This is an optimization exercise on Yosys and OpenROAD, whose aim is small area, not a production implementation.
RTL that was checked went through simulation tests only; none was proved equivalent to the original.
Not every run is shown, and edits may drop behaviour that the tests do not exercise.
Function not checked in run 4: the RTL went through the layout flow alone.

[design/flow/constraint.sdc]
create_clock -name core_clock -period 5.0 [get_ports {clk}]
set_input_delay 1.0000 -clock core_clock [delete_from_list [all_inputs] [get_ports {clk}]]
set_output_delay 1.0000 -clock core_clock [all_outputs]
set_load 0.01 [all_outputs]
[design/flow/run.sh]
#!/bin/bash
# synth_recipe.tcl (not shown) runs the flow's synth.tcl, then flattens the netlist and writes it again
# the make line also repeats each setting of config.mk as NAME=value (left out here)
make -C /OpenROAD-flow-scripts/flow DESIGN_CONFIG=/design/flow/config.mk WORK_HOME=/design/flow/orfs CLKGATE_MAP_FILE= SYNTH_SCRIPT=/design/flow/synth_recipe.tcl finish
[design/flow/config.mk]
export PLATFORM = sky130hd
export DESIGN_NAME = lcd_fsm
export DESIGN_NICKNAME = lcd_fsm
export VERILOG_FILES = /design/flow/design.v
export SDC_FILE = /design/flow/constraint.sdc
export NUM_CORES = 4
export LEC_CHECK = 0
export CAP_MARGIN = 20
export CORE_MARGIN = 2
export CORE_UTILIZATION = 40
export PLACE_DENSITY = 0.6
export SLEW_MARGIN = 20
[design/flow/design.v]
`timescale 1ns / 1ps
module lcd_fsm(
    input clk,
    input reset,
    input play_sw,
    input mov_up, 
    input mov_dwn, 
    input sel, 
    input vol_dwn, 
    input vol_up,
    input wrt_ack,
    input audio_rdy,
    input data_present_bro,
    input ram_rdy,
    output reg wrt_req,
    output reg write_enb,
    output reg read_req,
    output reg read_ack,
    output reg[7:0] lcd_state, 
    output reg[4:0] vol_level,
    output reg[25:0] addr,
    output reg[7:0] leds
    );
    reg[25:0] tr1_end;
    reg[25:0] tr2_end;
    reg[25:0] tr3_end;
    reg[25:0] tr4_end;
    reg[25:0] tr5_end;
	parameter send_request =	    6'b000000;
	parameter get_ack =			    6'b000001;
	parameter hello =			    6'b000010;
	parameter play = 			    6'b000011;
	parameter record = 			    6'b000100;
	parameter delete =			    6'b000101;
	parameter delete_all = 		    6'b000110;
	parameter volume =			    6'b000111;
	parameter vol_lvl_1 =		    6'b001000;
	parameter vol_lvl_2 =		    6'b001001;
	parameter vol_lvl_3 =		    6'b001010;
    parameter memfull =             6'b001011;
    parameter trk_1_play =          6'b001100;
    parameter trk_2_play =          6'b001101;
    parameter trk_3_play =          6'b001110;
    parameter trk_4_play =          6'b001111;
    parameter trk_5_play =          6'b010000;
    parameter trk_1_del =           6'b010001;
    parameter trk_2_del =           6'b010010;
    parameter trk_3_del =           6'b010011;
    parameter trk_4_del =           6'b010100;
    parameter trk_5_del =           6'b010101;
    parameter back_play =           6'b010110;
    parameter back_del =            6'b010111;
    parameter write =               6'b011000;
    parameter write_disable =       6'b011001;
    parameter tr1_read_request =    6'b011010;
    parameter tr1_read_data =       6'b011011;
    parameter tr2_read_request =    6'b011100;
    parameter tr2_read_data =       6'b011101;
    parameter tr3_read_request =    6'b011110;
    parameter tr3_read_data =       6'b011111;
    parameter tr4_read_request =    6'b100000;
    parameter tr4_read_data =       6'b100001;
    parameter tr5_read_request =    6'b100010;
    parameter tr5_read_data =       6'b100011;
    parameter trk_1_rec =           6'b100100;
    parameter trk_2_rec =           6'b100101;
    parameter trk_3_rec =           6'b100110;
    parameter trk_4_rec =           6'b100111;
    parameter trk_5_rec =           6'b101000;
    parameter tr1_write =           6'b101001;
    parameter tr1_write_disable =   6'b101010;
    parameter tr2_write =           6'b101011;
    parameter tr2_write_disable =   6'b101100;
    parameter tr3_write =           6'b101101;
    parameter tr3_write_disable =   6'b101110;
    parameter tr4_write =           6'b101111;
    parameter tr4_write_disable =   6'b110000;
    parameter tr5_write =           6'b110001;
    parameter tr5_write_disable =   6'b110010;
    parameter back_rec =            6'b110011;
	reg[5:0] state;
	reg[5:0] return_state;
	always@ (posedge clk) begin
		if (reset) begin
			state <= hello;
			return_state <= play;
            lcd_state <= 8'h00;
			wrt_req <= 0;
			vol_level <= 0;
            write_enb <= 0;
            read_req <= 0;
            read_ack <= 0;
            addr <= 0;
            leds <= 0;
            tr1_end <= 0;
            tr2_end <= 0;
            tr3_end <= 0;
            tr4_end <= 0;
            tr5_end <= 0;
		end else begin
			case (state)
				hello: begin
					if (sel && ram_rdy) begin	
						state <= send_request;
						return_state <= play;
						lcd_state <= 8'h00;
                        vol_level <= 0;
                        wrt_req <= 0;
                        write_enb <= 0;
                        read_req <= 0;
                        read_ack <= 0;
                        addr <= 0;
                        leds <= 0;
					end
				end
				play: begin
					if (!mov_up && mov_dwn && !sel) begin
						state <= send_request;
						return_state <= record;
						lcd_state <= 8'h01;
					end else if (sel) begin
                        state <= send_request;
                        return_state <= trk_1_play;
                        lcd_state <= 8'h09;
                        addr <= 0;
                        write_enb <= 0;
                        read_req <= 1'b0;
                        read_ack <= 1'b0;
                        leds <= 0; 
					end
				end
				record: begin
					if (mov_up && !mov_dwn && !sel) begin
						state <= send_request;
						return_state <= play;
						lcd_state <= 8'h00;
					end else if (!mov_up && mov_dwn && !sel) begin
						state <= send_request;
						return_state <= delete;
						lcd_state <= 8'h02;
					end else if (sel) begin
                        state <= send_request;
                        return_state <= trk_1_rec;
                        lcd_state <= 8'h09;
					end
				end	              
				delete: begin
					if (mov_up && !mov_dwn && !sel) begin
						state <= send_request;
						return_state <= record;
						lcd_state <= 8'h01;
					end else if (!mov_up && mov_dwn && !sel) begin
						state <= send_request;
						return_state <= delete_all;
						lcd_state <= 8'h03;
					end else if (sel) begin
                        state <= send_request;
                        return_state <= trk_1_del;
                        lcd_state <= 8'h09;
					end
				end
				delete_all: begin
					if (mov_up && !mov_dwn && !sel) begin
						state <= send_request;
						return_state <= delete;
						lcd_state <= 8'h02;
					end else if (!mov_up && mov_dwn && !sel) begin
						state <= send_request;
						return_state <= volume;
						lcd_state <= 8'h04;
					end else if (sel) begin
                        tr1_end <= 0;
                        tr2_end <= 0;
                        tr3_end <= 0;
                        tr4_end <= 0;
                        tr5_end <= 0;
					end
				end
				volume: begin
					if (mov_up && !mov_dwn && !sel) begin
						state <= send_request;
						return_state <= delete_all;
						lcd_state <= 8'h03;
					end else if (sel) begin
						state <= send_request;
						case (vol_level)
							5'b00000: begin
								return_state <= vol_lvl_1;
								lcd_state <= 8'h05;
							end
							5'b00110: begin
								return_state <= vol_lvl_2;
								lcd_state <= 8'h06;
							end
							5'b01100: begin
								return_state <= vol_lvl_3;
								lcd_state <= 8'h07;
							end
							default: begin
								return_state <= vol_lvl_1;
								lcd_state <= 8'h05;
							end
						endcase	
					end
				end
				vol_lvl_1: begin
					if (vol_up && !sel) begin
						state <= send_request;
						return_state <= vol_lvl_2;
						lcd_state <= 8'h06;
					end else if (sel) begin
						state <= send_request;
						return_state <= volume;
						lcd_state <= 8'h04;
						vol_level <= 5'b00000;
					end
				end
				vol_lvl_2: begin
					if (vol_dwn && !vol_up && !sel) begin
						state <= send_request;
						return_state <= vol_lvl_1;
						lcd_state <= 8'h05;
					end else if (!vol_dwn && vol_up && !sel) begin
						state <= send_request;
						return_state <= vol_lvl_3;
						lcd_state <= 8'h07;
					end else if (sel) begin
						state <= send_request;
						return_state <= volume;
						lcd_state <= 8'h04;
						vol_level <= 5'b00110;
					end
				end
				vol_lvl_3: begin
					if (vol_dwn && !sel) begin
						state <= send_request;
						return_state <= vol_lvl_2;
						lcd_state <= 8'h06;
					end else if (sel) begin
						state <= send_request;
						return_state <= volume;
						lcd_state <= 8'h04;
						vol_level <= 5'b01100;
					end
				end
                trk_1_play: begin
                   if (!mov_up && mov_dwn) begin
						state <= send_request;
						return_state <= trk_2_play;
						lcd_state <= 8'h0A;
					end else if (play_sw) begin
                        addr <= 0;
                        state <= tr1_read_request;
					end
                end
                tr1_read_request: begin
                    write_enb <= 0;
                    read_ack <= 1'b0;
                    if (audio_rdy && (addr < tr1_end)) begin
                        read_req <= 1'b1;
                        state <= tr1_read_data;
                    end else if (addr == tr1_end || !play_sw) begin
                        state <= send_request;
                        return_state <= trk_1_play;
                        lcd_state <= 8'h09;
                    end
                end
                tr1_read_data: begin
                    write_enb <= 0;
                    read_req <= 1'b0;
                    if (data_present_bro && play_sw) begin
                        read_ack <= 1'b1;
                        addr <= addr + 1'b1;
                        leds <= leds + 1'b1;
                        state <= tr1_read_request;
                    end else if (!play_sw) begin
                        state <= send_request;
                        return_state <= trk_1_play;
                        lcd_state <= 8'h09;
                    end
                end
               trk_2_play: begin
                   if (mov_up && !mov_dwn) begin
						state <= send_request;
						return_state <= trk_1_play;
						lcd_state <= 8'h09;
					end else if (!mov_up && mov_dwn) begin
						state <= send_request;
						return_state <= trk_3_play;
						lcd_state <= 8'h0B;
					end else if (play_sw) begin
                        addr <= 8259553;
                        state <= tr2_read_request; 
					end
               end
               tr2_read_request: begin
                    write_enb <= 0;
                    read_ack <= 1'b0;
                    if (audio_rdy && (addr < tr2_end)) begin
                        read_req <= 1'b1;
                        state <= tr2_read_data;
                    end else if (addr == tr2_end || !play_sw) begin
                        state <= send_request;
                        return_state <= trk_2_play;
                        lcd_state <= 8'h0A;
                    end
                end
                tr2_read_data: begin
                    write_enb <= 0;
                    read_req <= 1'b0;
                    if (data_present_bro && play_sw) begin
                        read_ack <= 1'b1;
                        addr <= addr + 1'b1;
                        leds <= leds + 1'b1;
                        state <= tr2_read_request;
                    end else if (!play_sw) begin
                        state <= send_request;
                        return_state <= trk_2_play;
                        lcd_state <= 8'h0A;
                    end
                end
               trk_3_play: begin
                   if (mov_up && !mov_dwn) begin
						state <= send_request;
						return_state <= trk_2_play;
						lcd_state <= 8'h0A;
					end else if (!mov_up && mov_dwn) begin
						state <= send_request;
						return_state <= trk_4_play;
						lcd_state <= 8'h0C;
					end else if (play_sw) begin
                        addr <= 16519105;
                        state <= tr3_read_request;
					end
               end
               tr3_read_request: begin
                    write_enb <= 0;
                    read_ack <= 1'b0;
                    if (audio_rdy && (addr < tr3_end)) begin
                        read_req <= 1'b1;
                        state <= tr3_read_data;
                    end else if (addr == tr3_end || !play_sw) begin
                        state <= send_request;
                        return_state <= trk_3_play;
                        lcd_state <= 8'h0B;
                    end
                end
                tr3_read_data: begin
                    write_enb <= 0;
                    read_req <= 1'b0;
                    if (data_present_bro && play_sw) begin
                        read_ack <= 1'b1;
                        addr <= addr + 1'b1;
                        leds <= leds + 1'b1;
                        state <= tr3_read_request;
                    end else if (!play_sw) begin
                        state <= send_request;
                        return_state <= trk_3_play;
                        lcd_state <= 8'h0B;
                    end
                end
               trk_4_play: begin
                   if (mov_up && !mov_dwn) begin
						state <= send_request;
						return_state <= trk_3_play;
						lcd_state <= 8'h0B;
					end else if (!mov_up && mov_dwn) begin
						state <= send_request;
						return_state <= trk_5_play;
						lcd_state <= 8'h0D;
					end else if (play_sw) begin
                        addr <= 24778657;
                        state <= tr4_read_request; 
					end
               end
               tr4_read_request: begin
                    write_enb <= 0;
                    read_ack <= 1'b0;
                    if (audio_rdy && (addr < tr4_end)) begin
                        read_req <= 1'b1;
                        state <= tr4_read_data;
                    end else if (addr == tr4_end || !play_sw) begin
                        state <= send_request;
                        return_state <= trk_4_play;
                        lcd_state <= 8'h0C;
                    end
                end
                tr4_read_data: begin
                    write_enb <= 0;
                    read_req <= 1'b0;
                    if (data_present_bro && play_sw) begin
                        read_ack <= 1'b1;
                        addr <= addr + 1'b1;
                        leds <= leds + 1'b1;
                        state <= tr4_read_request;
                    end else if (!play_sw) begin
                        state <= send_request;
                        return_state <= trk_4_play;
                        lcd_state <= 8'h0C;
                    end
                end
               trk_5_play: begin
                   if (mov_up && !mov_dwn) begin
						state <= send_request;
						return_state <= trk_4_play;
						lcd_state <= 8'h0C;
					end else if (!mov_up && mov_dwn) begin
						state <= send_request;
						return_state <= back_play;
						lcd_state <= 8'h0E;
					end else if (play_sw) begin
                        addr <= 33038209;
                        state <= tr5_read_request;
					end
                end
               tr5_read_request: begin
                    write_enb <= 0;
                    read_ack <= 1'b0;
                    if (audio_rdy && (addr < tr5_end)) begin
                        read_req <= 1'b1;
                        state <= tr5_read_data;
                    end else if (addr == tr5_end || !play_sw) begin
                        state <= send_request;
                        return_state <= trk_5_play;
                        lcd_state <= 8'h0D;
                    end
                end
                tr5_read_data: begin
                    write_enb <= 0;
                    read_req <= 1'b0;
                    if (data_present_bro && play_sw) begin
                        read_ack <= 1'b1;
                        addr <= addr + 1'b1;
                        leds <= leds + 1'b1;
                        state <= tr5_read_request;
                    end else if (!play_sw) begin
                        state <= send_request;
                        return_state <= trk_5_play;
                        lcd_state <= 8'h0D;
                    end
                end
               back_play: begin
                    if (mov_up && !mov_dwn && !sel) begin
                        state <= send_request;
                        return_state <= trk_5_play;
                        lcd_state <= 8'h0D;
                    end else if (sel) begin
                        state <= send_request;
                        return_state <= play;
                        lcd_state <= 8'h00;
					end
               end
               memfull: begin
                    if (sel) begin
                        state <= send_request;
                        return_state <= play;
                        lcd_state <= 8'h00;
                    end
               end
               trk_1_rec: begin
                   if (!mov_up && mov_dwn && !sel) begin
						state <= send_request;
						return_state <= trk_2_rec;
						lcd_state <= 8'h0A;
					end else if (sel) begin
                        state <= send_request;
                        lcd_state <= 8'h08;
                        return_state <= tr1_write;
                        addr <= 0;
                        write_enb <= 0;
                        read_req <= 1'b0;
                        read_ack <= 1'b0;
					end
               end
                tr1_write: begin
                    if (sel) begin
                        state <= send_request;
                        return_state <= record;
                        lcd_state <= 8'h01;
                        tr1_end <= addr;
                    end else if (addr == 2999) begin
                        state <= send_request;
                        return_state <= memfull;
                        lcd_state <= 8'h0F;
                        tr1_end <= addr;
                    end else if (audio_rdy && (addr < 2999)) begin
                        write_enb <= 1'b1;
                        addr <= addr + 1'b1;
                        leds <= leds + 1'b1;
                        state <= tr1_write_disable;
                    end
                end
                tr1_write_disable: begin
                    write_enb <= 1'b0;
                    state <= tr1_write;
                end
               trk_2_rec: begin
                   if (mov_up && !mov_dwn && !sel) begin
						state <= send_request;
						return_state <= trk_1_rec;
						lcd_state <= 8'h09;
					end else if (!mov_up && mov_dwn && !sel) begin
						state <= send_request;
						return_state <= trk_3_rec;
						lcd_state <= 8'h0B;
					end else if (sel) begin
                        state <= send_request;
                        lcd_state <= 8'h08;
                        return_state <= tr2_write;
                        addr <= 8259553;
                        write_enb <= 0;
                        read_req <= 1'b0;
                        read_ack <= 1'b0;
					end
                end
               tr2_write: begin
                    if (sel) begin
                        state <= send_request;
                        return_state <= record;
                        lcd_state <= 8'h01;
                        tr2_end <= addr;
                    end else if (addr == 8262552) begin
                        state <= send_request;
                        return_state <= memfull;
                        lcd_state <= 8'h0F;
                        tr2_end <= addr;   
                    end else if (audio_rdy && (addr < 8262552)) begin
                        write_enb <= 1'b1;
                        addr <= addr + 1'b1;
                        leds <= leds + 1'b1;
                        state <= tr2_write_disable;
                    end
                end
                tr2_write_disable: begin
                    write_enb <= 1'b0;
                    state <= tr2_write;
                end
               trk_3_rec: begin
                   if (mov_up && !mov_dwn && !sel) begin
						state <= send_request;
						return_state <= trk_2_rec;
						lcd_state <= 8'h0A;
					end else if (!mov_up && mov_dwn && !sel) begin
						state <= send_request;
						return_state <= trk_4_rec;
						lcd_state <= 8'h0C;
					end else if (sel) begin
                        state <= send_request;
                        lcd_state <= 8'h08;
                        return_state <= tr3_write;
                        addr <= 16519105;
                        write_enb <= 0;
                        read_req <= 1'b0;
                        read_ack <= 1'b0;                    
					end
                end
               tr3_write: begin
                    if (sel) begin
                        state <= send_request;
                        return_state <= record;
                        lcd_state <= 8'h01;
                        tr3_end <= addr;
                    end else if (addr == 16522104) begin
                        state <= send_request;
                        return_state <= memfull;
                        lcd_state <= 8'h0F;
                        tr3_end <= addr;
                    end else if (audio_rdy && (addr < 16522104)) begin
                        write_enb <= 1'b1;
                        addr <= addr + 1'b1;
                        leds <= leds + 1'b1;
                        state <= tr3_write_disable;
                    end
                end
                tr3_write_disable: begin
                    write_enb <= 1'b0;
                    state <= tr3_write;
                end
               trk_4_rec: begin
                   if (mov_up && !mov_dwn && !sel) begin
						state <= send_request;
						return_state <= trk_3_rec;
						lcd_state <= 8'h0B;
					end else if (!mov_up && mov_dwn && !sel) begin
						state <= send_request;
						return_state <= trk_5_rec;
						lcd_state <= 8'h0D;
					end else if (sel) begin
                        state <= send_request;
                        lcd_state <= 8'h08;
                        return_state <= tr4_write;
                        addr <= 24778657;
                        write_enb <= 0;
                        read_req <= 1'b0;
                        read_ack <= 1'b0;
					end
                end
               tr4_write: begin
                    if (sel) begin
                        state <= send_request;
                        return_state <= record;
                        lcd_state <= 8'h01;
                        tr4_end <= addr;
                    end else if (addr == 24781656) begin
                        state <= send_request;
                        return_state <= memfull;
                        lcd_state <= 8'h0F;
                        tr4_end <= addr;
                    end else if (audio_rdy && (addr < 24781656)) begin
                        write_enb <= 1'b1;
                        addr <= addr + 1'b1;
                        leds <= leds + 1'b1;
                        state <= tr4_write_disable;
                    end
                end
                tr4_write_disable: begin
                    write_enb <= 1'b0;
                    state <= tr4_write;
                end
               trk_5_rec: begin
                   if (mov_up && !mov_dwn && !sel) begin
						state <= send_request;
						return_state <= trk_4_rec;
						lcd_state <= 8'h0C;
					end else if (!mov_up && mov_dwn && !sel) begin
						state <= send_request;
						return_state <= back_rec;
						lcd_state <= 8'h0E;
					end else if (sel) begin
                        state <= send_request;
                        lcd_state <= 8'h08;
                        return_state <= tr5_write;
                        addr <= 33038209;
                        write_enb <= 0;
                        read_req <= 1'b0;
                        read_ack <= 1'b0;
					end
               end
               tr5_write: begin
                    if (sel) begin
                        state <= send_request;
                        return_state <= record;
                        lcd_state <= 8'h01;
                        tr5_end <= addr;
                    end else if (addr == 33041208) begin
                        state <= send_request;
                        return_state <= memfull;
                        lcd_state <= 8'h0F;
                        tr5_end <= addr;
                    end else if (audio_rdy && (addr < 33041208)) begin
                        write_enb <= 1'b1;
                        addr <= addr + 1'b1;
                        leds <= leds + 1'b1;
                        state <= tr5_write_disable;
                    end
                end
                tr5_write_disable: begin
                    write_enb <= 1'b0;
                    state <= tr5_write;
                end
               back_rec: begin
                    if (mov_up && !mov_dwn && !sel) begin
                        state <= send_request;
                        return_state <= trk_5_rec;
                        lcd_state <= 8'h0D;
                    end else if (sel) begin
                        state <= send_request;
                        return_state <= record;
                        lcd_state <= 8'h01;
					end
               end
               trk_1_del: begin
                   if (!mov_up && mov_dwn && !sel) begin
						state <= send_request;
						return_state <= trk_2_del;
						lcd_state <= 8'h0A;
					end else if (sel) begin
                        tr1_end <= 0;
					end
                end
               trk_2_del: begin
                   if (mov_up && !mov_dwn && !sel) begin
						state <= send_request;
						return_state <= trk_1_del;
						lcd_state <= 8'h09;
					end else if (!mov_up && mov_dwn && !sel) begin
						state <= send_request;
						return_state <= trk_3_del;
						lcd_state <= 8'h0B;
					end else if (sel) begin
                        tr2_end <= 0;
					end
                end
               trk_3_del: begin
                   if (mov_up && !mov_dwn && !sel) begin
						state <= send_request;
						return_state <= trk_2_del;
						lcd_state <= 8'h0A;
					end else if (!mov_up && mov_dwn && !sel) begin
						state <= send_request;
						return_state <= trk_4_del;
						lcd_state <= 8'h0C;
					end else if (sel) begin
                        tr3_end <= 0;
					end
                end
               trk_4_del: begin
                   if (mov_up && !mov_dwn && !sel) begin
						state <= send_request;
						return_state <= trk_3_del;
						lcd_state <= 8'h0B;
					end else if (!mov_up && mov_dwn && !sel) begin
						state <= send_request;
						return_state <= trk_5_del;
						lcd_state <= 8'h0D;
					end else if (sel) begin
                        tr4_end <= 0;
					end
                end
               trk_5_del: begin
                   if (mov_up && !mov_dwn && !sel) begin
						state <= send_request;
						return_state <= trk_4_del;
						lcd_state <= 8'h0C;
					end else if (!mov_up && mov_dwn && !sel) begin
						state <= send_request;
						return_state <= back_del;
						lcd_state <= 8'h0E;
					end else if (sel) begin
                        tr5_end <= 0;
					end
                end
               back_del: begin
                    if (mov_up && !mov_dwn && !sel) begin
                        state <= send_request;
                        return_state <= trk_5_del;
                        lcd_state <= 8'h0D;
                    end else if (sel) begin
                        state <= send_request;
                        return_state <= delete;
                        lcd_state <= 8'h02;
					end
               end
				send_request: begin
					if (!mov_up && !mov_dwn && !sel && !vol_dwn && !vol_up) begin
						wrt_req <= 1'b1;
						state <= get_ack;
					end
				end
				get_ack: begin
					if (wrt_ack) begin
						wrt_req <= 1'b0;
						state <= return_state;
					end
				end
				default: begin
					state <= hello;
					return_state <= play;
					wrt_req <= 1'b0;
					lcd_state <= 8'h00;
                    write_enb <= 0;
                    read_req <= 0;
                    read_ack <= 0;
                    vol_level <= 0;
                    addr <= 0;
                    leds <= 0;
				end
			endcase
		end
	end
endmodule
==> results.sh, run 1 <==
export IMPL_yosysTopAreaCellShare=0.252
export IMPL_crit_chain="clkinv_1 -> nor2_1 -> o21ai_0 -> nor3b_1 -> a211oi_2 -> o2111ai_1 -> or4b_1 -> a21oi_1"
export IMPL_num_clock_buffers=25
export IMPL_endpoint="read_req"
export IMPL_finalSetupTns_ns=0
export IMPL_nFillCells=3829
export IMPL_drive_above_1_share=0.0838
export IMPL_tightestPinTransition_ns=1.06
export IMPL_synth_avg_cell_area_um2=7.11
export IMPL_worstRegToRegCells=8
export IMPL_outcome="no timing/DRC/antenna violations"
export IMPL_cts_sinks=191
export IMPL_wl_per_cell_um=23.2
export IMPL_cts_setup_buffers=0
export IMPL_rsz0062_at_grt="false"
export IMPL_num_multi_input_gates=1629
export IMPL_fin_ws_ns=1.07
export IMPL_tap_cells=511
export IMPL_yosysWarnings=1
export IMPL_htreeDepth=4
export IMPL_route_met2_wl_mm=28.1
export IMPL_synth_area_leaders="dfxtp_1 (25%), ha_1 (11%), a21oi_1 (9.3%)"
export IMPL_cpPeakStageDelay_ns=0.83
export IMPL_antenna_found_initial=1
export IMPL_fmax_ghz=0.255
export IMPL_critPathKind="reg2reg"
export IMPL_met3WireLength_mm=4.58
export IMPL_place_inst=2639
export IMPL_synth_edf_count=0
export IMPL_grt_pass1_wl_mm=94.8
export IMPL_topRoutingLayerUsed="met4"
export IMPL_clock_latency_ns=0.47
export IMPL_synth_flop_cell="dfxtp_1"
export IMPL_crit_fanout=21
export IMPL_cts_buffers=17
export IMPL_hp_start="tr1_end[14]"
export IMPL_synthMostInstantiatedCell="a21oi_1"
export IMPL_layout_nonclk_buf_frac=0.0811
export IMPL_synth_compound_area_frac=0.249
**Run 1: top view of the die**

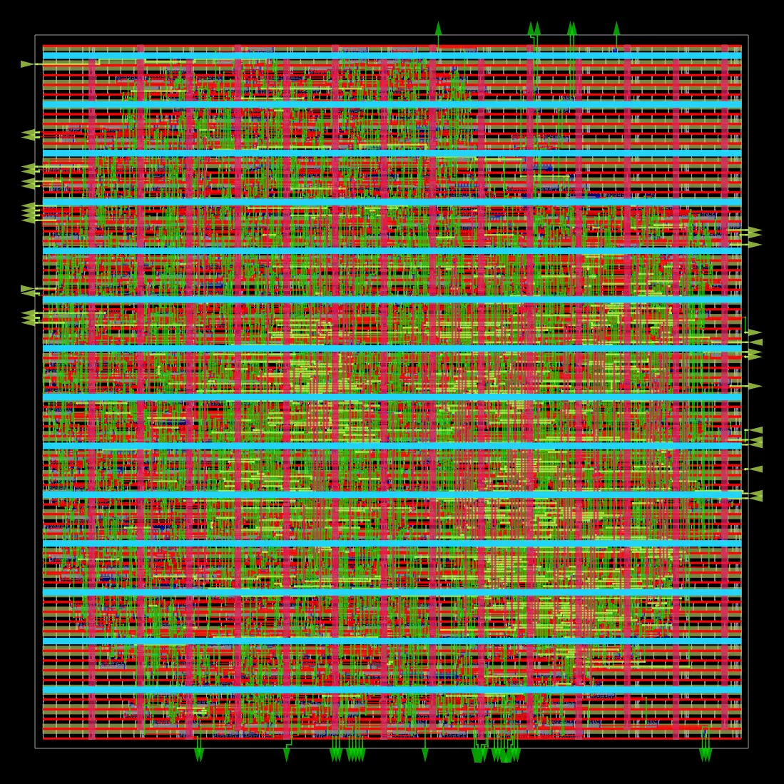
I/O pins: 63
post-route insts no fill: 2672
DRT Wirelength: 61.9 mm
post-layout instance area: 17100 um^2

**Run 1: clock distribution**

The bar under the picture is 50 um long.
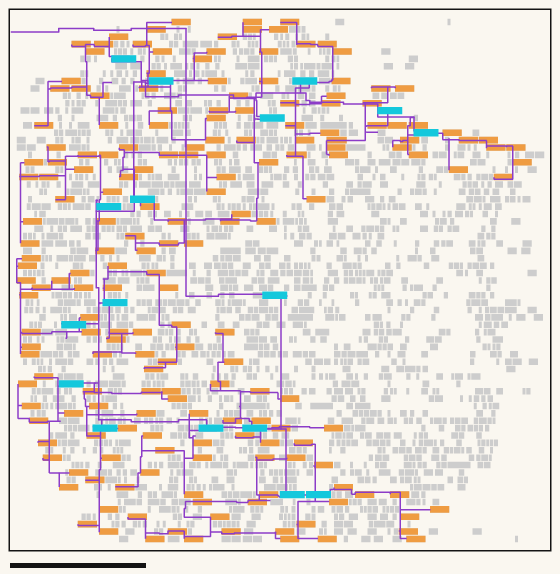
Key: clock wires = purple [length 2750 um]; clock-net drivers = cyan [count 17]; flip-flops = orange [count 191]
Position of the flops: widely spread. There are 18 routed clock nets.

**Run 1: routed metal per tile**

The bar under the picture is 50 um long. The die is cut into 40 by 40 equal tiles; dark blue is low, red is high, scaled to the fullest tile. Values are wire area over tile area, all layers added.
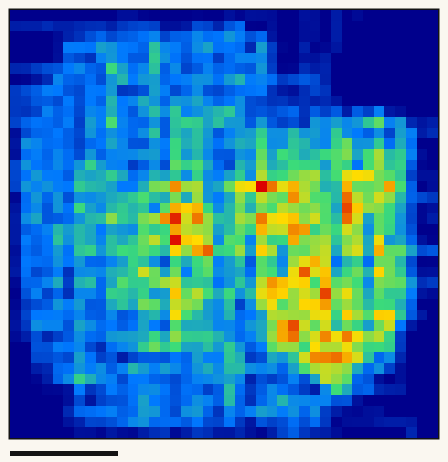
The mean over all tiles is 0.26. The densest ninth of the die: center. The emptiest ninth of the die: north-east. The fullest tile reaches 0.93. 15% of the tiles are nearly empty. 17% of the tiles are over half the peak.

**Run 1: met1 routing**

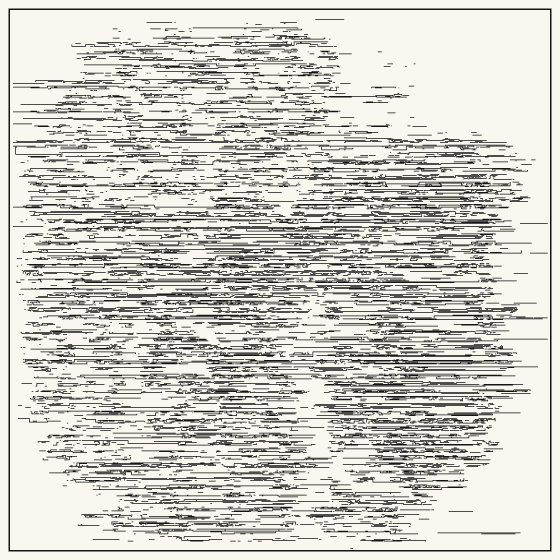

--- run 2 (changed files replaced; the others as in run 1) ---
==> design/flow/design.v <==
`timescale 1ns / 1ps
module lcd_fsm(
    input clk,
    input reset,
    input play_sw,
    input mov_up,
    input mov_dwn,
    input sel,
    input vol_dwn,
    input vol_up,
    input wrt_ack,
    input audio_rdy,
    input data_present_bro,
    input ram_rdy,
    output wrt_req,
    output write_enb,
    output reg read_req,
    output reg read_ack,
    output [7:0] lcd_state,
    output [4:0] vol_level,
    output [25:0] addr,
    output reg [7:0] leds
    );
    localparam [2:0] P_HELLO = 3'd0;    
    localparam [2:0] P_AT    = 3'd1;    
    localparam [2:0] P_SEND  = 3'd2;    
    localparam [2:0] P_ACK   = 3'd3;    
    localparam [2:0] P_WDIS  = 3'd4;    
    localparam [2:0] P_RREQ  = 3'd5;    
    localparam [2:0] P_RDATA = 3'd6;    
    localparam [1:0] K_PLAY = 2'd0;
    localparam [1:0] K_REC  = 2'd1;
    localparam [1:0] K_DEL  = 2'd2;
    reg [2:0]  ph;
    reg [3:0]  scr;         
    reg [1:0]  kind;        
    reg        v6, v12;     
    reg [2:0]  trk;         
    reg [11:0] alow;        
    reg [59:0] tend;        
    assign wrt_req   = (ph == P_ACK);
    assign write_enb = (ph == P_WDIS);
    assign lcd_state = {4'b0000, scr};
    assign vol_level = {1'b0, v12, v6 | v12, v6, 1'b0};
    wire wrapA = ~alow[11] & ~alow[10];
    wire wrapB = ~(alow[11] & alow[10]);
    reg [13:0] ahi;
    always @(*) begin
        case (trk)
            3'd1:    ahi = wrapA ? 14'd2017 : 14'd2016;
            3'd2:    ahi = wrapB ? 14'd4033 : 14'd4032;
            3'd3:    ahi = wrapA ? 14'd6050 : 14'd6049;
            3'd4:    ahi = wrapB ? 14'd8066 : 14'd8065;
            default: ahi = 14'd0;
        endcase
    end
    assign addr = {ahi, alow};
    function [11:0] base_low(input [2:0] t);
        case (t)
            3'd1:    base_low = 12'h7E1;
            3'd2:    base_low = 12'hFC1;
            3'd3:    base_low = 12'h7A1;
            3'd4:    base_low = 12'hF81;
            default: base_low = 12'h000;
        endcase
    endfunction
    reg [11:0] lim_low;
    always @(*) begin
        case (trk)
            3'd1:    lim_low = 12'h398;
            3'd2:    lim_low = 12'hB78;
            3'd3:    lim_low = 12'h358;
            3'd4:    lim_low = 12'hB38;
            default: lim_low = 12'hBB7;
        endcase
    end
    function [11:0] clr_val(input integer t);
        case (t)
            1, 3:    clr_val = 12'h400;
            2, 4:    clr_val = 12'hC00;
            default: clr_val = 12'h000;
        endcase
    endfunction
    reg [11:0] cur_end;
    always @(*) begin
        case (trk)
            3'd1:    cur_end = tend[23:12];
            3'd2:    cur_end = tend[35:24];
            3'd3:    cur_end = tend[47:36];
            3'd4:    cur_end = tend[59:48];
            default: cur_end = tend[11:0];
        endcase
    end
    wire end_empty = (trk != 3'd0) &&
                     (cur_end[11:9] == ((trk == 3'd1 || trk == 3'd3) ? 3'b010 : 3'b110));
    wire at_end    = (alow == cur_end);
    wire before_end = ~at_end & ~end_empty;
    wire up_only = mov_up & ~mov_dwn & ~sel;
    wire dn_only = ~mov_up & mov_dwn & ~sel;
    wire released = ~(mov_up | mov_dwn | sel | vol_dwn | vol_up);
    wire [2:0] pos = scr[2:0] - 3'd1;
    integer i;
    always @(posedge clk) begin
        if (reset) begin
            ph       <= P_HELLO;
            scr      <= 4'd0;
            v6       <= 1'b0;
            v12      <= 1'b0;
            trk      <= 3'd0;
            alow     <= 12'd0;
            leds     <= 8'd0;
            read_req <= 1'b0;
            read_ack <= 1'b0;
            for (i = 0; i < 5; i = i + 1)
                tend[i*12 +: 12] <= clr_val(i);
        end else begin
            read_req <= 1'b0;
            read_ack <= 1'b0;
            case (ph)
                P_HELLO:
                    if (sel && ram_rdy)
                        ph <= P_SEND;
                P_SEND:
                    if (released)
                        ph <= P_ACK;
                P_ACK:
                    if (wrt_ack)
                        ph <= P_AT;
                P_WDIS:
                    ph <= P_AT;
                P_RREQ:
                    if (audio_rdy && before_end) begin
                        read_req <= 1'b1;
                        ph <= P_RDATA;
                    end else if (at_end || !play_sw) begin
                        ph <= P_SEND;
                    end
                P_RDATA:
                    if (data_present_bro && play_sw) begin
                        read_ack <= 1'b1;
                        alow <= alow + 1'b1;
                        leds <= leds + 1'b1;
                        ph <= P_RREQ;
                    end else if (!play_sw) begin
                        ph <= P_SEND;
                    end
                default: begin  
                    case (scr)
                        4'd0:
                            if (dn_only) begin
                                ph <= P_SEND; scr <= 4'd1;
                            end else if (sel) begin
                                ph <= P_SEND; scr <= 4'd9; kind <= K_PLAY;
                                trk <= 3'd0; alow <= 12'd0; leds <= 8'd0;
                            end
                        4'd1:
                            if (up_only) begin
                                ph <= P_SEND; scr <= 4'd0;
                            end else if (dn_only) begin
                                ph <= P_SEND; scr <= 4'd2;
                            end else if (sel) begin
                                ph <= P_SEND; scr <= 4'd9; kind <= K_REC;
                            end
                        4'd2:
                            if (up_only) begin
                                ph <= P_SEND; scr <= 4'd1;
                            end else if (dn_only) begin
                                ph <= P_SEND; scr <= 4'd3;
                            end else if (sel) begin
                                ph <= P_SEND; scr <= 4'd9; kind <= K_DEL;
                            end
                        4'd3:
                            if (up_only) begin
                                ph <= P_SEND; scr <= 4'd2;
                            end else if (dn_only) begin
                                ph <= P_SEND; scr <= 4'd4;
                            end else if (sel) begin
                                for (i = 0; i < 5; i = i + 1)
                                    tend[i*12 +: 12] <= clr_val(i);
                            end
                        4'd4:
                            if (up_only) begin
                                ph <= P_SEND; scr <= 4'd3;
                            end else if (sel) begin
                                ph <= P_SEND; scr <= {2'b01, v6 | v12, ~v6};
                            end
                        4'd5:
                            if (vol_up && !sel) begin
                                ph <= P_SEND; scr <= 4'd6;
                            end else if (sel) begin
                                ph <= P_SEND; scr <= 4'd4; v6 <= 1'b0; v12 <= 1'b0;
                            end
                        4'd6:
                            if (vol_dwn && !vol_up && !sel) begin
                                ph <= P_SEND; scr <= 4'd5;
                            end else if (!vol_dwn && vol_up && !sel) begin
                                ph <= P_SEND; scr <= 4'd7;
                            end else if (sel) begin
                                ph <= P_SEND; scr <= 4'd4; v6 <= 1'b1; v12 <= 1'b0;
                            end
                        4'd7:
                            if (vol_dwn && !sel) begin
                                ph <= P_SEND; scr <= 4'd6;
                            end else if (sel) begin
                                ph <= P_SEND; scr <= 4'd4; v6 <= 1'b0; v12 <= 1'b1;
                            end
                        4'd8:  
                            if (sel) begin
                                ph <= P_SEND; scr <= 4'd1;
                                for (i = 0; i < 5; i = i + 1)
                                    if (trk == i) tend[i*12 +: 12] <= alow;
                            end else if (alow == lim_low) begin
                                ph <= P_SEND; scr <= 4'd15;
                                for (i = 0; i < 5; i = i + 1)
                                    if (trk == i) tend[i*12 +: 12] <= alow;
                            end else if (audio_rdy) begin
                                ph <= P_WDIS;
                                alow <= alow + 1'b1;
                                leds <= leds + 1'b1;
                            end
                        4'd15:  
                            if (sel) begin
                                ph <= P_SEND; scr <= 4'd0;
                            end
                        default:  
                            if (pos == 3'd5) begin
                                if (up_only) begin
                                    ph <= P_SEND; scr <= 4'd13;
                                end else if (sel) begin
                                    ph <= P_SEND;
                                    scr <= (kind == K_PLAY) ? 4'd0 :
                                           (kind == K_REC)  ? 4'd1 : 4'd2;
                                end
                            end else if (kind == K_PLAY) begin
                                if (!mov_up && mov_dwn) begin
                                    ph <= P_SEND; scr <= scr + 4'd1;
                                end else if (mov_up && !mov_dwn && pos != 3'd0) begin
                                    ph <= P_SEND; scr <= scr - 4'd1;
                                end else if (play_sw) begin
                                    ph <= P_RREQ;
                                    trk <= pos;
                                    alow <= base_low(pos);
                                end
                            end else begin
                                if (dn_only) begin
                                    ph <= P_SEND; scr <= scr + 4'd1;
                                end else if (up_only && pos != 3'd0) begin
                                    ph <= P_SEND; scr <= scr - 4'd1;
                                end else if (sel) begin
                                    if (kind == K_REC) begin
                                        ph <= P_SEND; scr <= 4'd8;
                                        trk <= pos;
                                        alow <= base_low(pos);
                                    end else begin
                                        for (i = 0; i < 5; i = i + 1)
                                            if (pos == i) tend[i*12 +: 12] <= clr_val(i);
                                    end
                                end
                            end
                    endcase
                end
            endcase
        end
    end
endmodule
**Run 2: met1 routing**

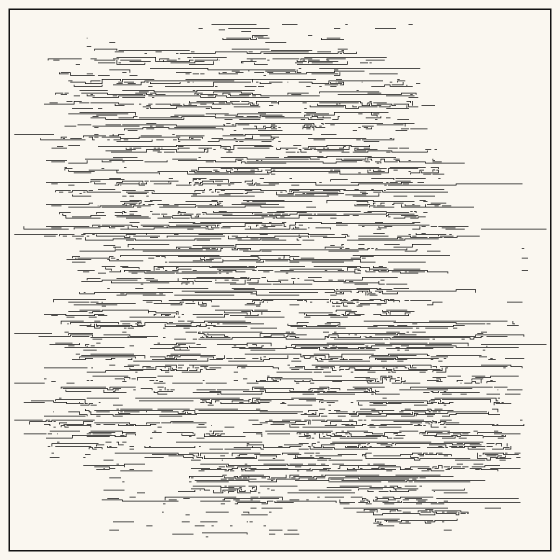
The layer holds 47% of the routed length. The wires run mostly horizontal. 814 nets have wire on it.

**Run 2: clock distribution**

The bar under the picture is 50 um long.
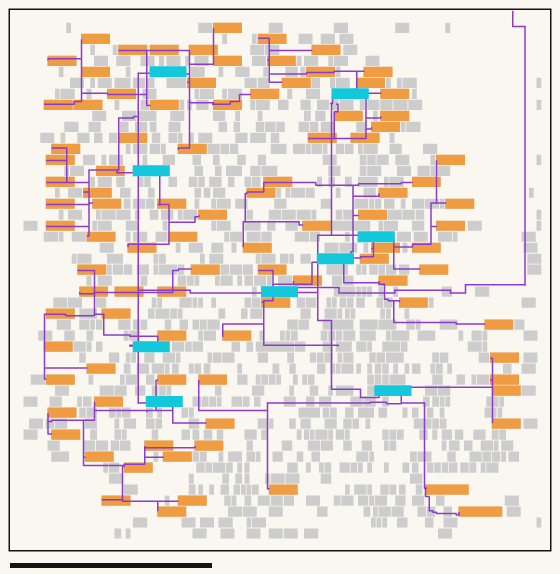
Key: clock wires = purple [length 1500 um]; clock-net drivers = cyan [count 9]; flip-flops = orange [count 96]
There are 10 routed clock nets.

==> run 2 against run 1 <==
Still clean on timing, DRC and antenna; die area down 55%; clock skew shrank 0.0072 ns; core utilization is 0.44 points higher; global-route usage fell by 6.5 points; critical path depth up 3; sequential cell count shrank 95.
==> results.sh, run 2 <==
export IMPL_outcome="no timing/DRC/antenna violations"
export IMPL_fmax_ghz=0.251
export IMPL_critPathKind="reg2reg"
export IMPL_synth_area_leaders="dfxtp_1 (28%), mux2i_1 (11%), nor2_1 (6.3%)"
export IMPL_synth_edf_count=2
export IMPL_yosysWarnings=1
export IMPL_met3WireLength_mm=1.41
export IMPL_wl_mm=22.0
export IMPL_synth_compound_area_frac=0.233
export IMPL_worstRegToRegCells=11
export IMPL_nFillCells=1670
export IMPL_final_cells=1094
export IMPL_num_clock_buffers=11
export IMPL_route_met2_wl_mm=9.63
export IMPL_cts_buffers=9
export IMPL_place_inst=1078
export IMPL_synthMostInstantiatedCell="nor2_1"
export IMPL_tightestPinTransition_ns=1.06
export IMPL_cts_sinks=96
export IMPL_fin_ws_ns=1.01
export IMPL_htreeDepth=3
export IMPL_cts_setup_buffers=0
export IMPL_io_pins=63
export IMPL_endpoint="tend[1]"
export IMPL_topRoutingLayerUsed="met4"
export IMPL_clock_latency_ns=0.36
export IMPL_synth_flop_cell="dfxtp_1"
export IMPL_antenna_found_initial=0
export IMPL_num_multi_input_gates=668
export IMPL_layout_nonclk_buf_frac=0.0876
export IMPL_crit_fanout=14
**Run 2: the metal 3 layer**

The bar under the picture is 50 um long.
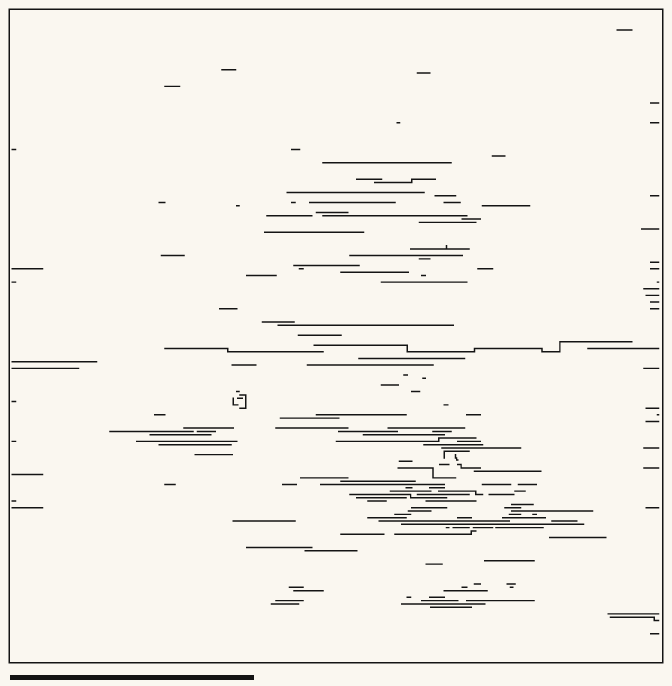

==> run 3: changes to the inputs <==
--- a/design/flow/config.mk
+++ b/design/flow/config.mk
@@ -7,6 +7,7 @@
 export LEC_CHECK = 0
+export ABC_AREA = 1
 export CAP_MARGIN = 20
 export CORE_MARGIN = 2
-export CORE_UTILIZATION = 40
-export PLACE_DENSITY = 0.6
+export CORE_UTILIZATION = 70
+export PLACE_DENSITY = 0.8
 export SLEW_MARGIN = 20
**Run 3: the metal 3 layer**

The bar under the picture is 20 um long.
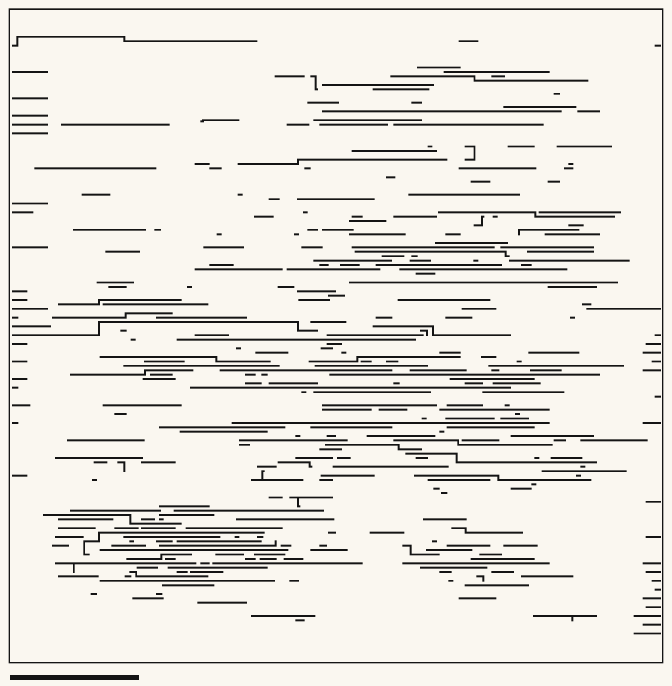
The layer carries 2570 um of wire. The layer holds 12% of the routed length.

**Run 3: congestion heat map**

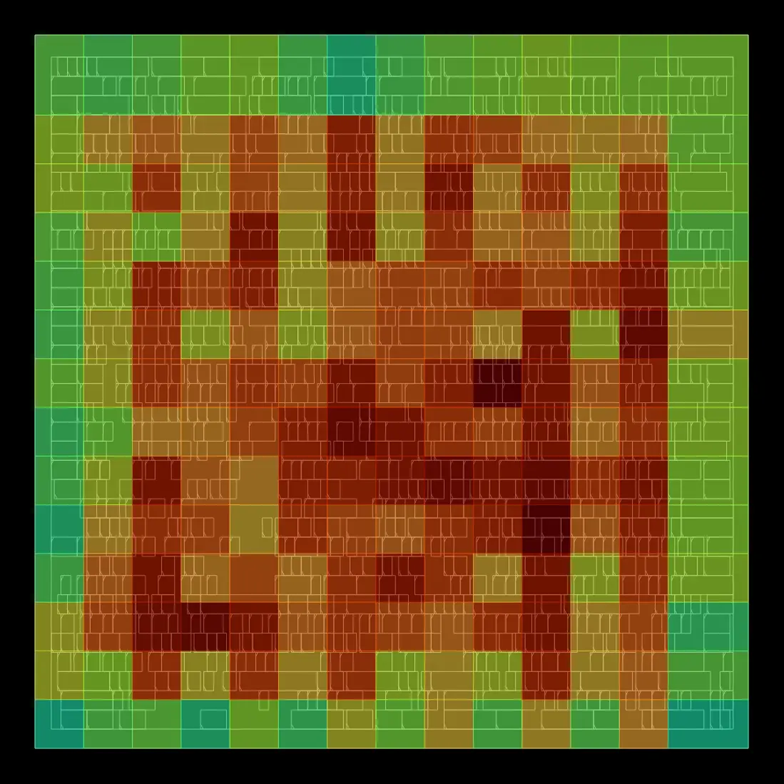
Finished Core Util: 0.781
met3 Use GR: 0.106
DR WL/cell: 17.5 um
gr usage total: 0.413
layer with the highest usage: met2

==> run 3 against run 2 <==
Worst hold slack got worse by 0.018 ns; critical path depth decreased by 5; critical path type is now reg2out; still clean on timing, DRC and antenna; non-clock buffer count decreased by 17; sequential share of layout area increased by 1.5 points; worst setup slack got worse by 0.086 ns; die area decreased by 43%; first-iteration DRC count increased by 34%; clock skew decreased by 0.0025 ns; register-to-register slack improved by 0.54 ns; synthesized cell count increased by 25%.
==> results.sh, run 3 <==
export IMPL_critPathKind="reg2out"
export IMPL_crit_chain="nor2_1 -> nand2_1 -> nand2_4 -> nor2_8 -> inv_2 -> clkdlybuf4s50_1"
export IMPL_fmax_ghz=0.245
export IMPL_worstRegToRegCells=13
export IMPL_synth_flop_cell="dfxtp_1"
export IMPL_finalSetupTns_ns=0
export IMPL_synth_edf_count=2
export IMPL_place_inst=1183
export IMPL_antenna_found_initial=0
export IMPL_yosysWarnings=1
export IMPL_met3WireLength_mm=2.57
export IMPL_io_pins=63
export IMPL_num_multi_input_gates=824
export IMPL_grt_pass1_wl_mm=33.2
export IMPL_topRoutingLayerUsed="met4"
export IMPL_rsz0062_at_grt="false"
export IMPL_layout_nonclk_buf_frac=0.0749
export IMPL_fin_ws_ns=0.925
export IMPL_synthMostInstantiatedCell="nand2_1"
export IMPL_hp_start="tend[30]"
export IMPL_final_cells=1199
export IMPL_synth_compound_area_frac=0.151
export IMPL_synth_avg_cell_area_um2=6.19
export IMPL_outcome="no timing/DRC/antenna violations"
export IMPL_tap_cells=111
export IMPL_cts_sinks=96
export IMPL_yosysTopAreaCellShare=0.285
export IMPL_htreeDepth=3
export IMPL_synth_area_leaders="dfxtp_1 (29%), nand2_1 (18%), a21oi_1 (7.4%)"
export IMPL_num_clock_buffers=10
export IMPL_drive_above_1_share=0.0625
export IMPL_wl_mm=20.9
export IMPL_crit_fanout=15
**Run 3: met1 routing**

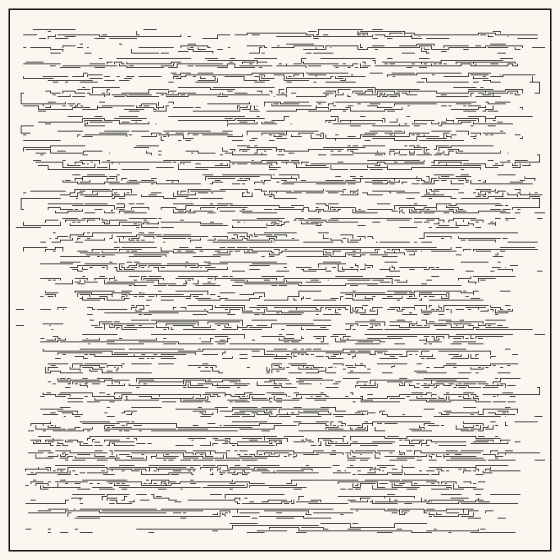

==> run 4: a larger rewrite; changed files in full <==
removed: design/flow/run.sh
==> design/flow/design.v <==
`timescale 1ns / 1ps
module lcd_fsm(
    input clk,
    input reset,
    input play_sw,
    input mov_up,
    input mov_dwn,
    input sel,
    input vol_dwn,
    input vol_up,
    input wrt_ack,
    input audio_rdy,
    input data_present_bro,
    input ram_rdy,
    output wrt_req,
    output write_enb,
    output reg read_req,
    output reg read_ack,
    output [7:0] lcd_state,
    output [4:0] vol_level,
    output [25:0] addr,
    output reg [7:0] leds
    );
    localparam [2:0] P_HELLO = 3'd0;    
    localparam [2:0] P_AT    = 3'd1;    
    localparam [2:0] P_SEND  = 3'd2;    
    localparam [2:0] P_ACK   = 3'd3;    
    localparam [2:0] P_WDIS  = 3'd4;    
    localparam [2:0] P_RREQ  = 3'd5;    
    localparam [2:0] P_RDATA = 3'd6;    
    localparam [1:0] K_PLAY = 2'd0;
    localparam [1:0] K_REC  = 2'd1;
    localparam [1:0] K_DEL  = 2'd2;
    reg [2:0]  ph;
    reg [3:0]  scr;         
    reg [1:0]  kind;        
    reg        v6, v12;     
    reg [2:0]  trk;         
    reg [11:0] alow;        
    reg [11:0] tend0, tend1, tend2, tend3, tend4;    
    assign wrt_req   = (ph == P_ACK);
    assign write_enb = (ph == P_WDIS);
    assign lcd_state = {4'b0000, scr};
    assign vol_level = {1'b0, v12, v6 | v12, v6, 1'b0};
    wire wrapA = ~alow[11] & ~alow[10];
    wire wrapB = ~(alow[11] & alow[10]);
    reg [13:0] ahi;
    always @(*) begin
        case (trk)
            3'd1:    ahi = wrapA ? 14'd2017 : 14'd2016;
            3'd2:    ahi = wrapB ? 14'd4033 : 14'd4032;
            3'd3:    ahi = wrapA ? 14'd6050 : 14'd6049;
            3'd4:    ahi = wrapB ? 14'd8066 : 14'd8065;
            default: ahi = 14'd0;
        endcase
    end
    assign addr = {ahi, alow};
    reg [11:0] lim_low;
    always @(*) begin
        case (trk)
            3'd1:    lim_low = 12'h398;
            3'd2:    lim_low = 12'hB78;
            3'd3:    lim_low = 12'h358;
            3'd4:    lim_low = 12'hB38;
            default: lim_low = 12'hBB7;
        endcase
    end
    wire at_lim = (alow == lim_low);
    wire [4:0] toh = {trk == 3'd4, trk == 3'd3, trk == 3'd2, trk == 3'd1, trk == 3'd0};
    wire [11:0] cur_end = ({12{toh[0]}} & tend0) | ({12{toh[1]}} & tend1) | ({12{toh[2]}} & tend2) |
                          ({12{toh[3]}} & tend3) | ({12{toh[4]}} & tend4);
    wire end_empty = (trk != 3'd0) &&
                     (cur_end[11:9] == ((trk == 3'd1 || trk == 3'd3) ? 3'b010 : 3'b110));
    wire at_end    = (alow == cur_end);
    wire before_end = ~at_end & ~end_empty;
    wire up_only = mov_up & ~mov_dwn & ~sel;
    wire dn_only = ~mov_up & mov_dwn & ~sel;
    wire released = ~(mov_up | mov_dwn | sel | vol_dwn | vol_up);
    wire at     = (ph == P_AT);
    wire s_list = scr[3] & (scr[2:0] != 3'd0) & (scr[2:0] != 3'd7);    
    wire s_back = (scr == 4'd14);
    wire s_trk  = s_list & ~s_back;                                     
    wire s_first = (scr == 4'd9);
    wire k_play = (kind == K_PLAY);
    wire k_rec  = (kind == K_REC);
    wire k_del  = ~k_play & ~k_rec;
    wire [2:0] pos = scr[2:0] - 3'd1;       
    reg m_inc, m_dec;
    always @(*) begin
        m_inc = 1'b0;
        m_dec = 1'b0;
        case (scr)
            4'd0:       m_inc = dn_only;
            4'd1, 4'd2, 4'd3: begin
                        m_inc = dn_only;
                        m_dec = up_only;
            end
            4'd4:       m_dec = up_only;
            4'd5:       m_inc = vol_up & ~sel;
            4'd6: begin
                        m_inc = ~vol_dwn & vol_up & ~sel;
                        m_dec = vol_dwn & ~vol_up & ~sel;
            end
            4'd7:       m_dec = vol_dwn & ~sel;
            4'd14:      m_dec = up_only;
            4'd9, 4'd10, 4'd11, 4'd12, 4'd13: begin
                if (k_play) begin
                        m_inc = ~mov_up & mov_dwn;
                        m_dec = mov_up & ~mov_dwn & ~s_first;
                end else begin
                        m_inc = dn_only;
                        m_dec = up_only & ~s_first;
                end
            end
            default: ;
        endcase
    end
    reg m_jmp;
    reg [3:0] jmp_to;
    always @(*) begin
        m_jmp = sel;
        case (scr)
            4'd0, 4'd1, 4'd2: jmp_to = 4'd9;
            4'd4:             jmp_to = {2'b01, v6 | v12, ~v6};
            4'd5, 4'd6, 4'd7: jmp_to = 4'd4;
            4'd8: begin
                              m_jmp  = sel | at_lim;
                              jmp_to = sel ? 4'd1 : 4'd15;
            end
            4'd14:            jmp_to = {2'b00, kind};
            4'd15:            jmp_to = 4'd0;
            4'd3:       begin m_jmp = 1'b0; jmp_to = 4'd0; end
            default:    begin m_jmp = sel & k_rec; jmp_to = 4'd8; end   
        endcase
    end
    wire go_send  = at & (m_inc | m_dec | m_jmp);
    wire rec_step = at & (scr == 4'd8) & ~sel & ~at_lim & audio_rdy;
    wire rec_stop = at & (scr == 4'd8) & (sel | at_lim);
    wire play_go  = at & s_trk & k_play & ~m_inc & ~m_dec & play_sw;
    wire rec_go   = at & s_trk & k_rec & sel;
    wire del_one  = at & s_trk & k_del & sel;
    wire del_all  = at & (scr == 4'd3) & sel;
    wire play_step = (ph == P_RDATA) & data_present_bro & play_sw;
    wire play_menu = at & (scr == 4'd0) & sel;
    wire step = rec_step | play_step;
    wire load_base = play_go | rec_go;
    reg [11:0] base_low;
    always @(*) begin
        case (pos)
            3'd1:    base_low = 12'h7E1;
            3'd2:    base_low = 12'hFC1;
            3'd3:    base_low = 12'h7A1;
            3'd4:    base_low = 12'hF81;
            default: base_low = 12'h000;
        endcase
    end
    always @(posedge clk) begin
        if (reset) begin
            ph       <= P_HELLO;
            scr      <= 4'd0;
            v6       <= 1'b0;
            v12      <= 1'b0;
            trk      <= 3'd0;
            alow     <= 12'd0;
            leds     <= 8'd0;
            read_req <= 1'b0;
            read_ack <= 1'b0;
        end else begin
            read_req <= (ph == P_RREQ) & audio_rdy & before_end;
            read_ack <= play_step;
            case (ph)
                P_HELLO: if (sel && ram_rdy) ph <= P_SEND;
                P_SEND:  if (released) ph <= P_ACK;
                P_ACK:   if (wrt_ack) ph <= P_AT;
                P_WDIS:  ph <= P_AT;
                P_RREQ:
                    if (audio_rdy && before_end) ph <= P_RDATA;
                    else if (at_end || !play_sw) ph <= P_SEND;
                P_RDATA:
                    if (data_present_bro && play_sw) ph <= P_RREQ;
                    else if (!play_sw) ph <= P_SEND;
                default:  
                    if (m_inc | m_dec | m_jmp) ph <= P_SEND;
                    else if (rec_step) ph <= P_WDIS;
                    else if (play_go) ph <= P_RREQ;
            endcase
            if (at) begin
                if (m_inc) scr <= scr + 4'd1;
                else if (m_dec) scr <= scr - 4'd1;
                else if (m_jmp) scr <= jmp_to;
            end
            if (at && sel && scr == 4'd0) kind <= K_PLAY;
            if (at && sel && scr == 4'd1) kind <= K_REC;
            if (at && sel && scr == 4'd2) kind <= K_DEL;
            if (at && sel && scr == 4'd5) begin v6 <= 1'b0; v12 <= 1'b0; end
            if (at && sel && scr == 4'd6) begin v6 <= 1'b1; v12 <= 1'b0; end
            if (at && sel && scr == 4'd7) begin v6 <= 1'b0; v12 <= 1'b1; end
            if (play_menu) begin
                trk  <= 3'd0;
                alow <= 12'd0;
            end else if (load_base) begin
                trk  <= pos;
                alow <= base_low;
            end else if (step) begin
                alow <= alow + 1'b1;
            end
            if (play_menu) leds <= 8'd0;
            else if (step) leds <= leds + 1'b1;
        end
    end
    wire clr_any = reset | del_all | del_one;
    wire [11:0] bus0 = alow & {12{~clr_any}};
    wire [11:0] busA = {bus0[11], alow[10] | clr_any, bus0[9:0]};             
    wire [11:0] busB = {alow[11] | clr_any, alow[10] | clr_any, bus0[9:0]};   
    wire [4:0] en;
    genvar g;
    generate
        for (g = 0; g < 5; g = g + 1) begin : g_en
            assign en[g] = reset | del_all | (del_one && pos == g) | (rec_stop && trk == g);
        end
    endgenerate
    always @(posedge clk) begin
        if (en[0]) tend0 <= bus0;
        if (en[1]) tend1 <= busA;
        if (en[2]) tend2 <= busB;
        if (en[3]) tend3 <= busA;
        if (en[4]) tend4 <= busB;
    end
endmodule
==> design/flow/flow/run.sh <==
#!/bin/bash
# Standard synthesis, then an area re-mapping of its combinational logic,
# then the standard layout with small port buffers.
set -euo pipefail
export BUFFER_PORTS_ARGS="-buffer_cell sky130_fd_sc_hd__buf_1"
bash standard.sh synth > synth.log 2>&1
R=$PWD/orfs/results/sky130hd/lcd_fsm/base
cp $R/1_2_yosys.v std_synth.v
REMAP_IN=$PWD/std_synth.v REMAP_OUT=$PWD/remapped.v REMAP_SCRIPT=$PWD/flow/area.abc \
  yosys -c flow/remap.tcl > remap.log 2>&1
cp remapped.v $R/1_2_yosys.v
bash standard.sh > layout.log 2>&1
==> design/flow/flow/area.abc <==
strash
dch -f
amap
==> design/flow/flow/remap.tcl <==
# Re-map the combinational logic of the standard synthesis netlist for area.
# Registers and tie cells are kept as they are (same cells, same names).
yosys -import
set lib $::env(FLOW_HOME)/platforms/sky130hd/lib/sky130_fd_sc_hd__tt_025C_1v80.lib
read_liberty -ignore_miss_func $lib
read_verilog $::env(REMAP_IN)
hierarchy -top $::env(FLOW_TOP)
blackbox sky130_fd_sc_hd__*df* sky130_fd_sc_hd__conb_1
flatten
opt -purge
abc -liberty $lib -dont_use *lpflow* -dont_use *probe* -script $::env(REMAP_SCRIPT)
opt_clean -purge
splitnets
opt_clean -purge
hilomap -singleton -hicell sky130_fd_sc_hd__conb_1 HI -locell sky130_fd_sc_hd__conb_1 LO
tee -o remap_stat.log stat -liberty $lib
write_verilog -noattr -nohex -nodec $::env(REMAP_OUT)
==> design/flow/standard.sh <==
#!/bin/bash
# synth_recipe.tcl (not shown) runs the flow's synth.tcl, then flattens the netlist and writes it again
# the make line also repeats each setting of config.mk as NAME=value (left out here)
make -C /OpenROAD-flow-scripts/flow DESIGN_CONFIG=/design/flow/config.mk WORK_HOME=/design/flow/orfs CLKGATE_MAP_FILE= SYNTH_SCRIPT=/design/flow/synth_recipe.tcl "${@:-finish}"
==> design/flow/config.mk <==
export PLATFORM = sky130hd
export DESIGN_NAME = lcd_fsm
export DESIGN_NICKNAME = lcd_fsm
export VERILOG_FILES = /design/flow/design.v
export SDC_FILE = /design/flow/constraint.sdc
export NUM_CORES = 4
export LEC_CHECK = 0
export CAP_MARGIN = 20
export CORE_MARGIN = 2
export CORE_UTILIZATION = 40
export PLACE_DENSITY = 0.6
export SLEW_MARGIN = 20
**Run 4: met1 routing**

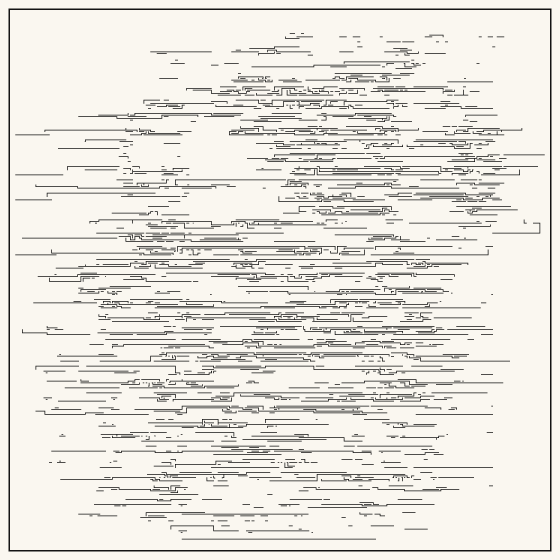
The longest straight run is 39.6 um. The wires run mostly horizontal. The layer holds 46% of the routed length. The layer carries 6060 um of wire. 535 nets have wire on it.

==> run 4 against run 3 <==
Worst setup slack worse by 0.58 ns; sequential cell count unchanged; die area up 19%; global-route usage down 19 points; critical path depth increased by 15; synthesized cell count decreased by 55%; via count down 45%; wire length shrank 38%; highest routed layer unchanged.
==> results.sh, run 4 <==
export IMPL_synth_avg_cell_area_um2=9.39
export IMPL_crit_fanout=13
export IMPL_num_clock_buffers=9
export IMPL_fin_area_um2=5360
export IMPL_syn_inst=482
export IMPL_place_inst=696
export IMPL_outcome="no timing/DRC/antenna violations"
export IMPL_maxSlewViolCount=0
export IMPL_met3WireLength_mm=1.10
export IMPL_hp_start="leds[3]"
export IMPL_initial_core_util=0.414
export IMPL_rsz0062_at_grt="true"
export IMPL_antenna_found_initial=0
export IMPL_final_cells=712
export IMPL_finalSetupTns_ns=0
export IMPL_io_pins=63
export IMPL_nFillCells=1056
export IMPL_topRoutingLayerUsed="met4"
export IMPL_yosysWarnings=1
export IMPL_clock_latency_ns=0.35
export IMPL_worstRegToRegCells=21
export IMPL_fin_ws_ns=0.348
export IMPL_drive_above_1_share=0.0507
export IMPL_cts_buffers=9
export IMPL_layout_nonclk_buf_frac=0.0546
export IMPL_crit_chain="clkinv_1 -> nor2_1 -> clkinv_1 -> nor2_2 -> o2111ai_1 -> a31oi_1 -> a21oi_1 -> a2111oi_0 -> nor4_1 -> nor2_1 -> clkinv_1 -> nand2_1 -> nor2_1 -> clkinv_1 -> nor3_1 -> nand2_1 -> nor2_1 -> nand2_1 -> nor3_1 -> o2111ai_1 -> o31ai_1"
export IMPL_diodes=0
export IMPL_critPathKind="reg2reg"
export IMPL_design_seq_count=96
export IMPL_placed_area_um2=5030
export IMPL_tightestPinTransition_ns=0.950
export IMPL_wl_mm=13.1
export IMPL_grt_busiest_layer="met1"
export IMPL_grt_max_degree=18
export IMPL_coreArea_um2=10900
export IMPL_cpPeakStageDelay_ns=0.76
export IMPL_grtUsageMet3=0.0535
export IMPL_route_met2_wl_mm=5.67
export IMPL_tap_cells=140
export IMPL_htreeDepth=3
export IMPL_fmax_ghz=0.215
export IMPL_cts_setup_buffers=0
export IMPL_endpoint="alow[11]"
export IMPL_cts_sinks=96
export IMPL_grt_pass1_wl_mm=20.2
export IMPL_fin_util=0.490
export IMPL_groute_usage_overall=0.225
**Run 4: routed metal per tile**

The bar under the picture is 20 um long. The die is cut into 22 by 22 equal tiles; dark blue is low, red is high, scaled to the fullest tile. Values are wire area over tile area, all layers added.
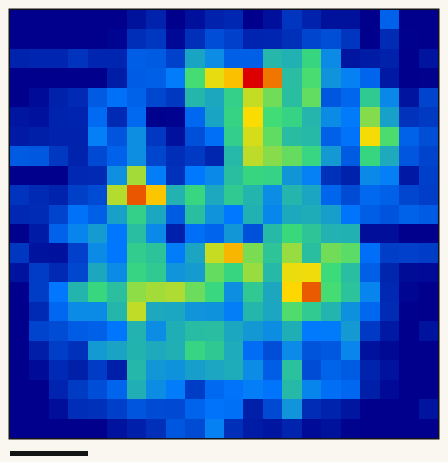
DR vias: 4148
DR WL/cell: 18.3 um

**Run 4: the metal 3 layer**

The bar under the picture is 20 um long.
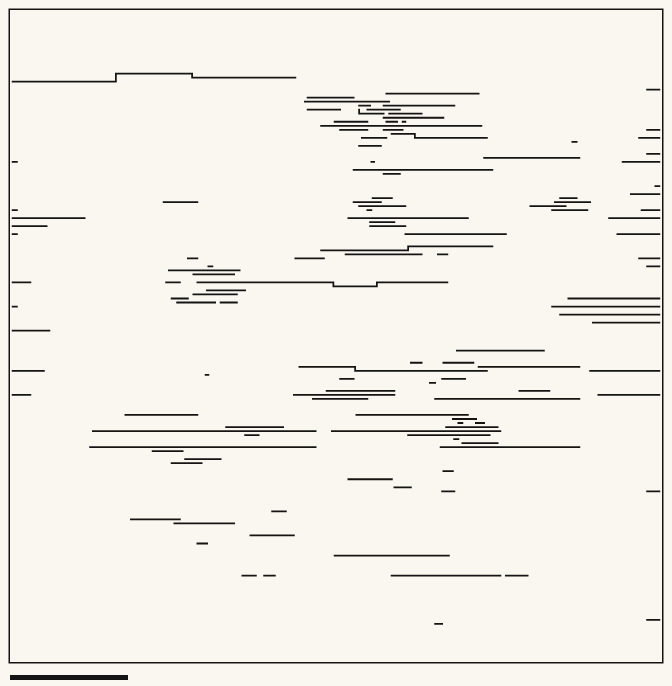

==> run 5: changes to the inputs <==
--- a/design/flow/design.v
+++ b/design/flow/design.v
@@ -210,7 +210,3 @@
     end
-    wire clr_any = reset | del_all | del_one;
-    wire [11:0] bus0 = alow & {12{~clr_any}};
-    wire [11:0] busA = {bus0[11], alow[10] | clr_any, bus0[9:0]};             
-    wire [11:0] busB = {alow[11] | clr_any, alow[10] | clr_any, bus0[9:0]};   
-    wire [4:0] en;
+    wire [4:0] clr, ld, hold;
     genvar g;
@@ -218,11 +214,15 @@
         for (g = 0; g < 5; g = g + 1) begin : g_en
-            assign en[g] = reset | del_all | (del_one && pos == g) | (rec_stop && trk == g);
+            assign clr[g]  = reset | del_all | (del_one && pos == g);
+            assign ld[g]   = ~clr[g] & rec_stop & (trk == g);
+            assign hold[g] = ~clr[g] & ~ld[g];
         end
     endgenerate
+    wire [11:0] maskA = 12'h400;
+    wire [11:0] maskB = 12'hC00;
     always @(posedge clk) begin
-        if (en[0]) tend0 <= bus0;
-        if (en[1]) tend1 <= busA;
-        if (en[2]) tend2 <= busB;
-        if (en[3]) tend3 <= busA;
-        if (en[4]) tend4 <= busB;
+        tend0 <= ({12{ld[0]}} & alow) | ({12{hold[0]}} & tend0);
+        tend1 <= ({12{ld[1]}} & alow) | ({12{hold[1]}} & tend1) | ({12{clr[1]}} & maskA);
+        tend2 <= ({12{ld[2]}} & alow) | ({12{hold[2]}} & tend2) | ({12{clr[2]}} & maskB);
+        tend3 <= ({12{ld[3]}} & alow) | ({12{hold[3]}} & tend3) | ({12{clr[3]}} & maskA);
+        tend4 <= ({12{ld[4]}} & alow) | ({12{hold[4]}} & tend4) | ({12{clr[4]}} & maskB);
     end
--- a/design/flow/flow/run.sh
+++ b/design/flow/flow/run.sh
@@ -2,5 +2,8 @@
 # Standard synthesis, then an area re-mapping of its combinational logic,
-# then the standard layout with small port buffers.
+# then the standard layout with small port buffers and a clock tree without
+# dummy loads.
 set -euo pipefail
 export BUFFER_PORTS_ARGS="-buffer_cell sky130_fd_sc_hd__buf_1"
+export SKIP_REPAIR_TIE_FANOUT=1
+export CTS_ARGS="-sink_clustering_enable -repair_clock_nets -buf_list sky130_fd_sc_hd__clkbuf_8 -dont_use_dummy_load"
 bash standard.sh synth > synth.log 2>&1
==> design/flow/flow/area.abc (replaced) <==
strash
&get -n
&deepsyn -T 60
&put
dch -f
amap
--- a/design/flow/config.mk
+++ b/design/flow/config.mk
@@ -7,6 +7,7 @@
 export LEC_CHECK = 0
-export CAP_MARGIN = 20
+export CAP_MARGIN = 0
 export CORE_MARGIN = 2
-export CORE_UTILIZATION = 40
-export PLACE_DENSITY = 0.6
-export SLEW_MARGIN = 20
+export CORE_UTILIZATION = 70
+export GPL_TIMING_DRIVEN = 0
+export PLACE_DENSITY = 0.85
+export SLEW_MARGIN = 0
**Run 5: the metal 3 layer**

The bar under the picture is 20 um long.
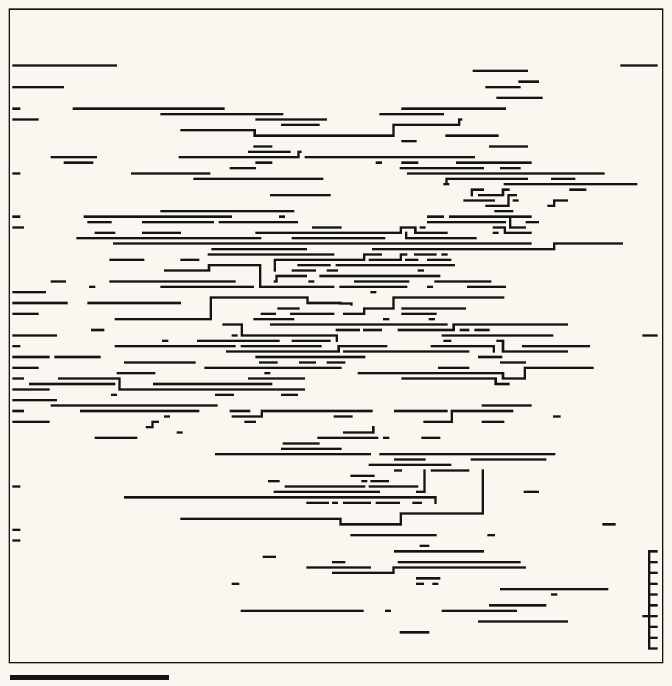
149 nets have wire on it. The layer holds 13% of the routed length.

==> run 5 against run 4 <==
Via count rose by 15%; cell count down 2.8%; sequential cell count did not move; register-to-register slack worse by 0.11 ns; first-iteration DRC count rose by 33%; global-route usage up 19 points.
==> results.sh, run 5 <==
export IMPL_outcome="no timing/DRC/antenna violations"
export IMPL_pre_cts_ws_ns=-0.233
export IMPL_clock_latency_ns=0.38
export IMPL_route_met2_wl_mm=5.74
export IMPL_topRoutingLayerUsed="met4"
export IMPL_fmax_ghz=0.210
export IMPL_layout_nonclk_buf_frac=0.0427
export IMPL_fin_ws_ns=0.238
export IMPL_htreeDepth=3
export IMPL_drive_above_1_share=0.0373
export IMPL_endpoint="tend1[2]"
export IMPL_maxSlewViolCount=0
export IMPL_drt_iter0_markers=581
export IMPL_fin_area_um2=4740
export IMPL_finalSetupTns_ns=0
export IMPL_grtUsageMet3=0.0989
export IMPL_rsz0062_at_grt="false"
export IMPL_grt_busiest_layer="met2"
export IMPL_placed_area_um2=4570
export IMPL_fin_util=0.801
export IMPL_coreArea_um2=5920
export IMPL_yosysWarnings=1
export IMPL_antenna_found_initial=0
export IMPL_nFillCells=392
export IMPL_cts_setup_buffers=0
export IMPL_cts_sinks=96
export IMPL_crit_chain="clkinv_2 -> nor2_1 -> inv_4 -> nand2_1 -> nor2_1 -> clkinv_1 -> a21oi_1 -> nor4_1 -> nor2_1 -> nor3_1 -> nand3_1 -> a31oi_2 -> o22ai_1"
export IMPL_grt_pass1_wl_mm=21.1
export IMPL_initial_core_util=0.722
export IMPL_place_inst=683
export IMPL_crit_fanout=13
export IMPL_num_clock_buffers=9
export IMPL_design_seq_count=96
export IMPL_syn_inst=555
export IMPL_tightestPinTransition_ns=1.32
export IMPL_critPathKind="reg2reg"
export IMPL_cpPeakStageDelay_ns=0.98
export IMPL_grt_max_degree=16
export IMPL_buffers=53
export IMPL_final_cells=692
export IMPL_num_multi_input_gates=350
export IMPL_met3WireLength_mm=1.79
export IMPL_diodes=0
export IMPL_layout_common_cells="clkinv_1 (104), dfxtp_1 (94), nor2_1 (74)"
export IMPL_detailedPlacementHpwl_mm=9.37
export IMPL_tap_cells=75
export IMPL_cts_buffers=9
export IMPL_drc_errors=0
export IMPL_io_pins=63
export IMPL_grt_pass1_vias=4303
export IMPL_worstRegToRegCells=13
**Run 5: routed metal per tile**

The bar under the picture is 20 um long. The die is cut into 16 by 16 equal tiles; dark blue is low, red is high, scaled to the fullest tile. Values are wire area over tile area, all layers added.
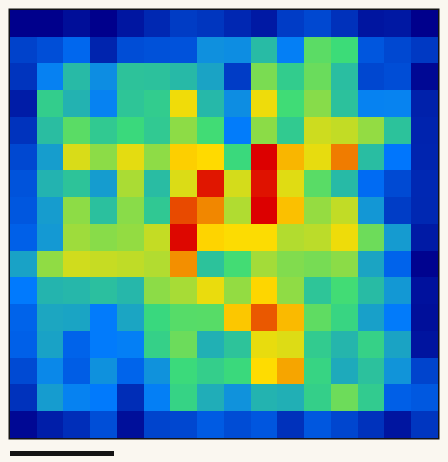
DR WL/cell: 19.6 um
DR vias: 4765
DRT Wirelength: 13.5 mm
gr usage total: 0.418

**Run 5: top view of the die**

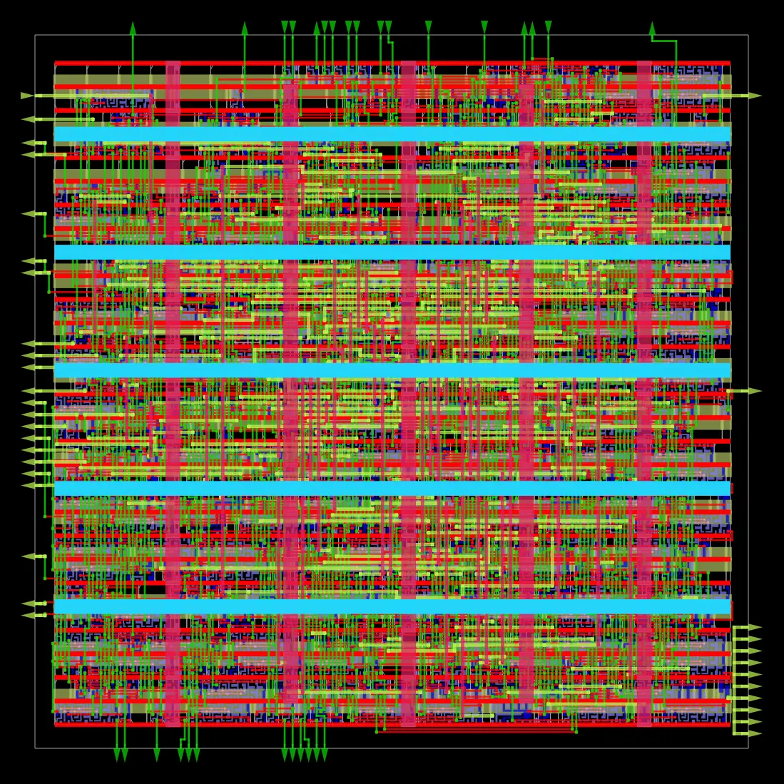

==> run 6: changes to the inputs <==
--- a/design/flow/flow/run.sh
+++ b/design/flow/flow/run.sh
@@ -6,3 +6,2 @@
 export BUFFER_PORTS_ARGS="-buffer_cell sky130_fd_sc_hd__buf_1"
-export SKIP_REPAIR_TIE_FANOUT=1
 export CTS_ARGS="-sink_clustering_enable -repair_clock_nets -buf_list sky130_fd_sc_hd__clkbuf_8 -dont_use_dummy_load"
--- a/design/flow/config.mk
+++ b/design/flow/config.mk
@@ -9,5 +9,5 @@
 export CORE_MARGIN = 2
-export CORE_UTILIZATION = 70
+export CORE_UTILIZATION = 60
 export GPL_TIMING_DRIVEN = 0
-export PLACE_DENSITY = 0.85
+export PLACE_DENSITY = 0.75
 export SLEW_MARGIN = 0
**Run 6: top view of the die**

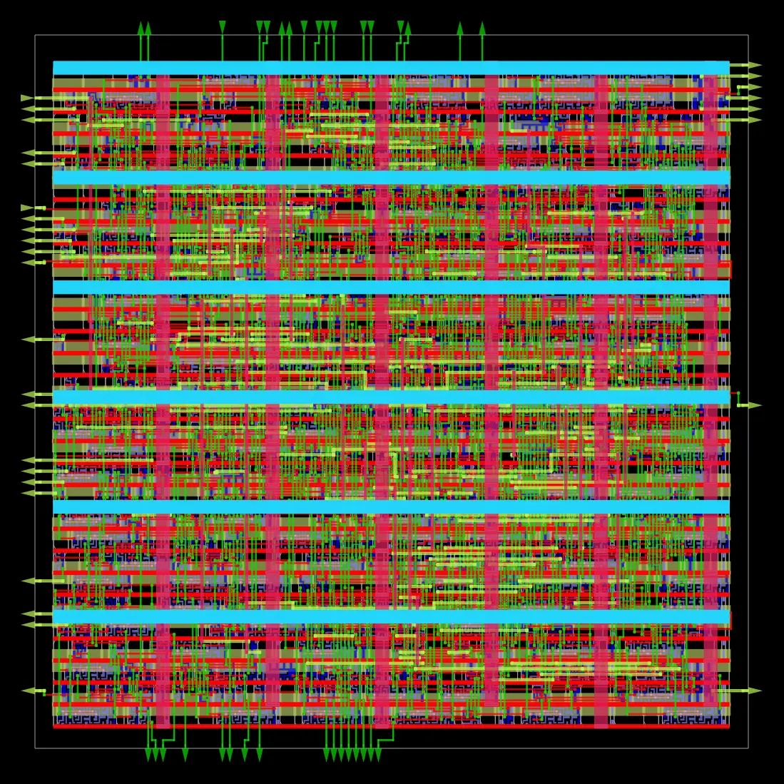
Finished Core Util: 0.702
Die Wd: 88.4 um

**Run 6: congestion heat map**

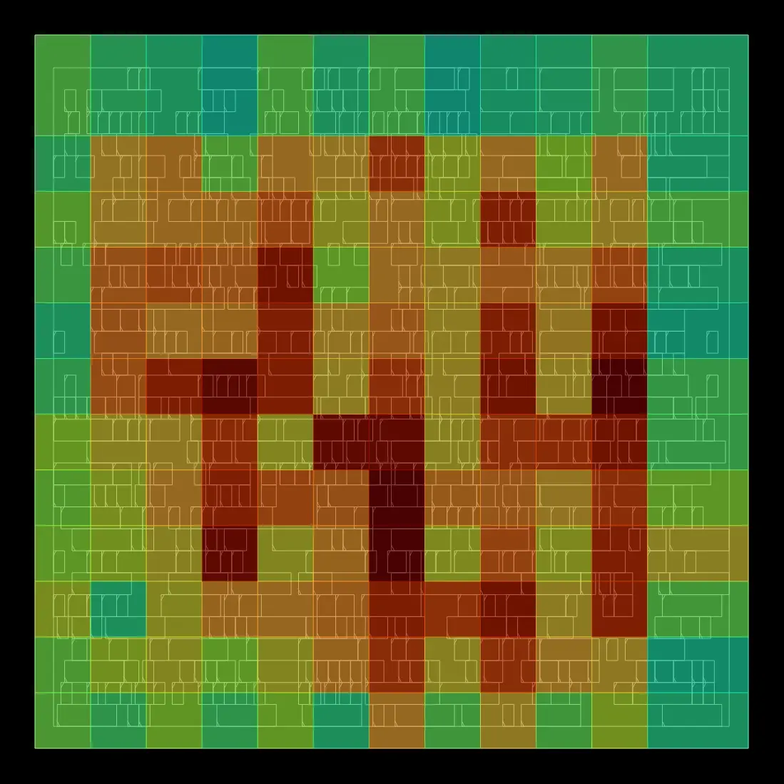
met2 Usage GRT: 0.531
gr usage total: 0.343

==> run 6 against run 5 <==
Still clean on timing, DRC and antenna; clock-buffer cell count unchanged; area after synthesis unchanged; non-clock buffer count unchanged; clock skew up 0.0062 ns.
==> results.sh, run 6 <==
export IMPL_area_growth_pct=12.2
export IMPL_drive_above_1_share=0.0383
export IMPL_layout_common_cells="clkinv_1 (104), dfxtp_1 (93), nor2_1 (74)"
export IMPL_cts_sinks=96
export IMPL_initial_core_util=0.625
export IMPL_slew_limit_headroom=0.0918
export IMPL_hp_start="leds[7]"
export IMPL_place_inst=713
export IMPL_syn_inst=555
export IMPL_htreeDepth=3
export IMPL_met3WireLength_mm=1.19
export IMPL_wl_per_cell_um=18.2
export IMPL_grt_pass1_wl_mm=20.4
export IMPL_fmax_ghz=0.214
export IMPL_grt_max_degree=16
export IMPL_design_seq_count=96
export IMPL_cts_setup_buffers=0
export IMPL_final_cells=722
export IMPL_detailedPlacementHpwl_mm=9.20
export IMPL_num_clock_buffers=9
export IMPL_layout_nonclk_buf_frac=0.0423
export IMPL_wl_mm=13.1
export IMPL_topRoutingLayerUsed="met4"
export IMPL_drc_errors=0
export IMPL_critPathKind="reg2reg"
export IMPL_synth_avg_cell_area_um2=7.70
export IMPL_grt_pass1_vias=4150
export IMPL_pre_cts_ws_ns=-0.262
export IMPL_maxSlewViolCount=0
export IMPL_nFillCells=640
export IMPL_cts_buffers=9
export IMPL_drt_iter0_markers=459
export IMPL_crit_chain="nor2_2 -> clkinv_2 -> nor2_2 -> clkinv_2 -> nand2_1 -> nor2_1 -> clkinv_1 -> a21oi_1 -> nor4_1 -> nor2_1 -> nor3_1 -> nand3_1 -> a31oi_2 -> o22ai_1"
export IMPL_endpoint="tend1[5]"
export IMPL_worstRegToRegCells=14
export IMPL_diodes=0
export IMPL_crit_fanout=13
export IMPL_route_met2_wl_mm=5.93
export IMPL_fin_area_um2=4790
export IMPL_grtUsageMet3=0.0616
export IMPL_cpPeakStageDelay_ns=0.95
export IMPL_clock_latency_ns=0.37
export IMPL_via_count=4576
export IMPL_finalSetupTns_ns=0
export IMPL_tap_cells=96
export IMPL_yosysWarnings=1
export IMPL_grt_busiest_layer="met2"
export IMPL_coreArea_um2=6830
export IMPL_buffers=53
export IMPL_num_multi_input_gates=359
export IMPL_antenna_found_initial=0
export IMPL_fin_ws_ns=0.325
export IMPL_outcome="no timing/DRC/antenna violations"
**Run 6: the metal 3 layer**

The bar under the picture is 20 um long.
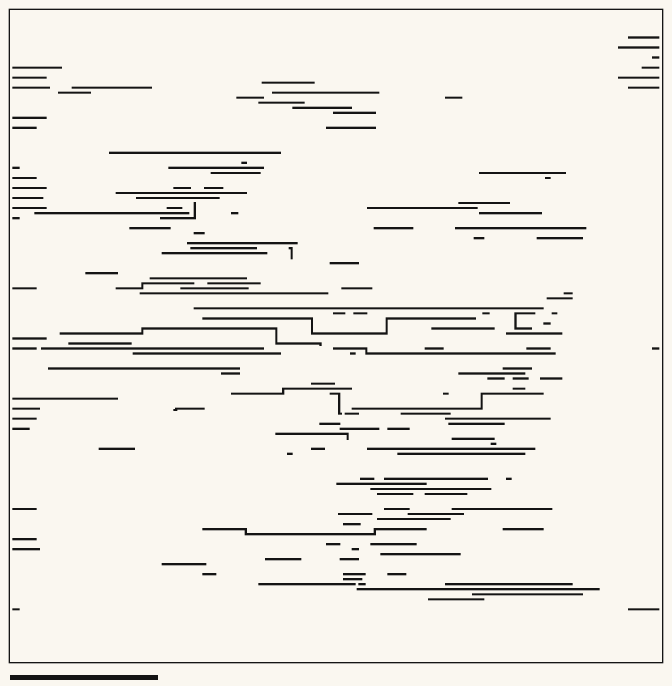

==> run 7: changes to the inputs <==
--- a/design/flow/design.v
+++ b/design/flow/design.v
@@ -23,9 +23,9 @@
     );
-    localparam [2:0] P_HELLO = 3'd0;    
-    localparam [2:0] P_AT    = 3'd1;    
+    localparam [2:0] P_HELLO = 3'd6;    
+    localparam [2:0] P_AT    = 3'd0;    
     localparam [2:0] P_SEND  = 3'd2;    
     localparam [2:0] P_ACK   = 3'd3;    
-    localparam [2:0] P_WDIS  = 3'd4;    
-    localparam [2:0] P_RREQ  = 3'd5;    
-    localparam [2:0] P_RDATA = 3'd6;    
+    localparam [2:0] P_WDIS  = 3'd1;    
+    localparam [2:0] P_RREQ  = 3'd4;    
+    localparam [2:0] P_RDATA = 3'd5;    
     localparam [1:0] K_PLAY = 2'd0;
==> design/flow/flow/run.sh (replaced) <==
#!/bin/bash
# Standard synthesis, then an area re-mapping of its combinational logic
# (registers kept as they are), then the standard layout with small port
# buffers, one shared tie cell and a clock tree without dummy loads.
set -euo pipefail
export BUFFER_PORTS_ARGS="-buffer_cell sky130_fd_sc_hd__buf_1"
export SKIP_REPAIR_TIE_FANOUT=1
export CTS_ARGS="-sink_clustering_enable -repair_clock_nets -buf_list sky130_fd_sc_hd__clkbuf_8 -dont_use_dummy_load"
bash standard.sh synth > synth.log 2>&1
R=$PWD/orfs/results/sky130hd/lcd_fsm/base
cp $R/1_2_yosys.v std_synth.v
REMAP_IN=$PWD/std_synth.v REMAP_OUT=$PWD/remapped.v REMAP_SCRIPT=$PWD/flow/area.abc \
  yosys -c flow/remap.tcl > remap.log 2>&1
# absorb inverters on register outputs; keep the result only if it is proven equal
cp remapped.v final_synth.v
if python3 flow/peephole.py remapped.v peephole.v > peephole.log 2>&1 && \
   EQ_GOLD=$PWD/remapped.v EQ_GATE=$PWD/peephole.v yosys -c flow/equiv.tcl > equiv.log 2>&1; then
  cp peephole.v final_synth.v
fi
cp final_synth.v $R/1_2_yosys.v
bash standard.sh > layout.log 2>&1
==> design/flow/flow/equiv.tcl (new file) <==
# Prove that the peephole netlist does what the re-mapped netlist does
# (registers paired by name).
yosys -import
set lib $::env(FLOW_HOME)/platforms/sky130hd/lib/sky130_fd_sc_hd__tt_025C_1v80.lib
read_liberty -ignore_miss_func $lib
read_verilog $::env(EQ_GOLD)
rename $::env(FLOW_TOP) gold
read_verilog $::env(EQ_GATE)
rename $::env(FLOW_TOP) gate
flatten
opt_clean
equiv_make gold gate eq
hierarchy -top eq
equiv_simple -seq 2
equiv_induct
equiv_status -assert
==> design/flow/flow/peephole.py (new file) <==
#!/usr/bin/env python3
"""Absorb inverters on register outputs into the gates they feed.

Reads a flat gate-level netlist written by Yosys (one module, sky130hd
cells), and rewrites every

    inv(Q of a register) -> only load: one input of an o22ai

as a single o2bb2ai that takes the register output directly.  The partner
input of that o22ai input pair is needed inverted; it is taken from the input
of the inverter that drives it if there is one, else from a new inverter that
is shared by all the rewrites that need it.  The function of the netlist is
unchanged:

    o22ai:   Y = !((A1 | A2) & (B1 | B2))
    o2bb2ai: Y = !((!A1_N | !A2_N) & (B1 | B2))

usage: peephole.py IN.v OUT.v
"""
import re
import sys

P = "sky130_fd_sc_hd__"
CELL_RE = re.compile(r"^  (" + P + r"\w+) (\S+)\s+\((.*?)\n  \);\n", re.S | re.M)
PIN_RE = re.compile(r"\.(\w+)\(([^()]*?)\)")
OUT_PINS = ("X", "Y", "Q", "Q_N", "HI", "LO")


def esc(net):
    # escaped identifiers end at white space
    return net + " " if net.startswith("\\") else net


def main():
    src = open(sys.argv[1]).read()
    cells = []
    for m in CELL_RE.finditer(src):
        pins = {k: v.strip() for k, v in PIN_RE.findall(m.group(3))}
        cells.append({"type": m.group(1), "name": m.group(2), "pins": pins,
                      "span": m.span()})
    ports = set()
    for m in re.finditer(r"^\s*(?:input|output|inout)\s+(?:\[[^\]]*\]\s*)?(\w+)\s*;", src, re.M):
        ports.add(m.group(1))

    def base(net):
        return re.sub(r"\s*\[.*$", "", net.lstrip("\\")).strip()

    drv = {}
    loads = {}
    for c in cells:
        for k, v in c["pins"].items():
            if k in OUT_PINS:
                drv[v] = (c, k)
            else:
                loads.setdefault(v, []).append((c, k))
    # nets used by assign statements count as extra loads
    for m in re.finditer(r"^\s*assign\s+(.*?)\s*=\s*(.*?)\s*;", src, re.M):
        loads.setdefault(m.group(2).strip(), []).append((None, None))

    def is_inv(c):
        return re.match(P + r"(clk)?inv_\d+$", c["type"]) is not None

    def is_reg(c):
        return "df" in c["type"]

    new_invs = {}
    remove = set()
    replace = {}
    nrew = 0
    for c in cells:
        if not is_inv(c) or c["name"] in remove:
            continue
        q = c["pins"].get("A")
        nq = c["pins"].get("Y")
        if q not in drv or not is_reg(drv[q][0]):
            continue
        if base(nq) in ports:
            continue
        ld = loads.get(nq, [])
        if len(ld) != 1 or ld[0][0] is None:
            continue
        g, pin = ld[0]
        if not re.match(P + r"o22ai_1$", g["type"]) or g["name"] in replace:
            continue
        p = g["pins"]
        pair = {"A1": "A2", "A2": "A1", "B1": "B2", "B2": "B1"}
        partner = p[pair[pin]]
        other = ("B1", "B2") if pin in ("A1", "A2") else ("A1", "A2")
        # the partner, inverted
        if partner == nq:
            continue
        if partner in drv and is_inv(drv[partner][0]):
            npartner = drv[partner][0]["pins"]["A"]
        else:
            if partner not in new_invs:
                new_invs[partner] = "_peep_inv_%d_" % len(new_invs)
            npartner = new_invs[partner]
        replace[g["name"]] = {"A1_N": q, "A2_N": npartner,
                              "B1": p[other[0]], "B2": p[other[1]], "Y": p["Y"]}
        remove.add(c["name"])
        nrew += 1

    # rebuild the text
    out = []
    pos = 0
    for c in cells:
        s, e = c["span"]
        out.append(src[pos:s])
        pos = e
        if c["name"] in remove:
            continue
        if c["name"] in replace:
            r = replace[c["name"]]
            body = ",\n".join("    .%s(%s)" % (k, esc(r[k])) for k in ("A1_N", "A2_N", "B1", "B2", "Y"))
            out.append("  %so2bb2ai_1 _peep_%s_ (\n%s\n  );\n" % (P, c["name"].strip("\\_ "), body))
        else:
            out.append(src[s:e])
    out.append(src[pos:])
    text = "".join(out)
    if new_invs:
        decl = "".join("  wire %s;\n" % w for w in new_invs.values())
        insts = "".join("  %sinv_1 %s (\n    .A(%s),\n    .Y(%s)\n  );\n" % (P, w + "cell", esc(n), w)
                        for n, w in new_invs.items())
        i = text.index("\nendmodule")
        text = text[:i] + "\n" + insts + text[i:]
        # declarations right after the module header
        j = text.index(");\n", text.index("module ")) + 3
        text = text[:j] + decl + text[j:]
    open(sys.argv[2], "w").write(text)
    print("rewrites %d, new inverters %d" % (nrew, len(new_invs)))


if __name__ == "__main__":
    main()
--- a/design/flow/config.mk
+++ b/design/flow/config.mk
@@ -9,5 +9,5 @@
 export CORE_MARGIN = 2
-export CORE_UTILIZATION = 60
+export CORE_UTILIZATION = 70
 export GPL_TIMING_DRIVEN = 0
-export PLACE_DENSITY = 0.75
+export PLACE_DENSITY = 0.85
 export SLEW_MARGIN = 0
**Run 7: the metal 3 layer**

The bar under the picture is 20 um long.
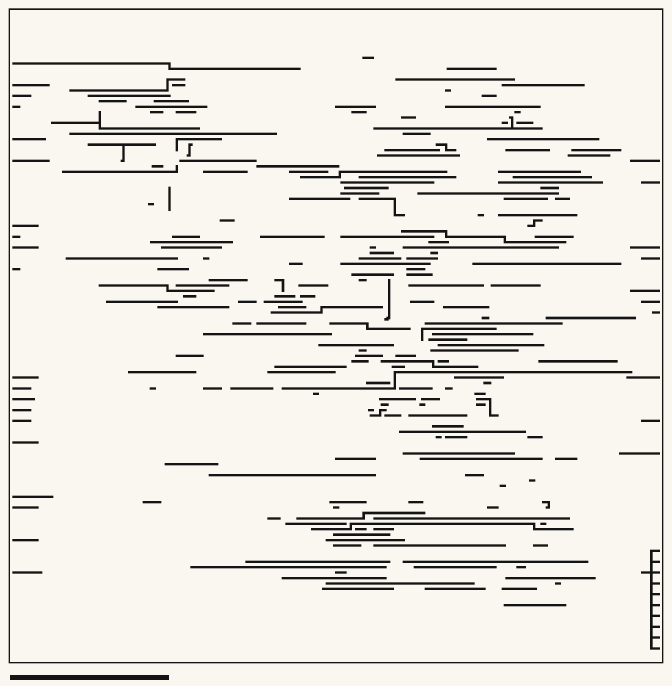
The wires run mostly horizontal. The layer carries 1490 um of wire.

**Run 7: clock distribution**

The bar under the picture is 20 um long.
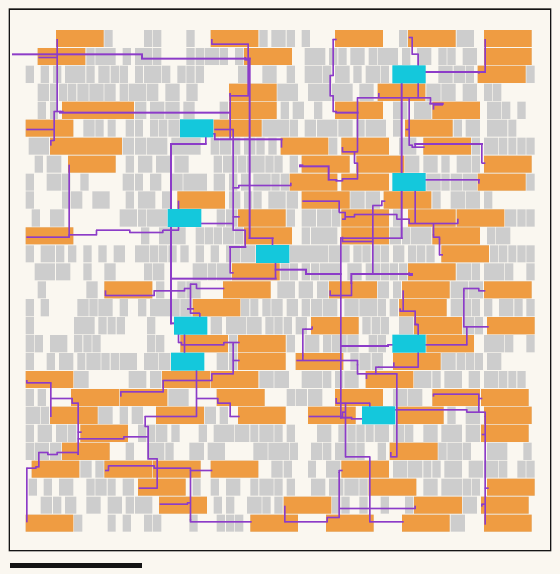
Key: flip-flops = orange [count 96]; clock wires = purple [length 1010 um]; clock-net drivers = cyan [count 9]
Position of the flops: widely spread. There are 10 routed clock nets.

==> run 7 against run 6 <==
Synthesized cell count stayed put; critical endpoint is now alow[11]; die area is 14% lower; critical path depth is 8 higher; highest routed layer unchanged; core utilization is 11 points higher; worst hold slack better by 0.015 ns; design area is 0.89% lower.
==> results.sh, run 7 <==
export IMPL_design_seq_count=96
export IMPL_met3WireLength_mm=1.49
export IMPL_area_growth_pct=12.0
export IMPL_pre_cts_ws_ns=-0.271
export IMPL_place_inst=686
export IMPL_yosysWarnings=1
export IMPL_detailedPlacementHpwl_mm=8.70
export IMPL_worstRegToRegCells=22
export IMPL_grt_pass1_vias=3931
export IMPL_grt_pass1_wl_mm=19.5
export IMPL_fin_util=0.807
export IMPL_layout_nonclk_buf_frac=0.0545
export IMPL_cts_buffers=9
export IMPL_outcome="no timing/DRC/antenna violations"
export IMPL_fmax_ghz=0.211
export IMPL_groute_usage_overall=0.387
export IMPL_via_count=4631
export IMPL_diodes=0
export IMPL_wl_per_cell_um=18.2
export IMPL_slew_limit_headroom=0.252
export IMPL_grt_use_met2=0.616
export IMPL_fin_area_um2=4750
export IMPL_topRoutingLayerUsed="met4"
export IMPL_cts_setup_buffers=0
export IMPL_antenna_found_initial=0
export IMPL_crit_chain="clkinv_1 -> nor3_4 -> clkinvlp_4 -> nand3_1 -> nor2_1 -> a21oi_1 -> o21ai_1 -> nor3_1 -> a21oi_1 -> clkinv_1 -> nand2_1 -> nor2_1 -> nand2_1 -> nor2_1 -> nand2_1 -> nor2_1 -> clkinv_1 -> nor2_1 -> nand4_1 -> nor2_1 -> o21ai_0 -> o22ai_1"
export IMPL_tightestPinTransition_ns=1.11
**Run 7: top view of the die**

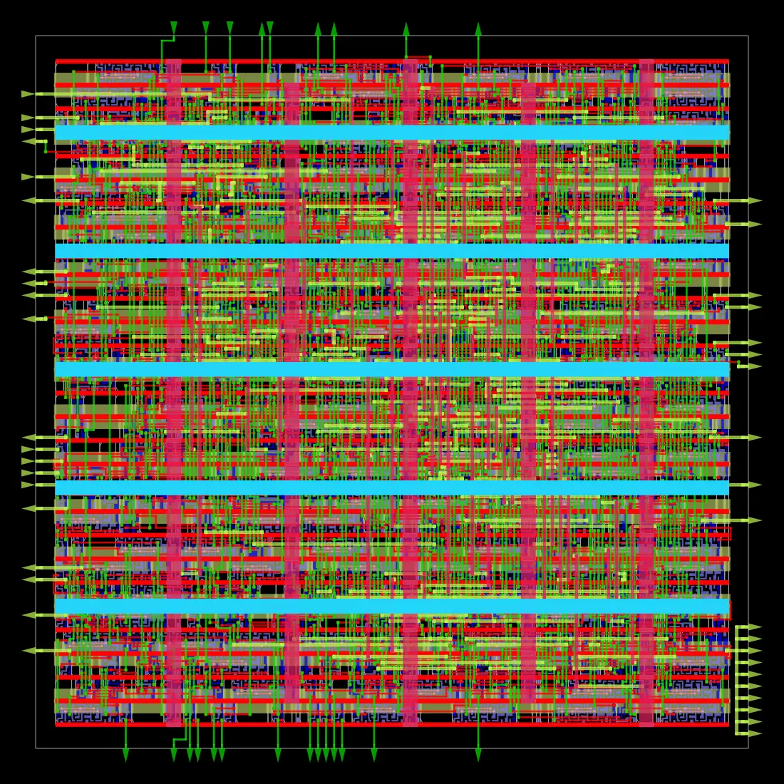

==> run 8: changes to the inputs <==
--- a/design/flow/flow/run.sh
+++ b/design/flow/flow/run.sh
@@ -11,4 +11,17 @@
 cp $R/1_2_yosys.v std_synth.v
-REMAP_IN=$PWD/std_synth.v REMAP_OUT=$PWD/remapped.v REMAP_SCRIPT=$PWD/flow/area.abc \
-  yosys -c flow/remap.tcl > remap.log 2>&1
+# re-map with a few seeds of ABC's deep synthesis; keep the smallest
+for s in 1 2 3 4; do
+  sed "s/SEED/$s/" flow/area.abc > remap_$s.abc
+  REMAP_IN=$PWD/std_synth.v REMAP_OUT=$PWD/remapped_$s.v REMAP_SCRIPT=$PWD/remap_$s.abc \
+  REMAP_STAT=$PWD/remap_stat_$s.log yosys -c flow/remap.tcl > remap_$s.log 2>&1 &
+done
+wait
+best=""; besta=""
+for s in 1 2 3 4; do
+  a=$(awk '/Chip area/ {print $NF}' remap_stat_$s.log 2>/dev/null || true)
+  [[ -n "$a" ]] || continue
+  if [[ -z "$besta" ]] || awk "BEGIN {exit !($a < $besta)}"; then best=$s; besta=$a; fi
+done
+echo "seed $best area $besta" > remap_choice.log
+cp remapped_$best.v remapped.v
 # absorb inverters on register outputs; keep the result only if it is proven equal
==> design/flow/flow/area.abc (replaced) <==
strash
&get -n
&deepsyn -T 30 -S SEED
&put
dch -f
amap
--- a/design/flow/flow/equiv.tcl
+++ b/design/flow/flow/equiv.tcl
@@ -6,5 +6,5 @@
 read_verilog $::env(EQ_GOLD)
-rename $::env(FLOW_TOP) gold
+yosys rename $::env(FLOW_TOP) gold
 read_verilog $::env(EQ_GATE)
-rename $::env(FLOW_TOP) gate
+yosys rename $::env(FLOW_TOP) gate
 flatten
--- a/design/flow/flow/remap.tcl
+++ b/design/flow/flow/remap.tcl
@@ -15,3 +15,3 @@
 hilomap -singleton -hicell sky130_fd_sc_hd__conb_1 HI -locell sky130_fd_sc_hd__conb_1 LO
-tee -o remap_stat.log stat -liberty $lib
+tee -o $::env(REMAP_STAT) stat -liberty $lib
 write_verilog -noattr -nohex -nodec $::env(REMAP_OUT)
**Run 8: top view of the die**

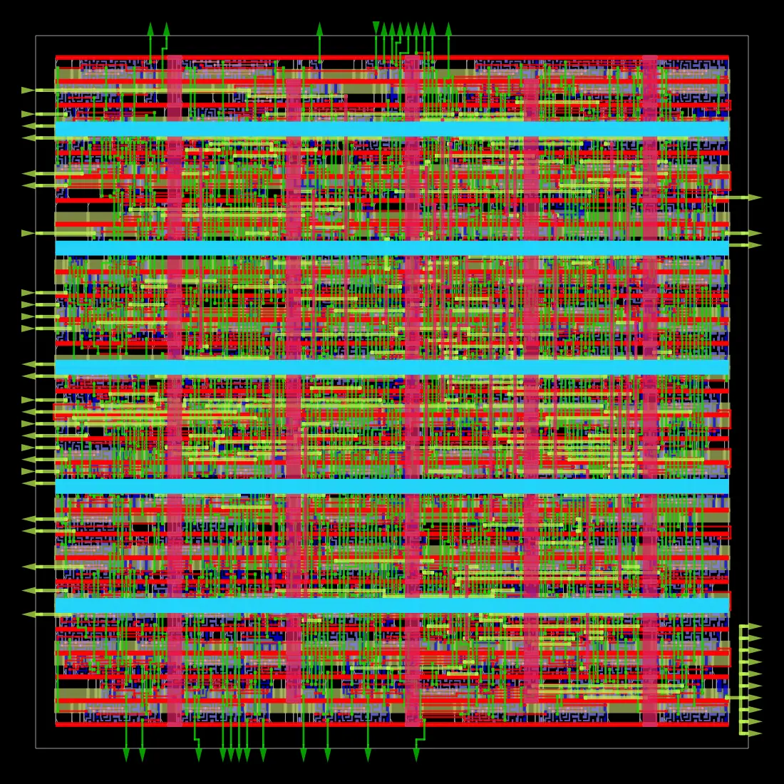
FP Rows: 28
DIE AREA: 6620 um^2
Die Wd: 81.4 um

**Run 8: the metal 3 layer**

The bar under the picture is 20 um long.
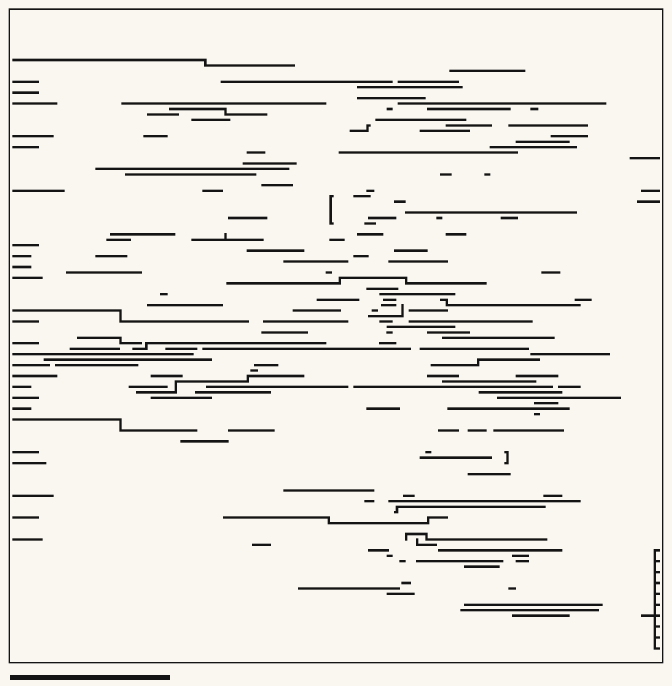
met3 Use GR: 0.0711
DR vias: 4411
DRT Wirelength: 12.3 mm

==> run 8 against run 7 <==
Cell count is 3.3% lower; non-clock buffer count is 2 lower; worst hold slack worse by 0.0042 ns; critical path depth is 3 lower; first-iteration DRC count is 6.6% higher; critical path type unchanged.
==> results.sh, run 8 <==
export IMPL_outcome="no timing/DRC/antenna violations"
export IMPL_endpoint="ph[1]"
export IMPL_final_cells=676
export IMPL_route_met2_wl_mm=5.65
export IMPL_area_growth_pct=11.6
export IMPL_critPathKind="reg2reg"
export IMPL_io_pins=63
export IMPL_topRoutingLayerUsed="met4"
export IMPL_placed_area_um2=4500
export IMPL_pre_cts_ws_ns=-0.391
export IMPL_cts_sinks=96
export IMPL_cts_buffers=9
export IMPL_buffers=58
export IMPL_synth_avg_cell_area_um2=7.85
export IMPL_fin_ws_ns=0.269
export IMPL_antenna_found_initial=0
export IMPL_tap_cells=75
export IMPL_drt_iter0_markers=547
export IMPL_grt_pass1_wl_mm=18.7
export IMPL_groute_usage_overall=0.374
export IMPL_yosysWarnings=1
export IMPL_hp_start="tend0[7]"
export IMPL_crit_chain="clkinv_1 -> nor2_1 -> clkinv_1 -> nor2_1 -> clkinv_1 -> o22ai_1 -> a2111oi_1 -> nand2_1 -> o21ai_0 -> a221oi_1 -> o2111ai_1 -> nor4b_1 -> a211oi_1 -> o311ai_0 -> nand3_1 -> a21oi_1 -> clkinv_1 -> a21oi_1 -> or3_1"
export IMPL_met3WireLength_mm=1.31
export IMPL_num_clock_buffers=9
export IMPL_fin_util=0.799
export IMPL_syn_inst=534
export IMPL_num_multi_input_gates=342
export IMPL_clock_latency_ns=0.37
export IMPL_grt_max_degree=17
export IMPL_cpPeakStageDelay_ns=0.53
export IMPL_grt_pass1_vias=3928
export IMPL_htreeDepth=3
export IMPL_fin_area_um2=4680
export IMPL_drive_above_1_share=0.0316
export IMPL_drc_errors=0
export IMPL_diodes=0
**Run 8: routed metal per tile**

The bar under the picture is 20 um long. The die is cut into 16 by 16 equal tiles; dark blue is low, red is high, scaled to the fullest tile. Values are wire area over tile area, all layers added.
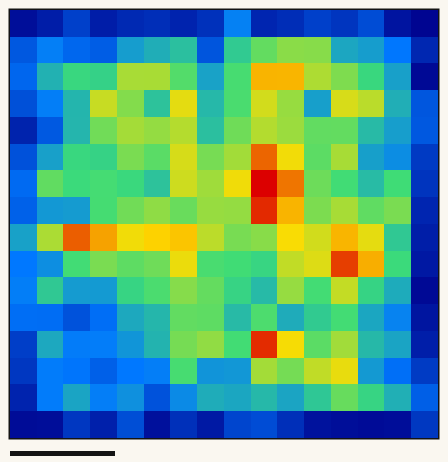

==> run 9: changes to the inputs <==
--- a/design/flow/design.v
+++ b/design/flow/design.v
@@ -39,3 +39,4 @@
     reg [11:0] alow;        
-    reg [11:0] tend0, tend1, tend2, tend3, tend4;    
+    reg [11:0] tendn0, tendn1, tendn2, tendn3, tendn4;
+    wire [11:0] tend0 = ~tendn0, tend1 = ~tendn1, tend2 = ~tendn2, tend3 = ~tendn3, tend4 = ~tendn4;
     assign wrt_req   = (ph == P_ACK);
@@ -222,7 +223,7 @@
     always @(posedge clk) begin
-        tend0 <= ({12{ld[0]}} & alow) | ({12{hold[0]}} & tend0);
-        tend1 <= ({12{ld[1]}} & alow) | ({12{hold[1]}} & tend1) | ({12{clr[1]}} & maskA);
-        tend2 <= ({12{ld[2]}} & alow) | ({12{hold[2]}} & tend2) | ({12{clr[2]}} & maskB);
-        tend3 <= ({12{ld[3]}} & alow) | ({12{hold[3]}} & tend3) | ({12{clr[3]}} & maskA);
-        tend4 <= ({12{ld[4]}} & alow) | ({12{hold[4]}} & tend4) | ({12{clr[4]}} & maskB);
+        tendn0 <= ({12{ld[0]}} & ~alow) | ({12{hold[0]}} & tendn0) | ({12{clr[0]}});
+        tendn1 <= ({12{ld[1]}} & ~alow) | ({12{hold[1]}} & tendn1) | ({12{clr[1]}} & ~maskA);
+        tendn2 <= ({12{ld[2]}} & ~alow) | ({12{hold[2]}} & tendn2) | ({12{clr[2]}} & ~maskB);
+        tendn3 <= ({12{ld[3]}} & ~alow) | ({12{hold[3]}} & tendn3) | ({12{clr[3]}} & ~maskA);
+        tendn4 <= ({12{ld[4]}} & ~alow) | ({12{hold[4]}} & tendn4) | ({12{clr[4]}} & ~maskB);
     end
==> design/flow/flow/area.abc (replaced) <==
strash
&get -n
&deepsyn -T 30 -S SEED
&put
dch -f
amap
strash
dch -f
amap
**Run 9: routed metal per tile**

The bar under the picture is 20 um long. The die is cut into 16 by 16 equal tiles; dark blue is low, red is high, scaled to the fullest tile. Values are wire area over tile area, all layers added.
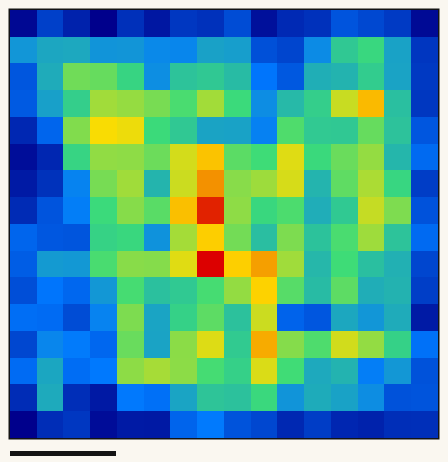
1.2% of the tiles are nearly empty. The fullest tile reaches 0.85. The mean over all tiles is 0.33. 31% of the tiles are over half the peak.

**Run 9: top view of the die**

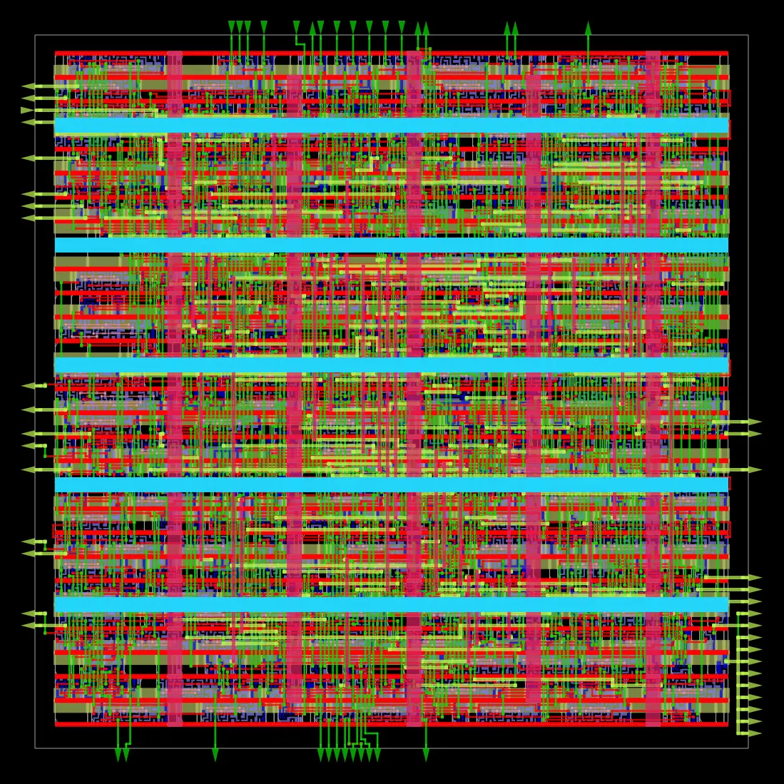
Die Wd: 81.0 um
post-route insts no fill: 671
post-layout instance area: 4570 um^2
Finished Core Util: 0.785
DIE AREA: 6560 um^2

==> run 9 against run 8 <==
Clock skew fell by 0.0033 ns; die area fell by 1.0%; critical path depth fell by 3; sequential cell count did not move; design area fell by 2.3%; register-to-register slack got worse by 0.03 ns.
==> results.sh, run 9 <==
export IMPL_crit_chain="clkinv_1 -> nor3_1 -> clkinv_1 -> a21oi_1 -> or4_1 -> o21ai_0 -> nor4_1 -> nor2b_1 -> nor3_1 -> nand3_1 -> nor4_1 -> nand4_1 -> nor2_1 -> clkinv_1 -> o221ai_1 -> o21ai_0"
export IMPL_hp_start="tendn3[10]"
export IMPL_diodes=0
export IMPL_cts_sinks=96
export IMPL_num_clock_buffers=9
export IMPL_nFillCells=446
export IMPL_io_pins=63
export IMPL_cpPeakStageDelay_ns=0.55
export IMPL_coreArea_um2=5820
export IMPL_buffers=53
export IMPL_drt_iter0_markers=509
export IMPL_outcome="no timing/DRC/antenna violations"
export IMPL_wl_mm=12.3
export IMPL_fin_ws_ns=0.238
export IMPL_via_count=4414
export IMPL_topRoutingLayerUsed="met4"
export IMPL_grt_max_degree=17
export IMPL_initial_core_util=0.713
export IMPL_endpoint="alow[11]"
export IMPL_cts_buffers=9
export IMPL_num_rows=28
export IMPL_worstRegToRegCells=16
export IMPL_grt_use_met2=0.622
export IMPL_pre_cts_ws_ns=0.398
export IMPL_grtUsageMet3=0.0733
export IMPL_cts_setup_buffers=0
export IMPL_layout_nonclk_buf_frac=0.0444
export IMPL_tap_cells=75
export IMPL_crit_fanout=14
export IMPL_detailedPlacementHpwl_mm=8.51
export IMPL_clock_latency_ns=0.36
export IMPL_groute_usage_overall=0.384
export IMPL_route_met2_wl_mm=5.67
export IMPL_maxSlewViolCount=0
export IMPL_finalSetupTns_ns=0
==> run 10: changes to the inputs <==
--- a/design/flow/flow/peephole.py
+++ b/design/flow/flow/peephole.py
@@ -68,2 +68,3 @@
     replace = {}
+    undo = {}
     nrew = 0
@@ -100,3 +101,17 @@
         remove.add(c["name"])
+        undo[g["name"]] = c["name"]
         nrew += 1
+
+    users = {}
+    for gname, r in replace.items():
+        if r["A2_N"] in new_invs.values():
+            users.setdefault(r["A2_N"], []).append(gname)
+    for w, gl in users.items():
+        if len(gl) * 1.25 <= 3.75:
+            for gname in gl:
+                del replace[gname]
+                remove.discard(undo[gname])
+                nrew -= 1
+            for n in [n for n, x in new_invs.items() if x == w]:
+                del new_invs[n]
 
--- a/design/flow/config.mk
+++ b/design/flow/config.mk
@@ -9,5 +9,5 @@
 export CORE_MARGIN = 2
-export CORE_UTILIZATION = 70
+export CORE_UTILIZATION = 85
 export GPL_TIMING_DRIVEN = 0
-export PLACE_DENSITY = 0.85
+export PLACE_DENSITY = 0.92
 export SLEW_MARGIN = 0
==> run 10 against run 9 <==
The flow now stops in 3_1_place_gp_skip_io; synthesized cell count unchanged; area after synthesis down 0.12%.
==> results.sh, run 10 <==
export IMPL_syn_inst=534
export IMPL_firstError="[ERROR GPL-0301] Utilization 102.805 % exceeds 100%."
export IMPL_netlist_area_um2=4140
export IMPL_synth_avg_cell_area_um2=7.76
export IMPL_initial_core_util=0.877
export IMPL_die_width_um=73.8
export IMPL_num_rows=25
export IMPL_yosysWarnings=1
export IMPL_stop_stage="3_1_place_gp_skip_io"
export IMPL_die_h_um=73.8
export IMPL_outcome="stopped before the end"
==> run 11: changes to the inputs <==
--- a/design/flow/design.v
+++ b/design/flow/design.v
@@ -16,4 +16,4 @@
     output write_enb,
-    output reg read_req,
-    output reg read_ack,
+    output read_req,
+    output read_ack,
     output [7:0] lcd_state,
@@ -23,9 +23,8 @@
     );
-    localparam [2:0] P_HELLO = 3'd6;    
-    localparam [2:0] P_AT    = 3'd0;    
-    localparam [2:0] P_SEND  = 3'd2;    
-    localparam [2:0] P_ACK   = 3'd3;    
-    localparam [2:0] P_WDIS  = 3'd1;    
-    localparam [2:0] P_RREQ  = 3'd4;    
-    localparam [2:0] P_RDATA = 3'd5;    
+    localparam [3:0] S_HELLO = 4'b0011;
+    localparam [3:0] S_WDIS  = 4'b0111;
+    localparam [3:0] S_RREQ  = 4'b1100;
+    localparam [3:0] S_RREQ1 = 4'b1101;
+    localparam [3:0] S_RDATA = 4'b1110;
+    localparam [3:0] S_RDAT1 = 4'b1111;
     localparam [1:0] K_PLAY = 2'd0;
@@ -33,5 +32,4 @@
     localparam [1:0] K_DEL  = 2'd2;
-    reg [2:0]  ph;
+    reg [3:0]  st;
     reg [3:0]  scr;         
-    reg [1:0]  kind;        
     reg        v6, v12;     
@@ -41,4 +39,16 @@
     wire [11:0] tend0 = ~tendn0, tend1 = ~tendn1, tend2 = ~tendn2, tend3 = ~tendn3, tend4 = ~tendn4;
-    assign wrt_req   = (ph == P_ACK);
-    assign write_enb = (ph == P_WDIS);
+    wire [1:0] kind = st[1:0];      
+    wire c_at    = (st[3:2] == 2'b00);
+    wire at      = c_at & ~(st[1] & st[0]);
+    wire hello   = c_at & st[1] & st[0];
+    wire c_send  = (st[3:2] == 2'b01);
+    wire send    = c_send & ~(st[1] & st[0]);
+    wire wdis    = c_send & st[1] & st[0];
+    wire ack     = (st[3:2] == 2'b10);
+    wire in_rreq  = (st[3:1] == 3'b110);
+    wire in_rdata = (st[3:1] == 3'b111);
+    assign wrt_req   = ack;
+    assign write_enb = wdis;
+    assign read_req  = in_rdata & st[0];
+    assign read_ack  = in_rreq & st[0];
     assign lcd_state = {4'b0000, scr};
@@ -79,3 +89,2 @@
     wire released = ~(mov_up | mov_dwn | sel | vol_dwn | vol_up);
-    wire at     = (ph == P_AT);
     wire s_list = scr[3] & (scr[2:0] != 3'd0) & (scr[2:0] != 3'd7);    
@@ -143,3 +152,3 @@
     wire del_all  = at & (scr == 4'd3) & sel;
-    wire play_step = (ph == P_RDATA) & data_present_bro & play_sw;
+    wire play_step = in_rdata & data_present_bro & play_sw;
     wire play_menu = at & (scr == 4'd0) & sel;
@@ -159,3 +168,3 @@
         if (reset) begin
-            ph       <= P_HELLO;
+            st       <= S_HELLO;
             scr      <= 4'd0;
@@ -166,23 +175,27 @@
             leds     <= 8'd0;
-            read_req <= 1'b0;
-            read_ack <= 1'b0;
         end else begin
-            read_req <= (ph == P_RREQ) & audio_rdy & before_end;
-            read_ack <= play_step;
-            case (ph)
-                P_HELLO: if (sel && ram_rdy) ph <= P_SEND;
-                P_SEND:  if (released) ph <= P_ACK;
-                P_ACK:   if (wrt_ack) ph <= P_AT;
-                P_WDIS:  ph <= P_AT;
-                P_RREQ:
-                    if (audio_rdy && before_end) ph <= P_RDATA;
-                    else if (at_end || !play_sw) ph <= P_SEND;
-                P_RDATA:
-                    if (data_present_bro && play_sw) ph <= P_RREQ;
-                    else if (!play_sw) ph <= P_SEND;
-                default:  
-                    if (m_inc | m_dec | m_jmp) ph <= P_SEND;
-                    else if (rec_step) ph <= P_WDIS;
-                    else if (play_go) ph <= P_RREQ;
-            endcase
+            if (hello) begin
+                if (sel && ram_rdy) st <= {2'b01, K_PLAY};
+            end else if (send) begin
+                if (released) st <= {2'b10, kind};
+            end else if (ack) begin
+                if (wrt_ack) st <= {2'b00, kind};
+            end else if (wdis) begin
+                st <= {2'b00, K_PLAY};
+            end else if (in_rreq) begin
+                if (audio_rdy && before_end) st <= S_RDAT1;
+                else if (at_end || !play_sw) st <= {2'b01, K_PLAY};
+                else st <= S_RREQ;
+            end else if (in_rdata) begin
+                if (data_present_bro && play_sw) st <= S_RREQ1;
+                else if (!play_sw) st <= {2'b01, K_PLAY};
+                else st <= S_RDATA;
+            end else begin  
+                if (m_inc | m_dec | m_jmp)
+                    st <= {2'b01, (sel && scr == 4'd0) ? K_PLAY :
+                                  (sel && scr == 4'd1) ? K_REC :
+                                  (sel && scr == 4'd2) ? K_DEL : kind};
+                else if (rec_step) st <= S_WDIS;
+                else if (play_go) st <= S_RREQ;
+            end
             if (at) begin
@@ -192,5 +205,2 @@
             end
-            if (at && sel && scr == 4'd0) kind <= K_PLAY;
-            if (at && sel && scr == 4'd1) kind <= K_REC;
-            if (at && sel && scr == 4'd2) kind <= K_DEL;
             if (at && sel && scr == 4'd5) begin v6 <= 1'b0; v12 <= 1'b0; end
--- a/design/flow/flow/run.sh
+++ b/design/flow/flow/run.sh
@@ -12,10 +12,12 @@
 # re-map with a few seeds of ABC's deep synthesis; keep the smallest
-for s in 1 2 3 4; do
-  sed "s/SEED/$s/" flow/area.abc > remap_$s.abc
-  REMAP_IN=$PWD/std_synth.v REMAP_OUT=$PWD/remapped_$s.v REMAP_SCRIPT=$PWD/remap_$s.abc \
-  REMAP_STAT=$PWD/remap_stat_$s.log yosys -c flow/remap.tcl > remap_$s.log 2>&1 &
+for batch in "1 2 3 4" "5 6 7 8"; do
+  for s in $batch; do
+    sed "s/SEED/$s/" flow/area.abc > remap_$s.abc
+    REMAP_IN=$PWD/std_synth.v REMAP_OUT=$PWD/remapped_$s.v REMAP_SCRIPT=$PWD/remap_$s.abc \
+    REMAP_STAT=$PWD/remap_stat_$s.log yosys -c flow/remap.tcl > remap_$s.log 2>&1 &
+  done
+  wait
 done
-wait
 best=""; besta=""
-for s in 1 2 3 4; do
+for s in 1 2 3 4 5 6 7 8; do
   a=$(awk '/Chip area/ {print $NF}' remap_stat_$s.log 2>/dev/null || true)
--- a/design/flow/config.mk
+++ b/design/flow/config.mk
@@ -9,5 +9,5 @@
 export CORE_MARGIN = 2
-export CORE_UTILIZATION = 85
+export CORE_UTILIZATION = 70
 export GPL_TIMING_DRIVEN = 0
-export PLACE_DENSITY = 0.92
+export PLACE_DENSITY = 0.85
 export SLEW_MARGIN = 0
**Run 11: clock distribution**

The bar under the picture is 20 um long.
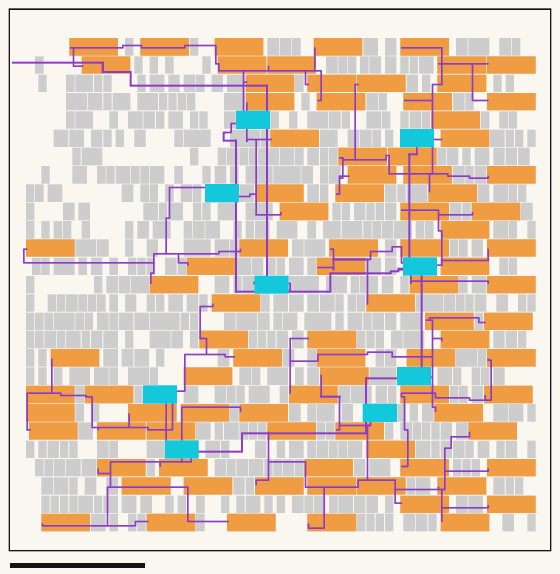
Worst-Skew Late Latency: 0.37 ns

==> run 11 against run 10 <==
Now fails the layout checks on setup timing; area after synthesis fell by 1.7%; synthesized cell count grew 2.6%.
==> results.sh, run 11 <==
export IMPL_syn_inst=548
export IMPL_hp_start="tendn4[10]"
export IMPL_setup_violations=1
export IMPL_tap_cells=72
export IMPL_worstRegToRegCells=15
export IMPL_diodes=0
export IMPL_fin_util=0.820
export IMPL_io_pins=63
export IMPL_slew_limit_headroom=0.156
export IMPL_fin_ws_ns=-0.0102
export IMPL_wl_per_cell_um=19.3
export IMPL_crit_fanout=16
export IMPL_netlist_area_um2=4070
export IMPL_buffers=56
export IMPL_cts_buffers=9
export IMPL_grt_use_met2=0.685
export IMPL_check_faults="setup timing"
export IMPL_place_inst=676
export IMPL_cts_setup_buffers=0
export IMPL_pre_cts_ws_ns=-0.0551
export IMPL_area_growth_pct=12.3
export IMPL_die_width_um=80.3
export IMPL_initial_core_util=0.730
export IMPL_grt_pass1_wl_mm=21.0
export IMPL_topRoutingLayerUsed="met4"
export IMPL_finalSetupTns_ns=-0.0102
export IMPL_coreArea_um2=5570
export IMPL_outcome="complete, but fails checks"
export IMPL_cpPeakStageDelay_ns=0.58
export IMPL_via_count=4690
export IMPL_fmax_ghz=0.200
export IMPL_num_rows=27
export IMPL_nFillCells=364
export IMPL_met3WireLength_mm=1.53
export IMPL_num_multi_input_gates=401
export IMPL_yosysWarnings=1
export IMPL_synth_avg_cell_area_um2=7.43
export IMPL_groute_usage_overall=0.424
export IMPL_maxSlewViolCount=0
export IMPL_wl_mm=13.2
export IMPL_layout_common_cells="nor2_1 (138), dfxtp_1 (93), a21oi_1 (69)"
export IMPL_cts_sinks=93
export IMPL_grt_pass1_vias=4471
**Run 11: top view of the die**

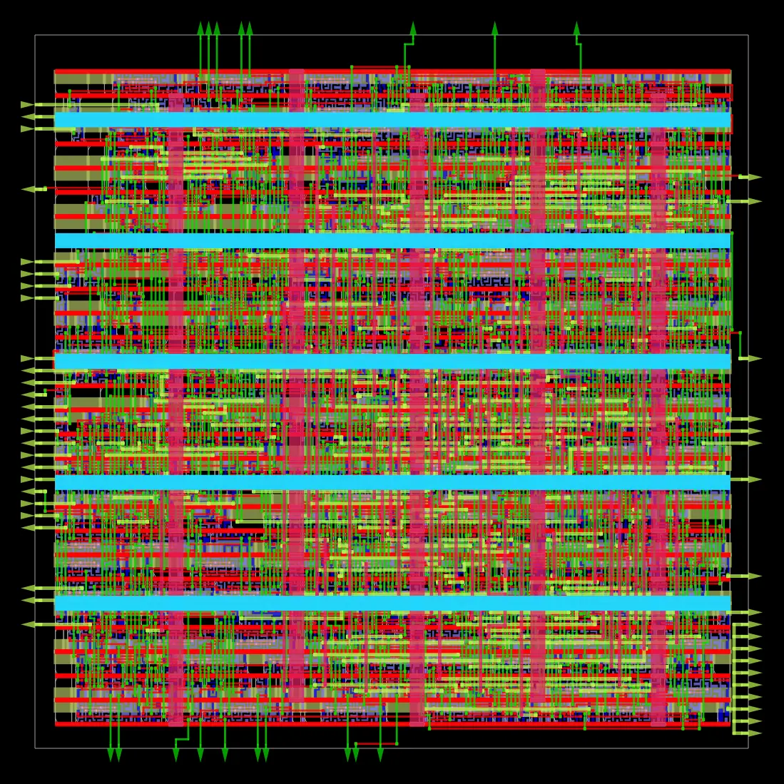
post-layout instance area: 4570 um^2
DIE AREA: 6440 um^2


==> screenshots <==
Routed metal per tile.
(a)
The bar under the picture is 20 um long. The die is cut into 20 by 20 equal tiles; dark blue is low, red is high, scaled to the fullest tile. Values are wire area over tile area, all layers added.
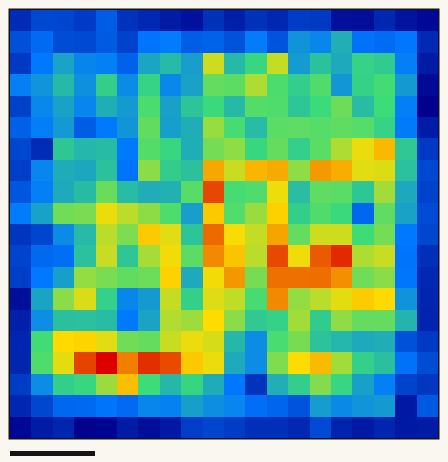
(b)
The bar under the picture is 20 um long. The die is cut into 16 by 16 equal tiles; dark blue is low, red is high, scaled to the fullest tile. Values are wire area over tile area, all layers added.
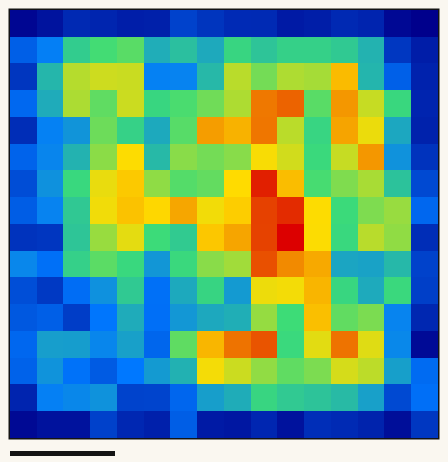
(c)
The bar under the picture is 50 um long. The die is cut into 27 by 27 equal tiles; dark blue is low, red is high, scaled to the fullest tile. Values are wire area over tile area, all layers added.
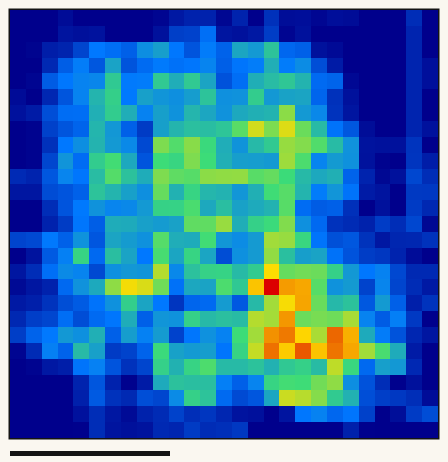
(d)
The bar under the picture is 20 um long. The die is cut into 18 by 18 equal tiles; dark blue is low, red is high, scaled to the fullest tile. Values are wire area over tile area, all layers added.
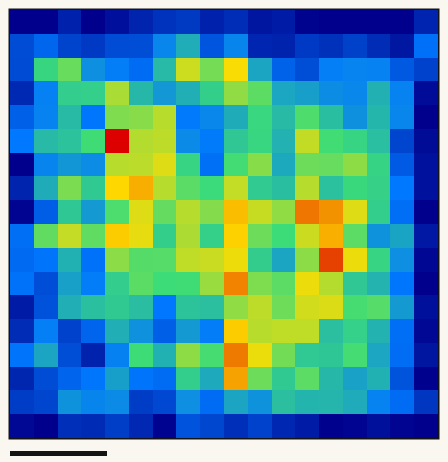
(e)
The bar under the picture is 20 um long. The die is cut into 16 by 16 equal tiles; dark blue is low, red is high, scaled to the fullest tile. Values are wire area over tile area, all layers added.
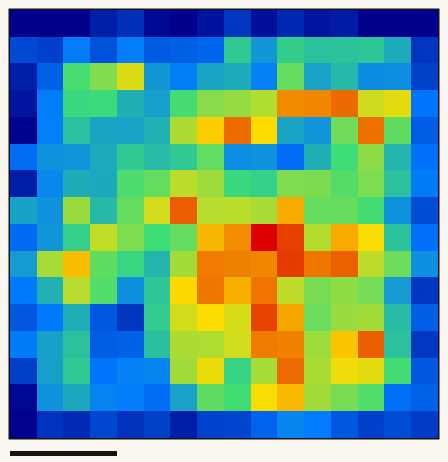
(a) is run 3.
(c) is run 2.
(d) is run 6.
(e) is run 11.
(b) is run 7.
The one with the largest die is (c).


==> gallery <==
Congestion heat map.
shot_01.png
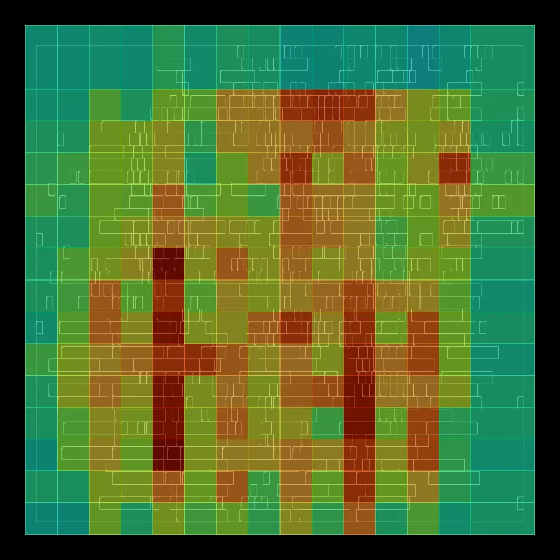
shot_02.png
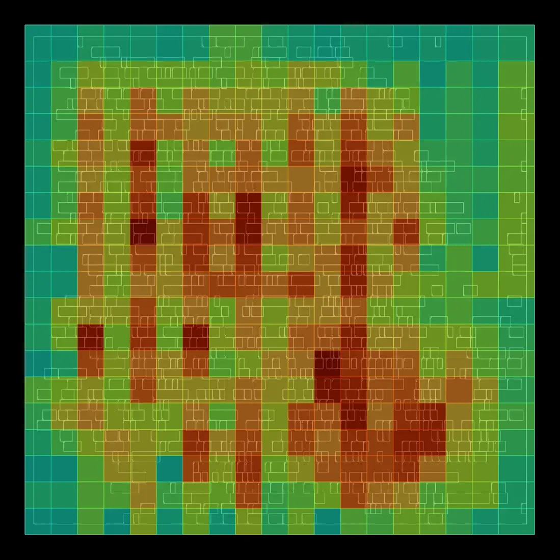
shot_03.png
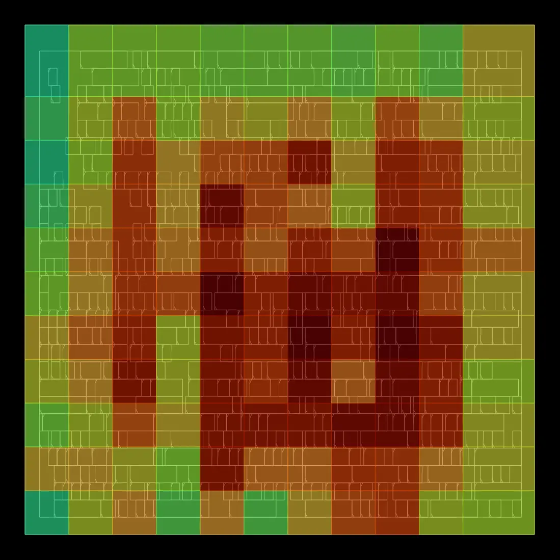
shot_04.png
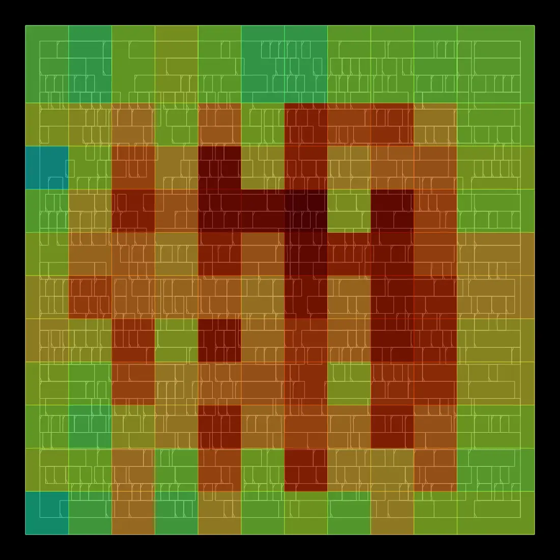
shot_05.png
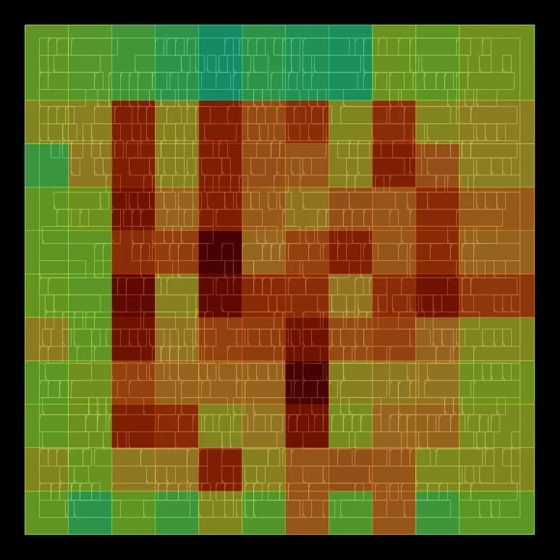
shot_06.png
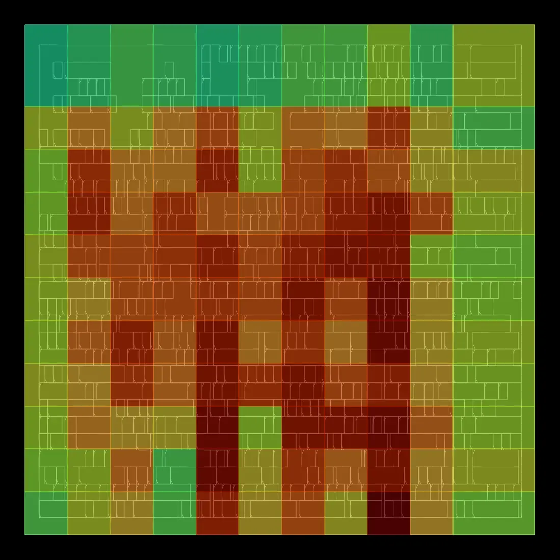
shot_02.png comes from run 2.
shot_01.png comes from run 4.
shot_03.png comes from run 11.
shot_05.png comes from run 9.
shot_06.png comes from run 5.
shot_04.png comes from run 8.

separate check: timing with driven ports:
Ports are ideal in the flow. The routed layouts listed here were re-timed in OpenROAD. Step 1 sets driving cells, clkbuf_16 on the clock port and buf_2 on the other inputs (assumed; they add their load-dependent delay and slew). Step 2 moves the port delays by t, midway between the first and last clock arrival at a register: inputs arrive t later, outputs are due t later. That takes back most of the time a late clock gives input paths. a / b / c = ideal ports / drivers / drivers and shift; a / b = the first two.
run	shift t [ns]	setup slack, ns	hold slack, ns	clock arrival spread, ns	worst register clock-pin slew, ns
run 1	0.518	1.074 / 1.074 / 0.691	0.451 / 0.451 / 0.451	0.019 / 0.019	0.08 / 0.08
run 2	0.403	1.011 / 1.011 / 0.941	0.487 / 0.487 / 0.487	0.012 / 0.012	0.08 / 0.08
run 3	0.415	0.925 / 0.891 / 1.059	0.469 / 0.469 / 0.469	0.009 / 0.009	0.11 / 0.11
run 4	0.382	0.348 / 0.348 / 0.348	0.491 / 0.491 / 0.491	0.008 / 0.008	0.07 / 0.07
run 5	0.402	0.238 / 0.238 / 0.238	0.465 / 0.465 / 0.465	0.017 / 0.016	0.09 / 0.09
run 6	0.391	0.325 / 0.325 / 0.325	0.455 / 0.455 / 0.455	0.026 / 0.027	0.10 / 0.10
run 7	0.383	0.250 / 0.250 / 0.250	0.470 / 0.470 / 0.470	0.025 / 0.025	0.10 / 0.10
run 8	0.391	0.269 / 0.269 / 0.269	0.465 / 0.465 / 0.465	0.026 / 0.026	0.10 / 0.10
run 9	0.385	0.238 / 0.238 / 0.166	0.465 / 0.465 / 0.465	0.022 / 0.023	0.09 / 0.09
run 11	0.386	-0.010 / -0.010 / -0.010	0.475 / 0.475 / 0.475	0.025 / 0.024	0.10 / 0.10
For run 1, which loses most, drivers alone change the setup slack by 0.000 ns; drivers and shift together by -0.383 ns.
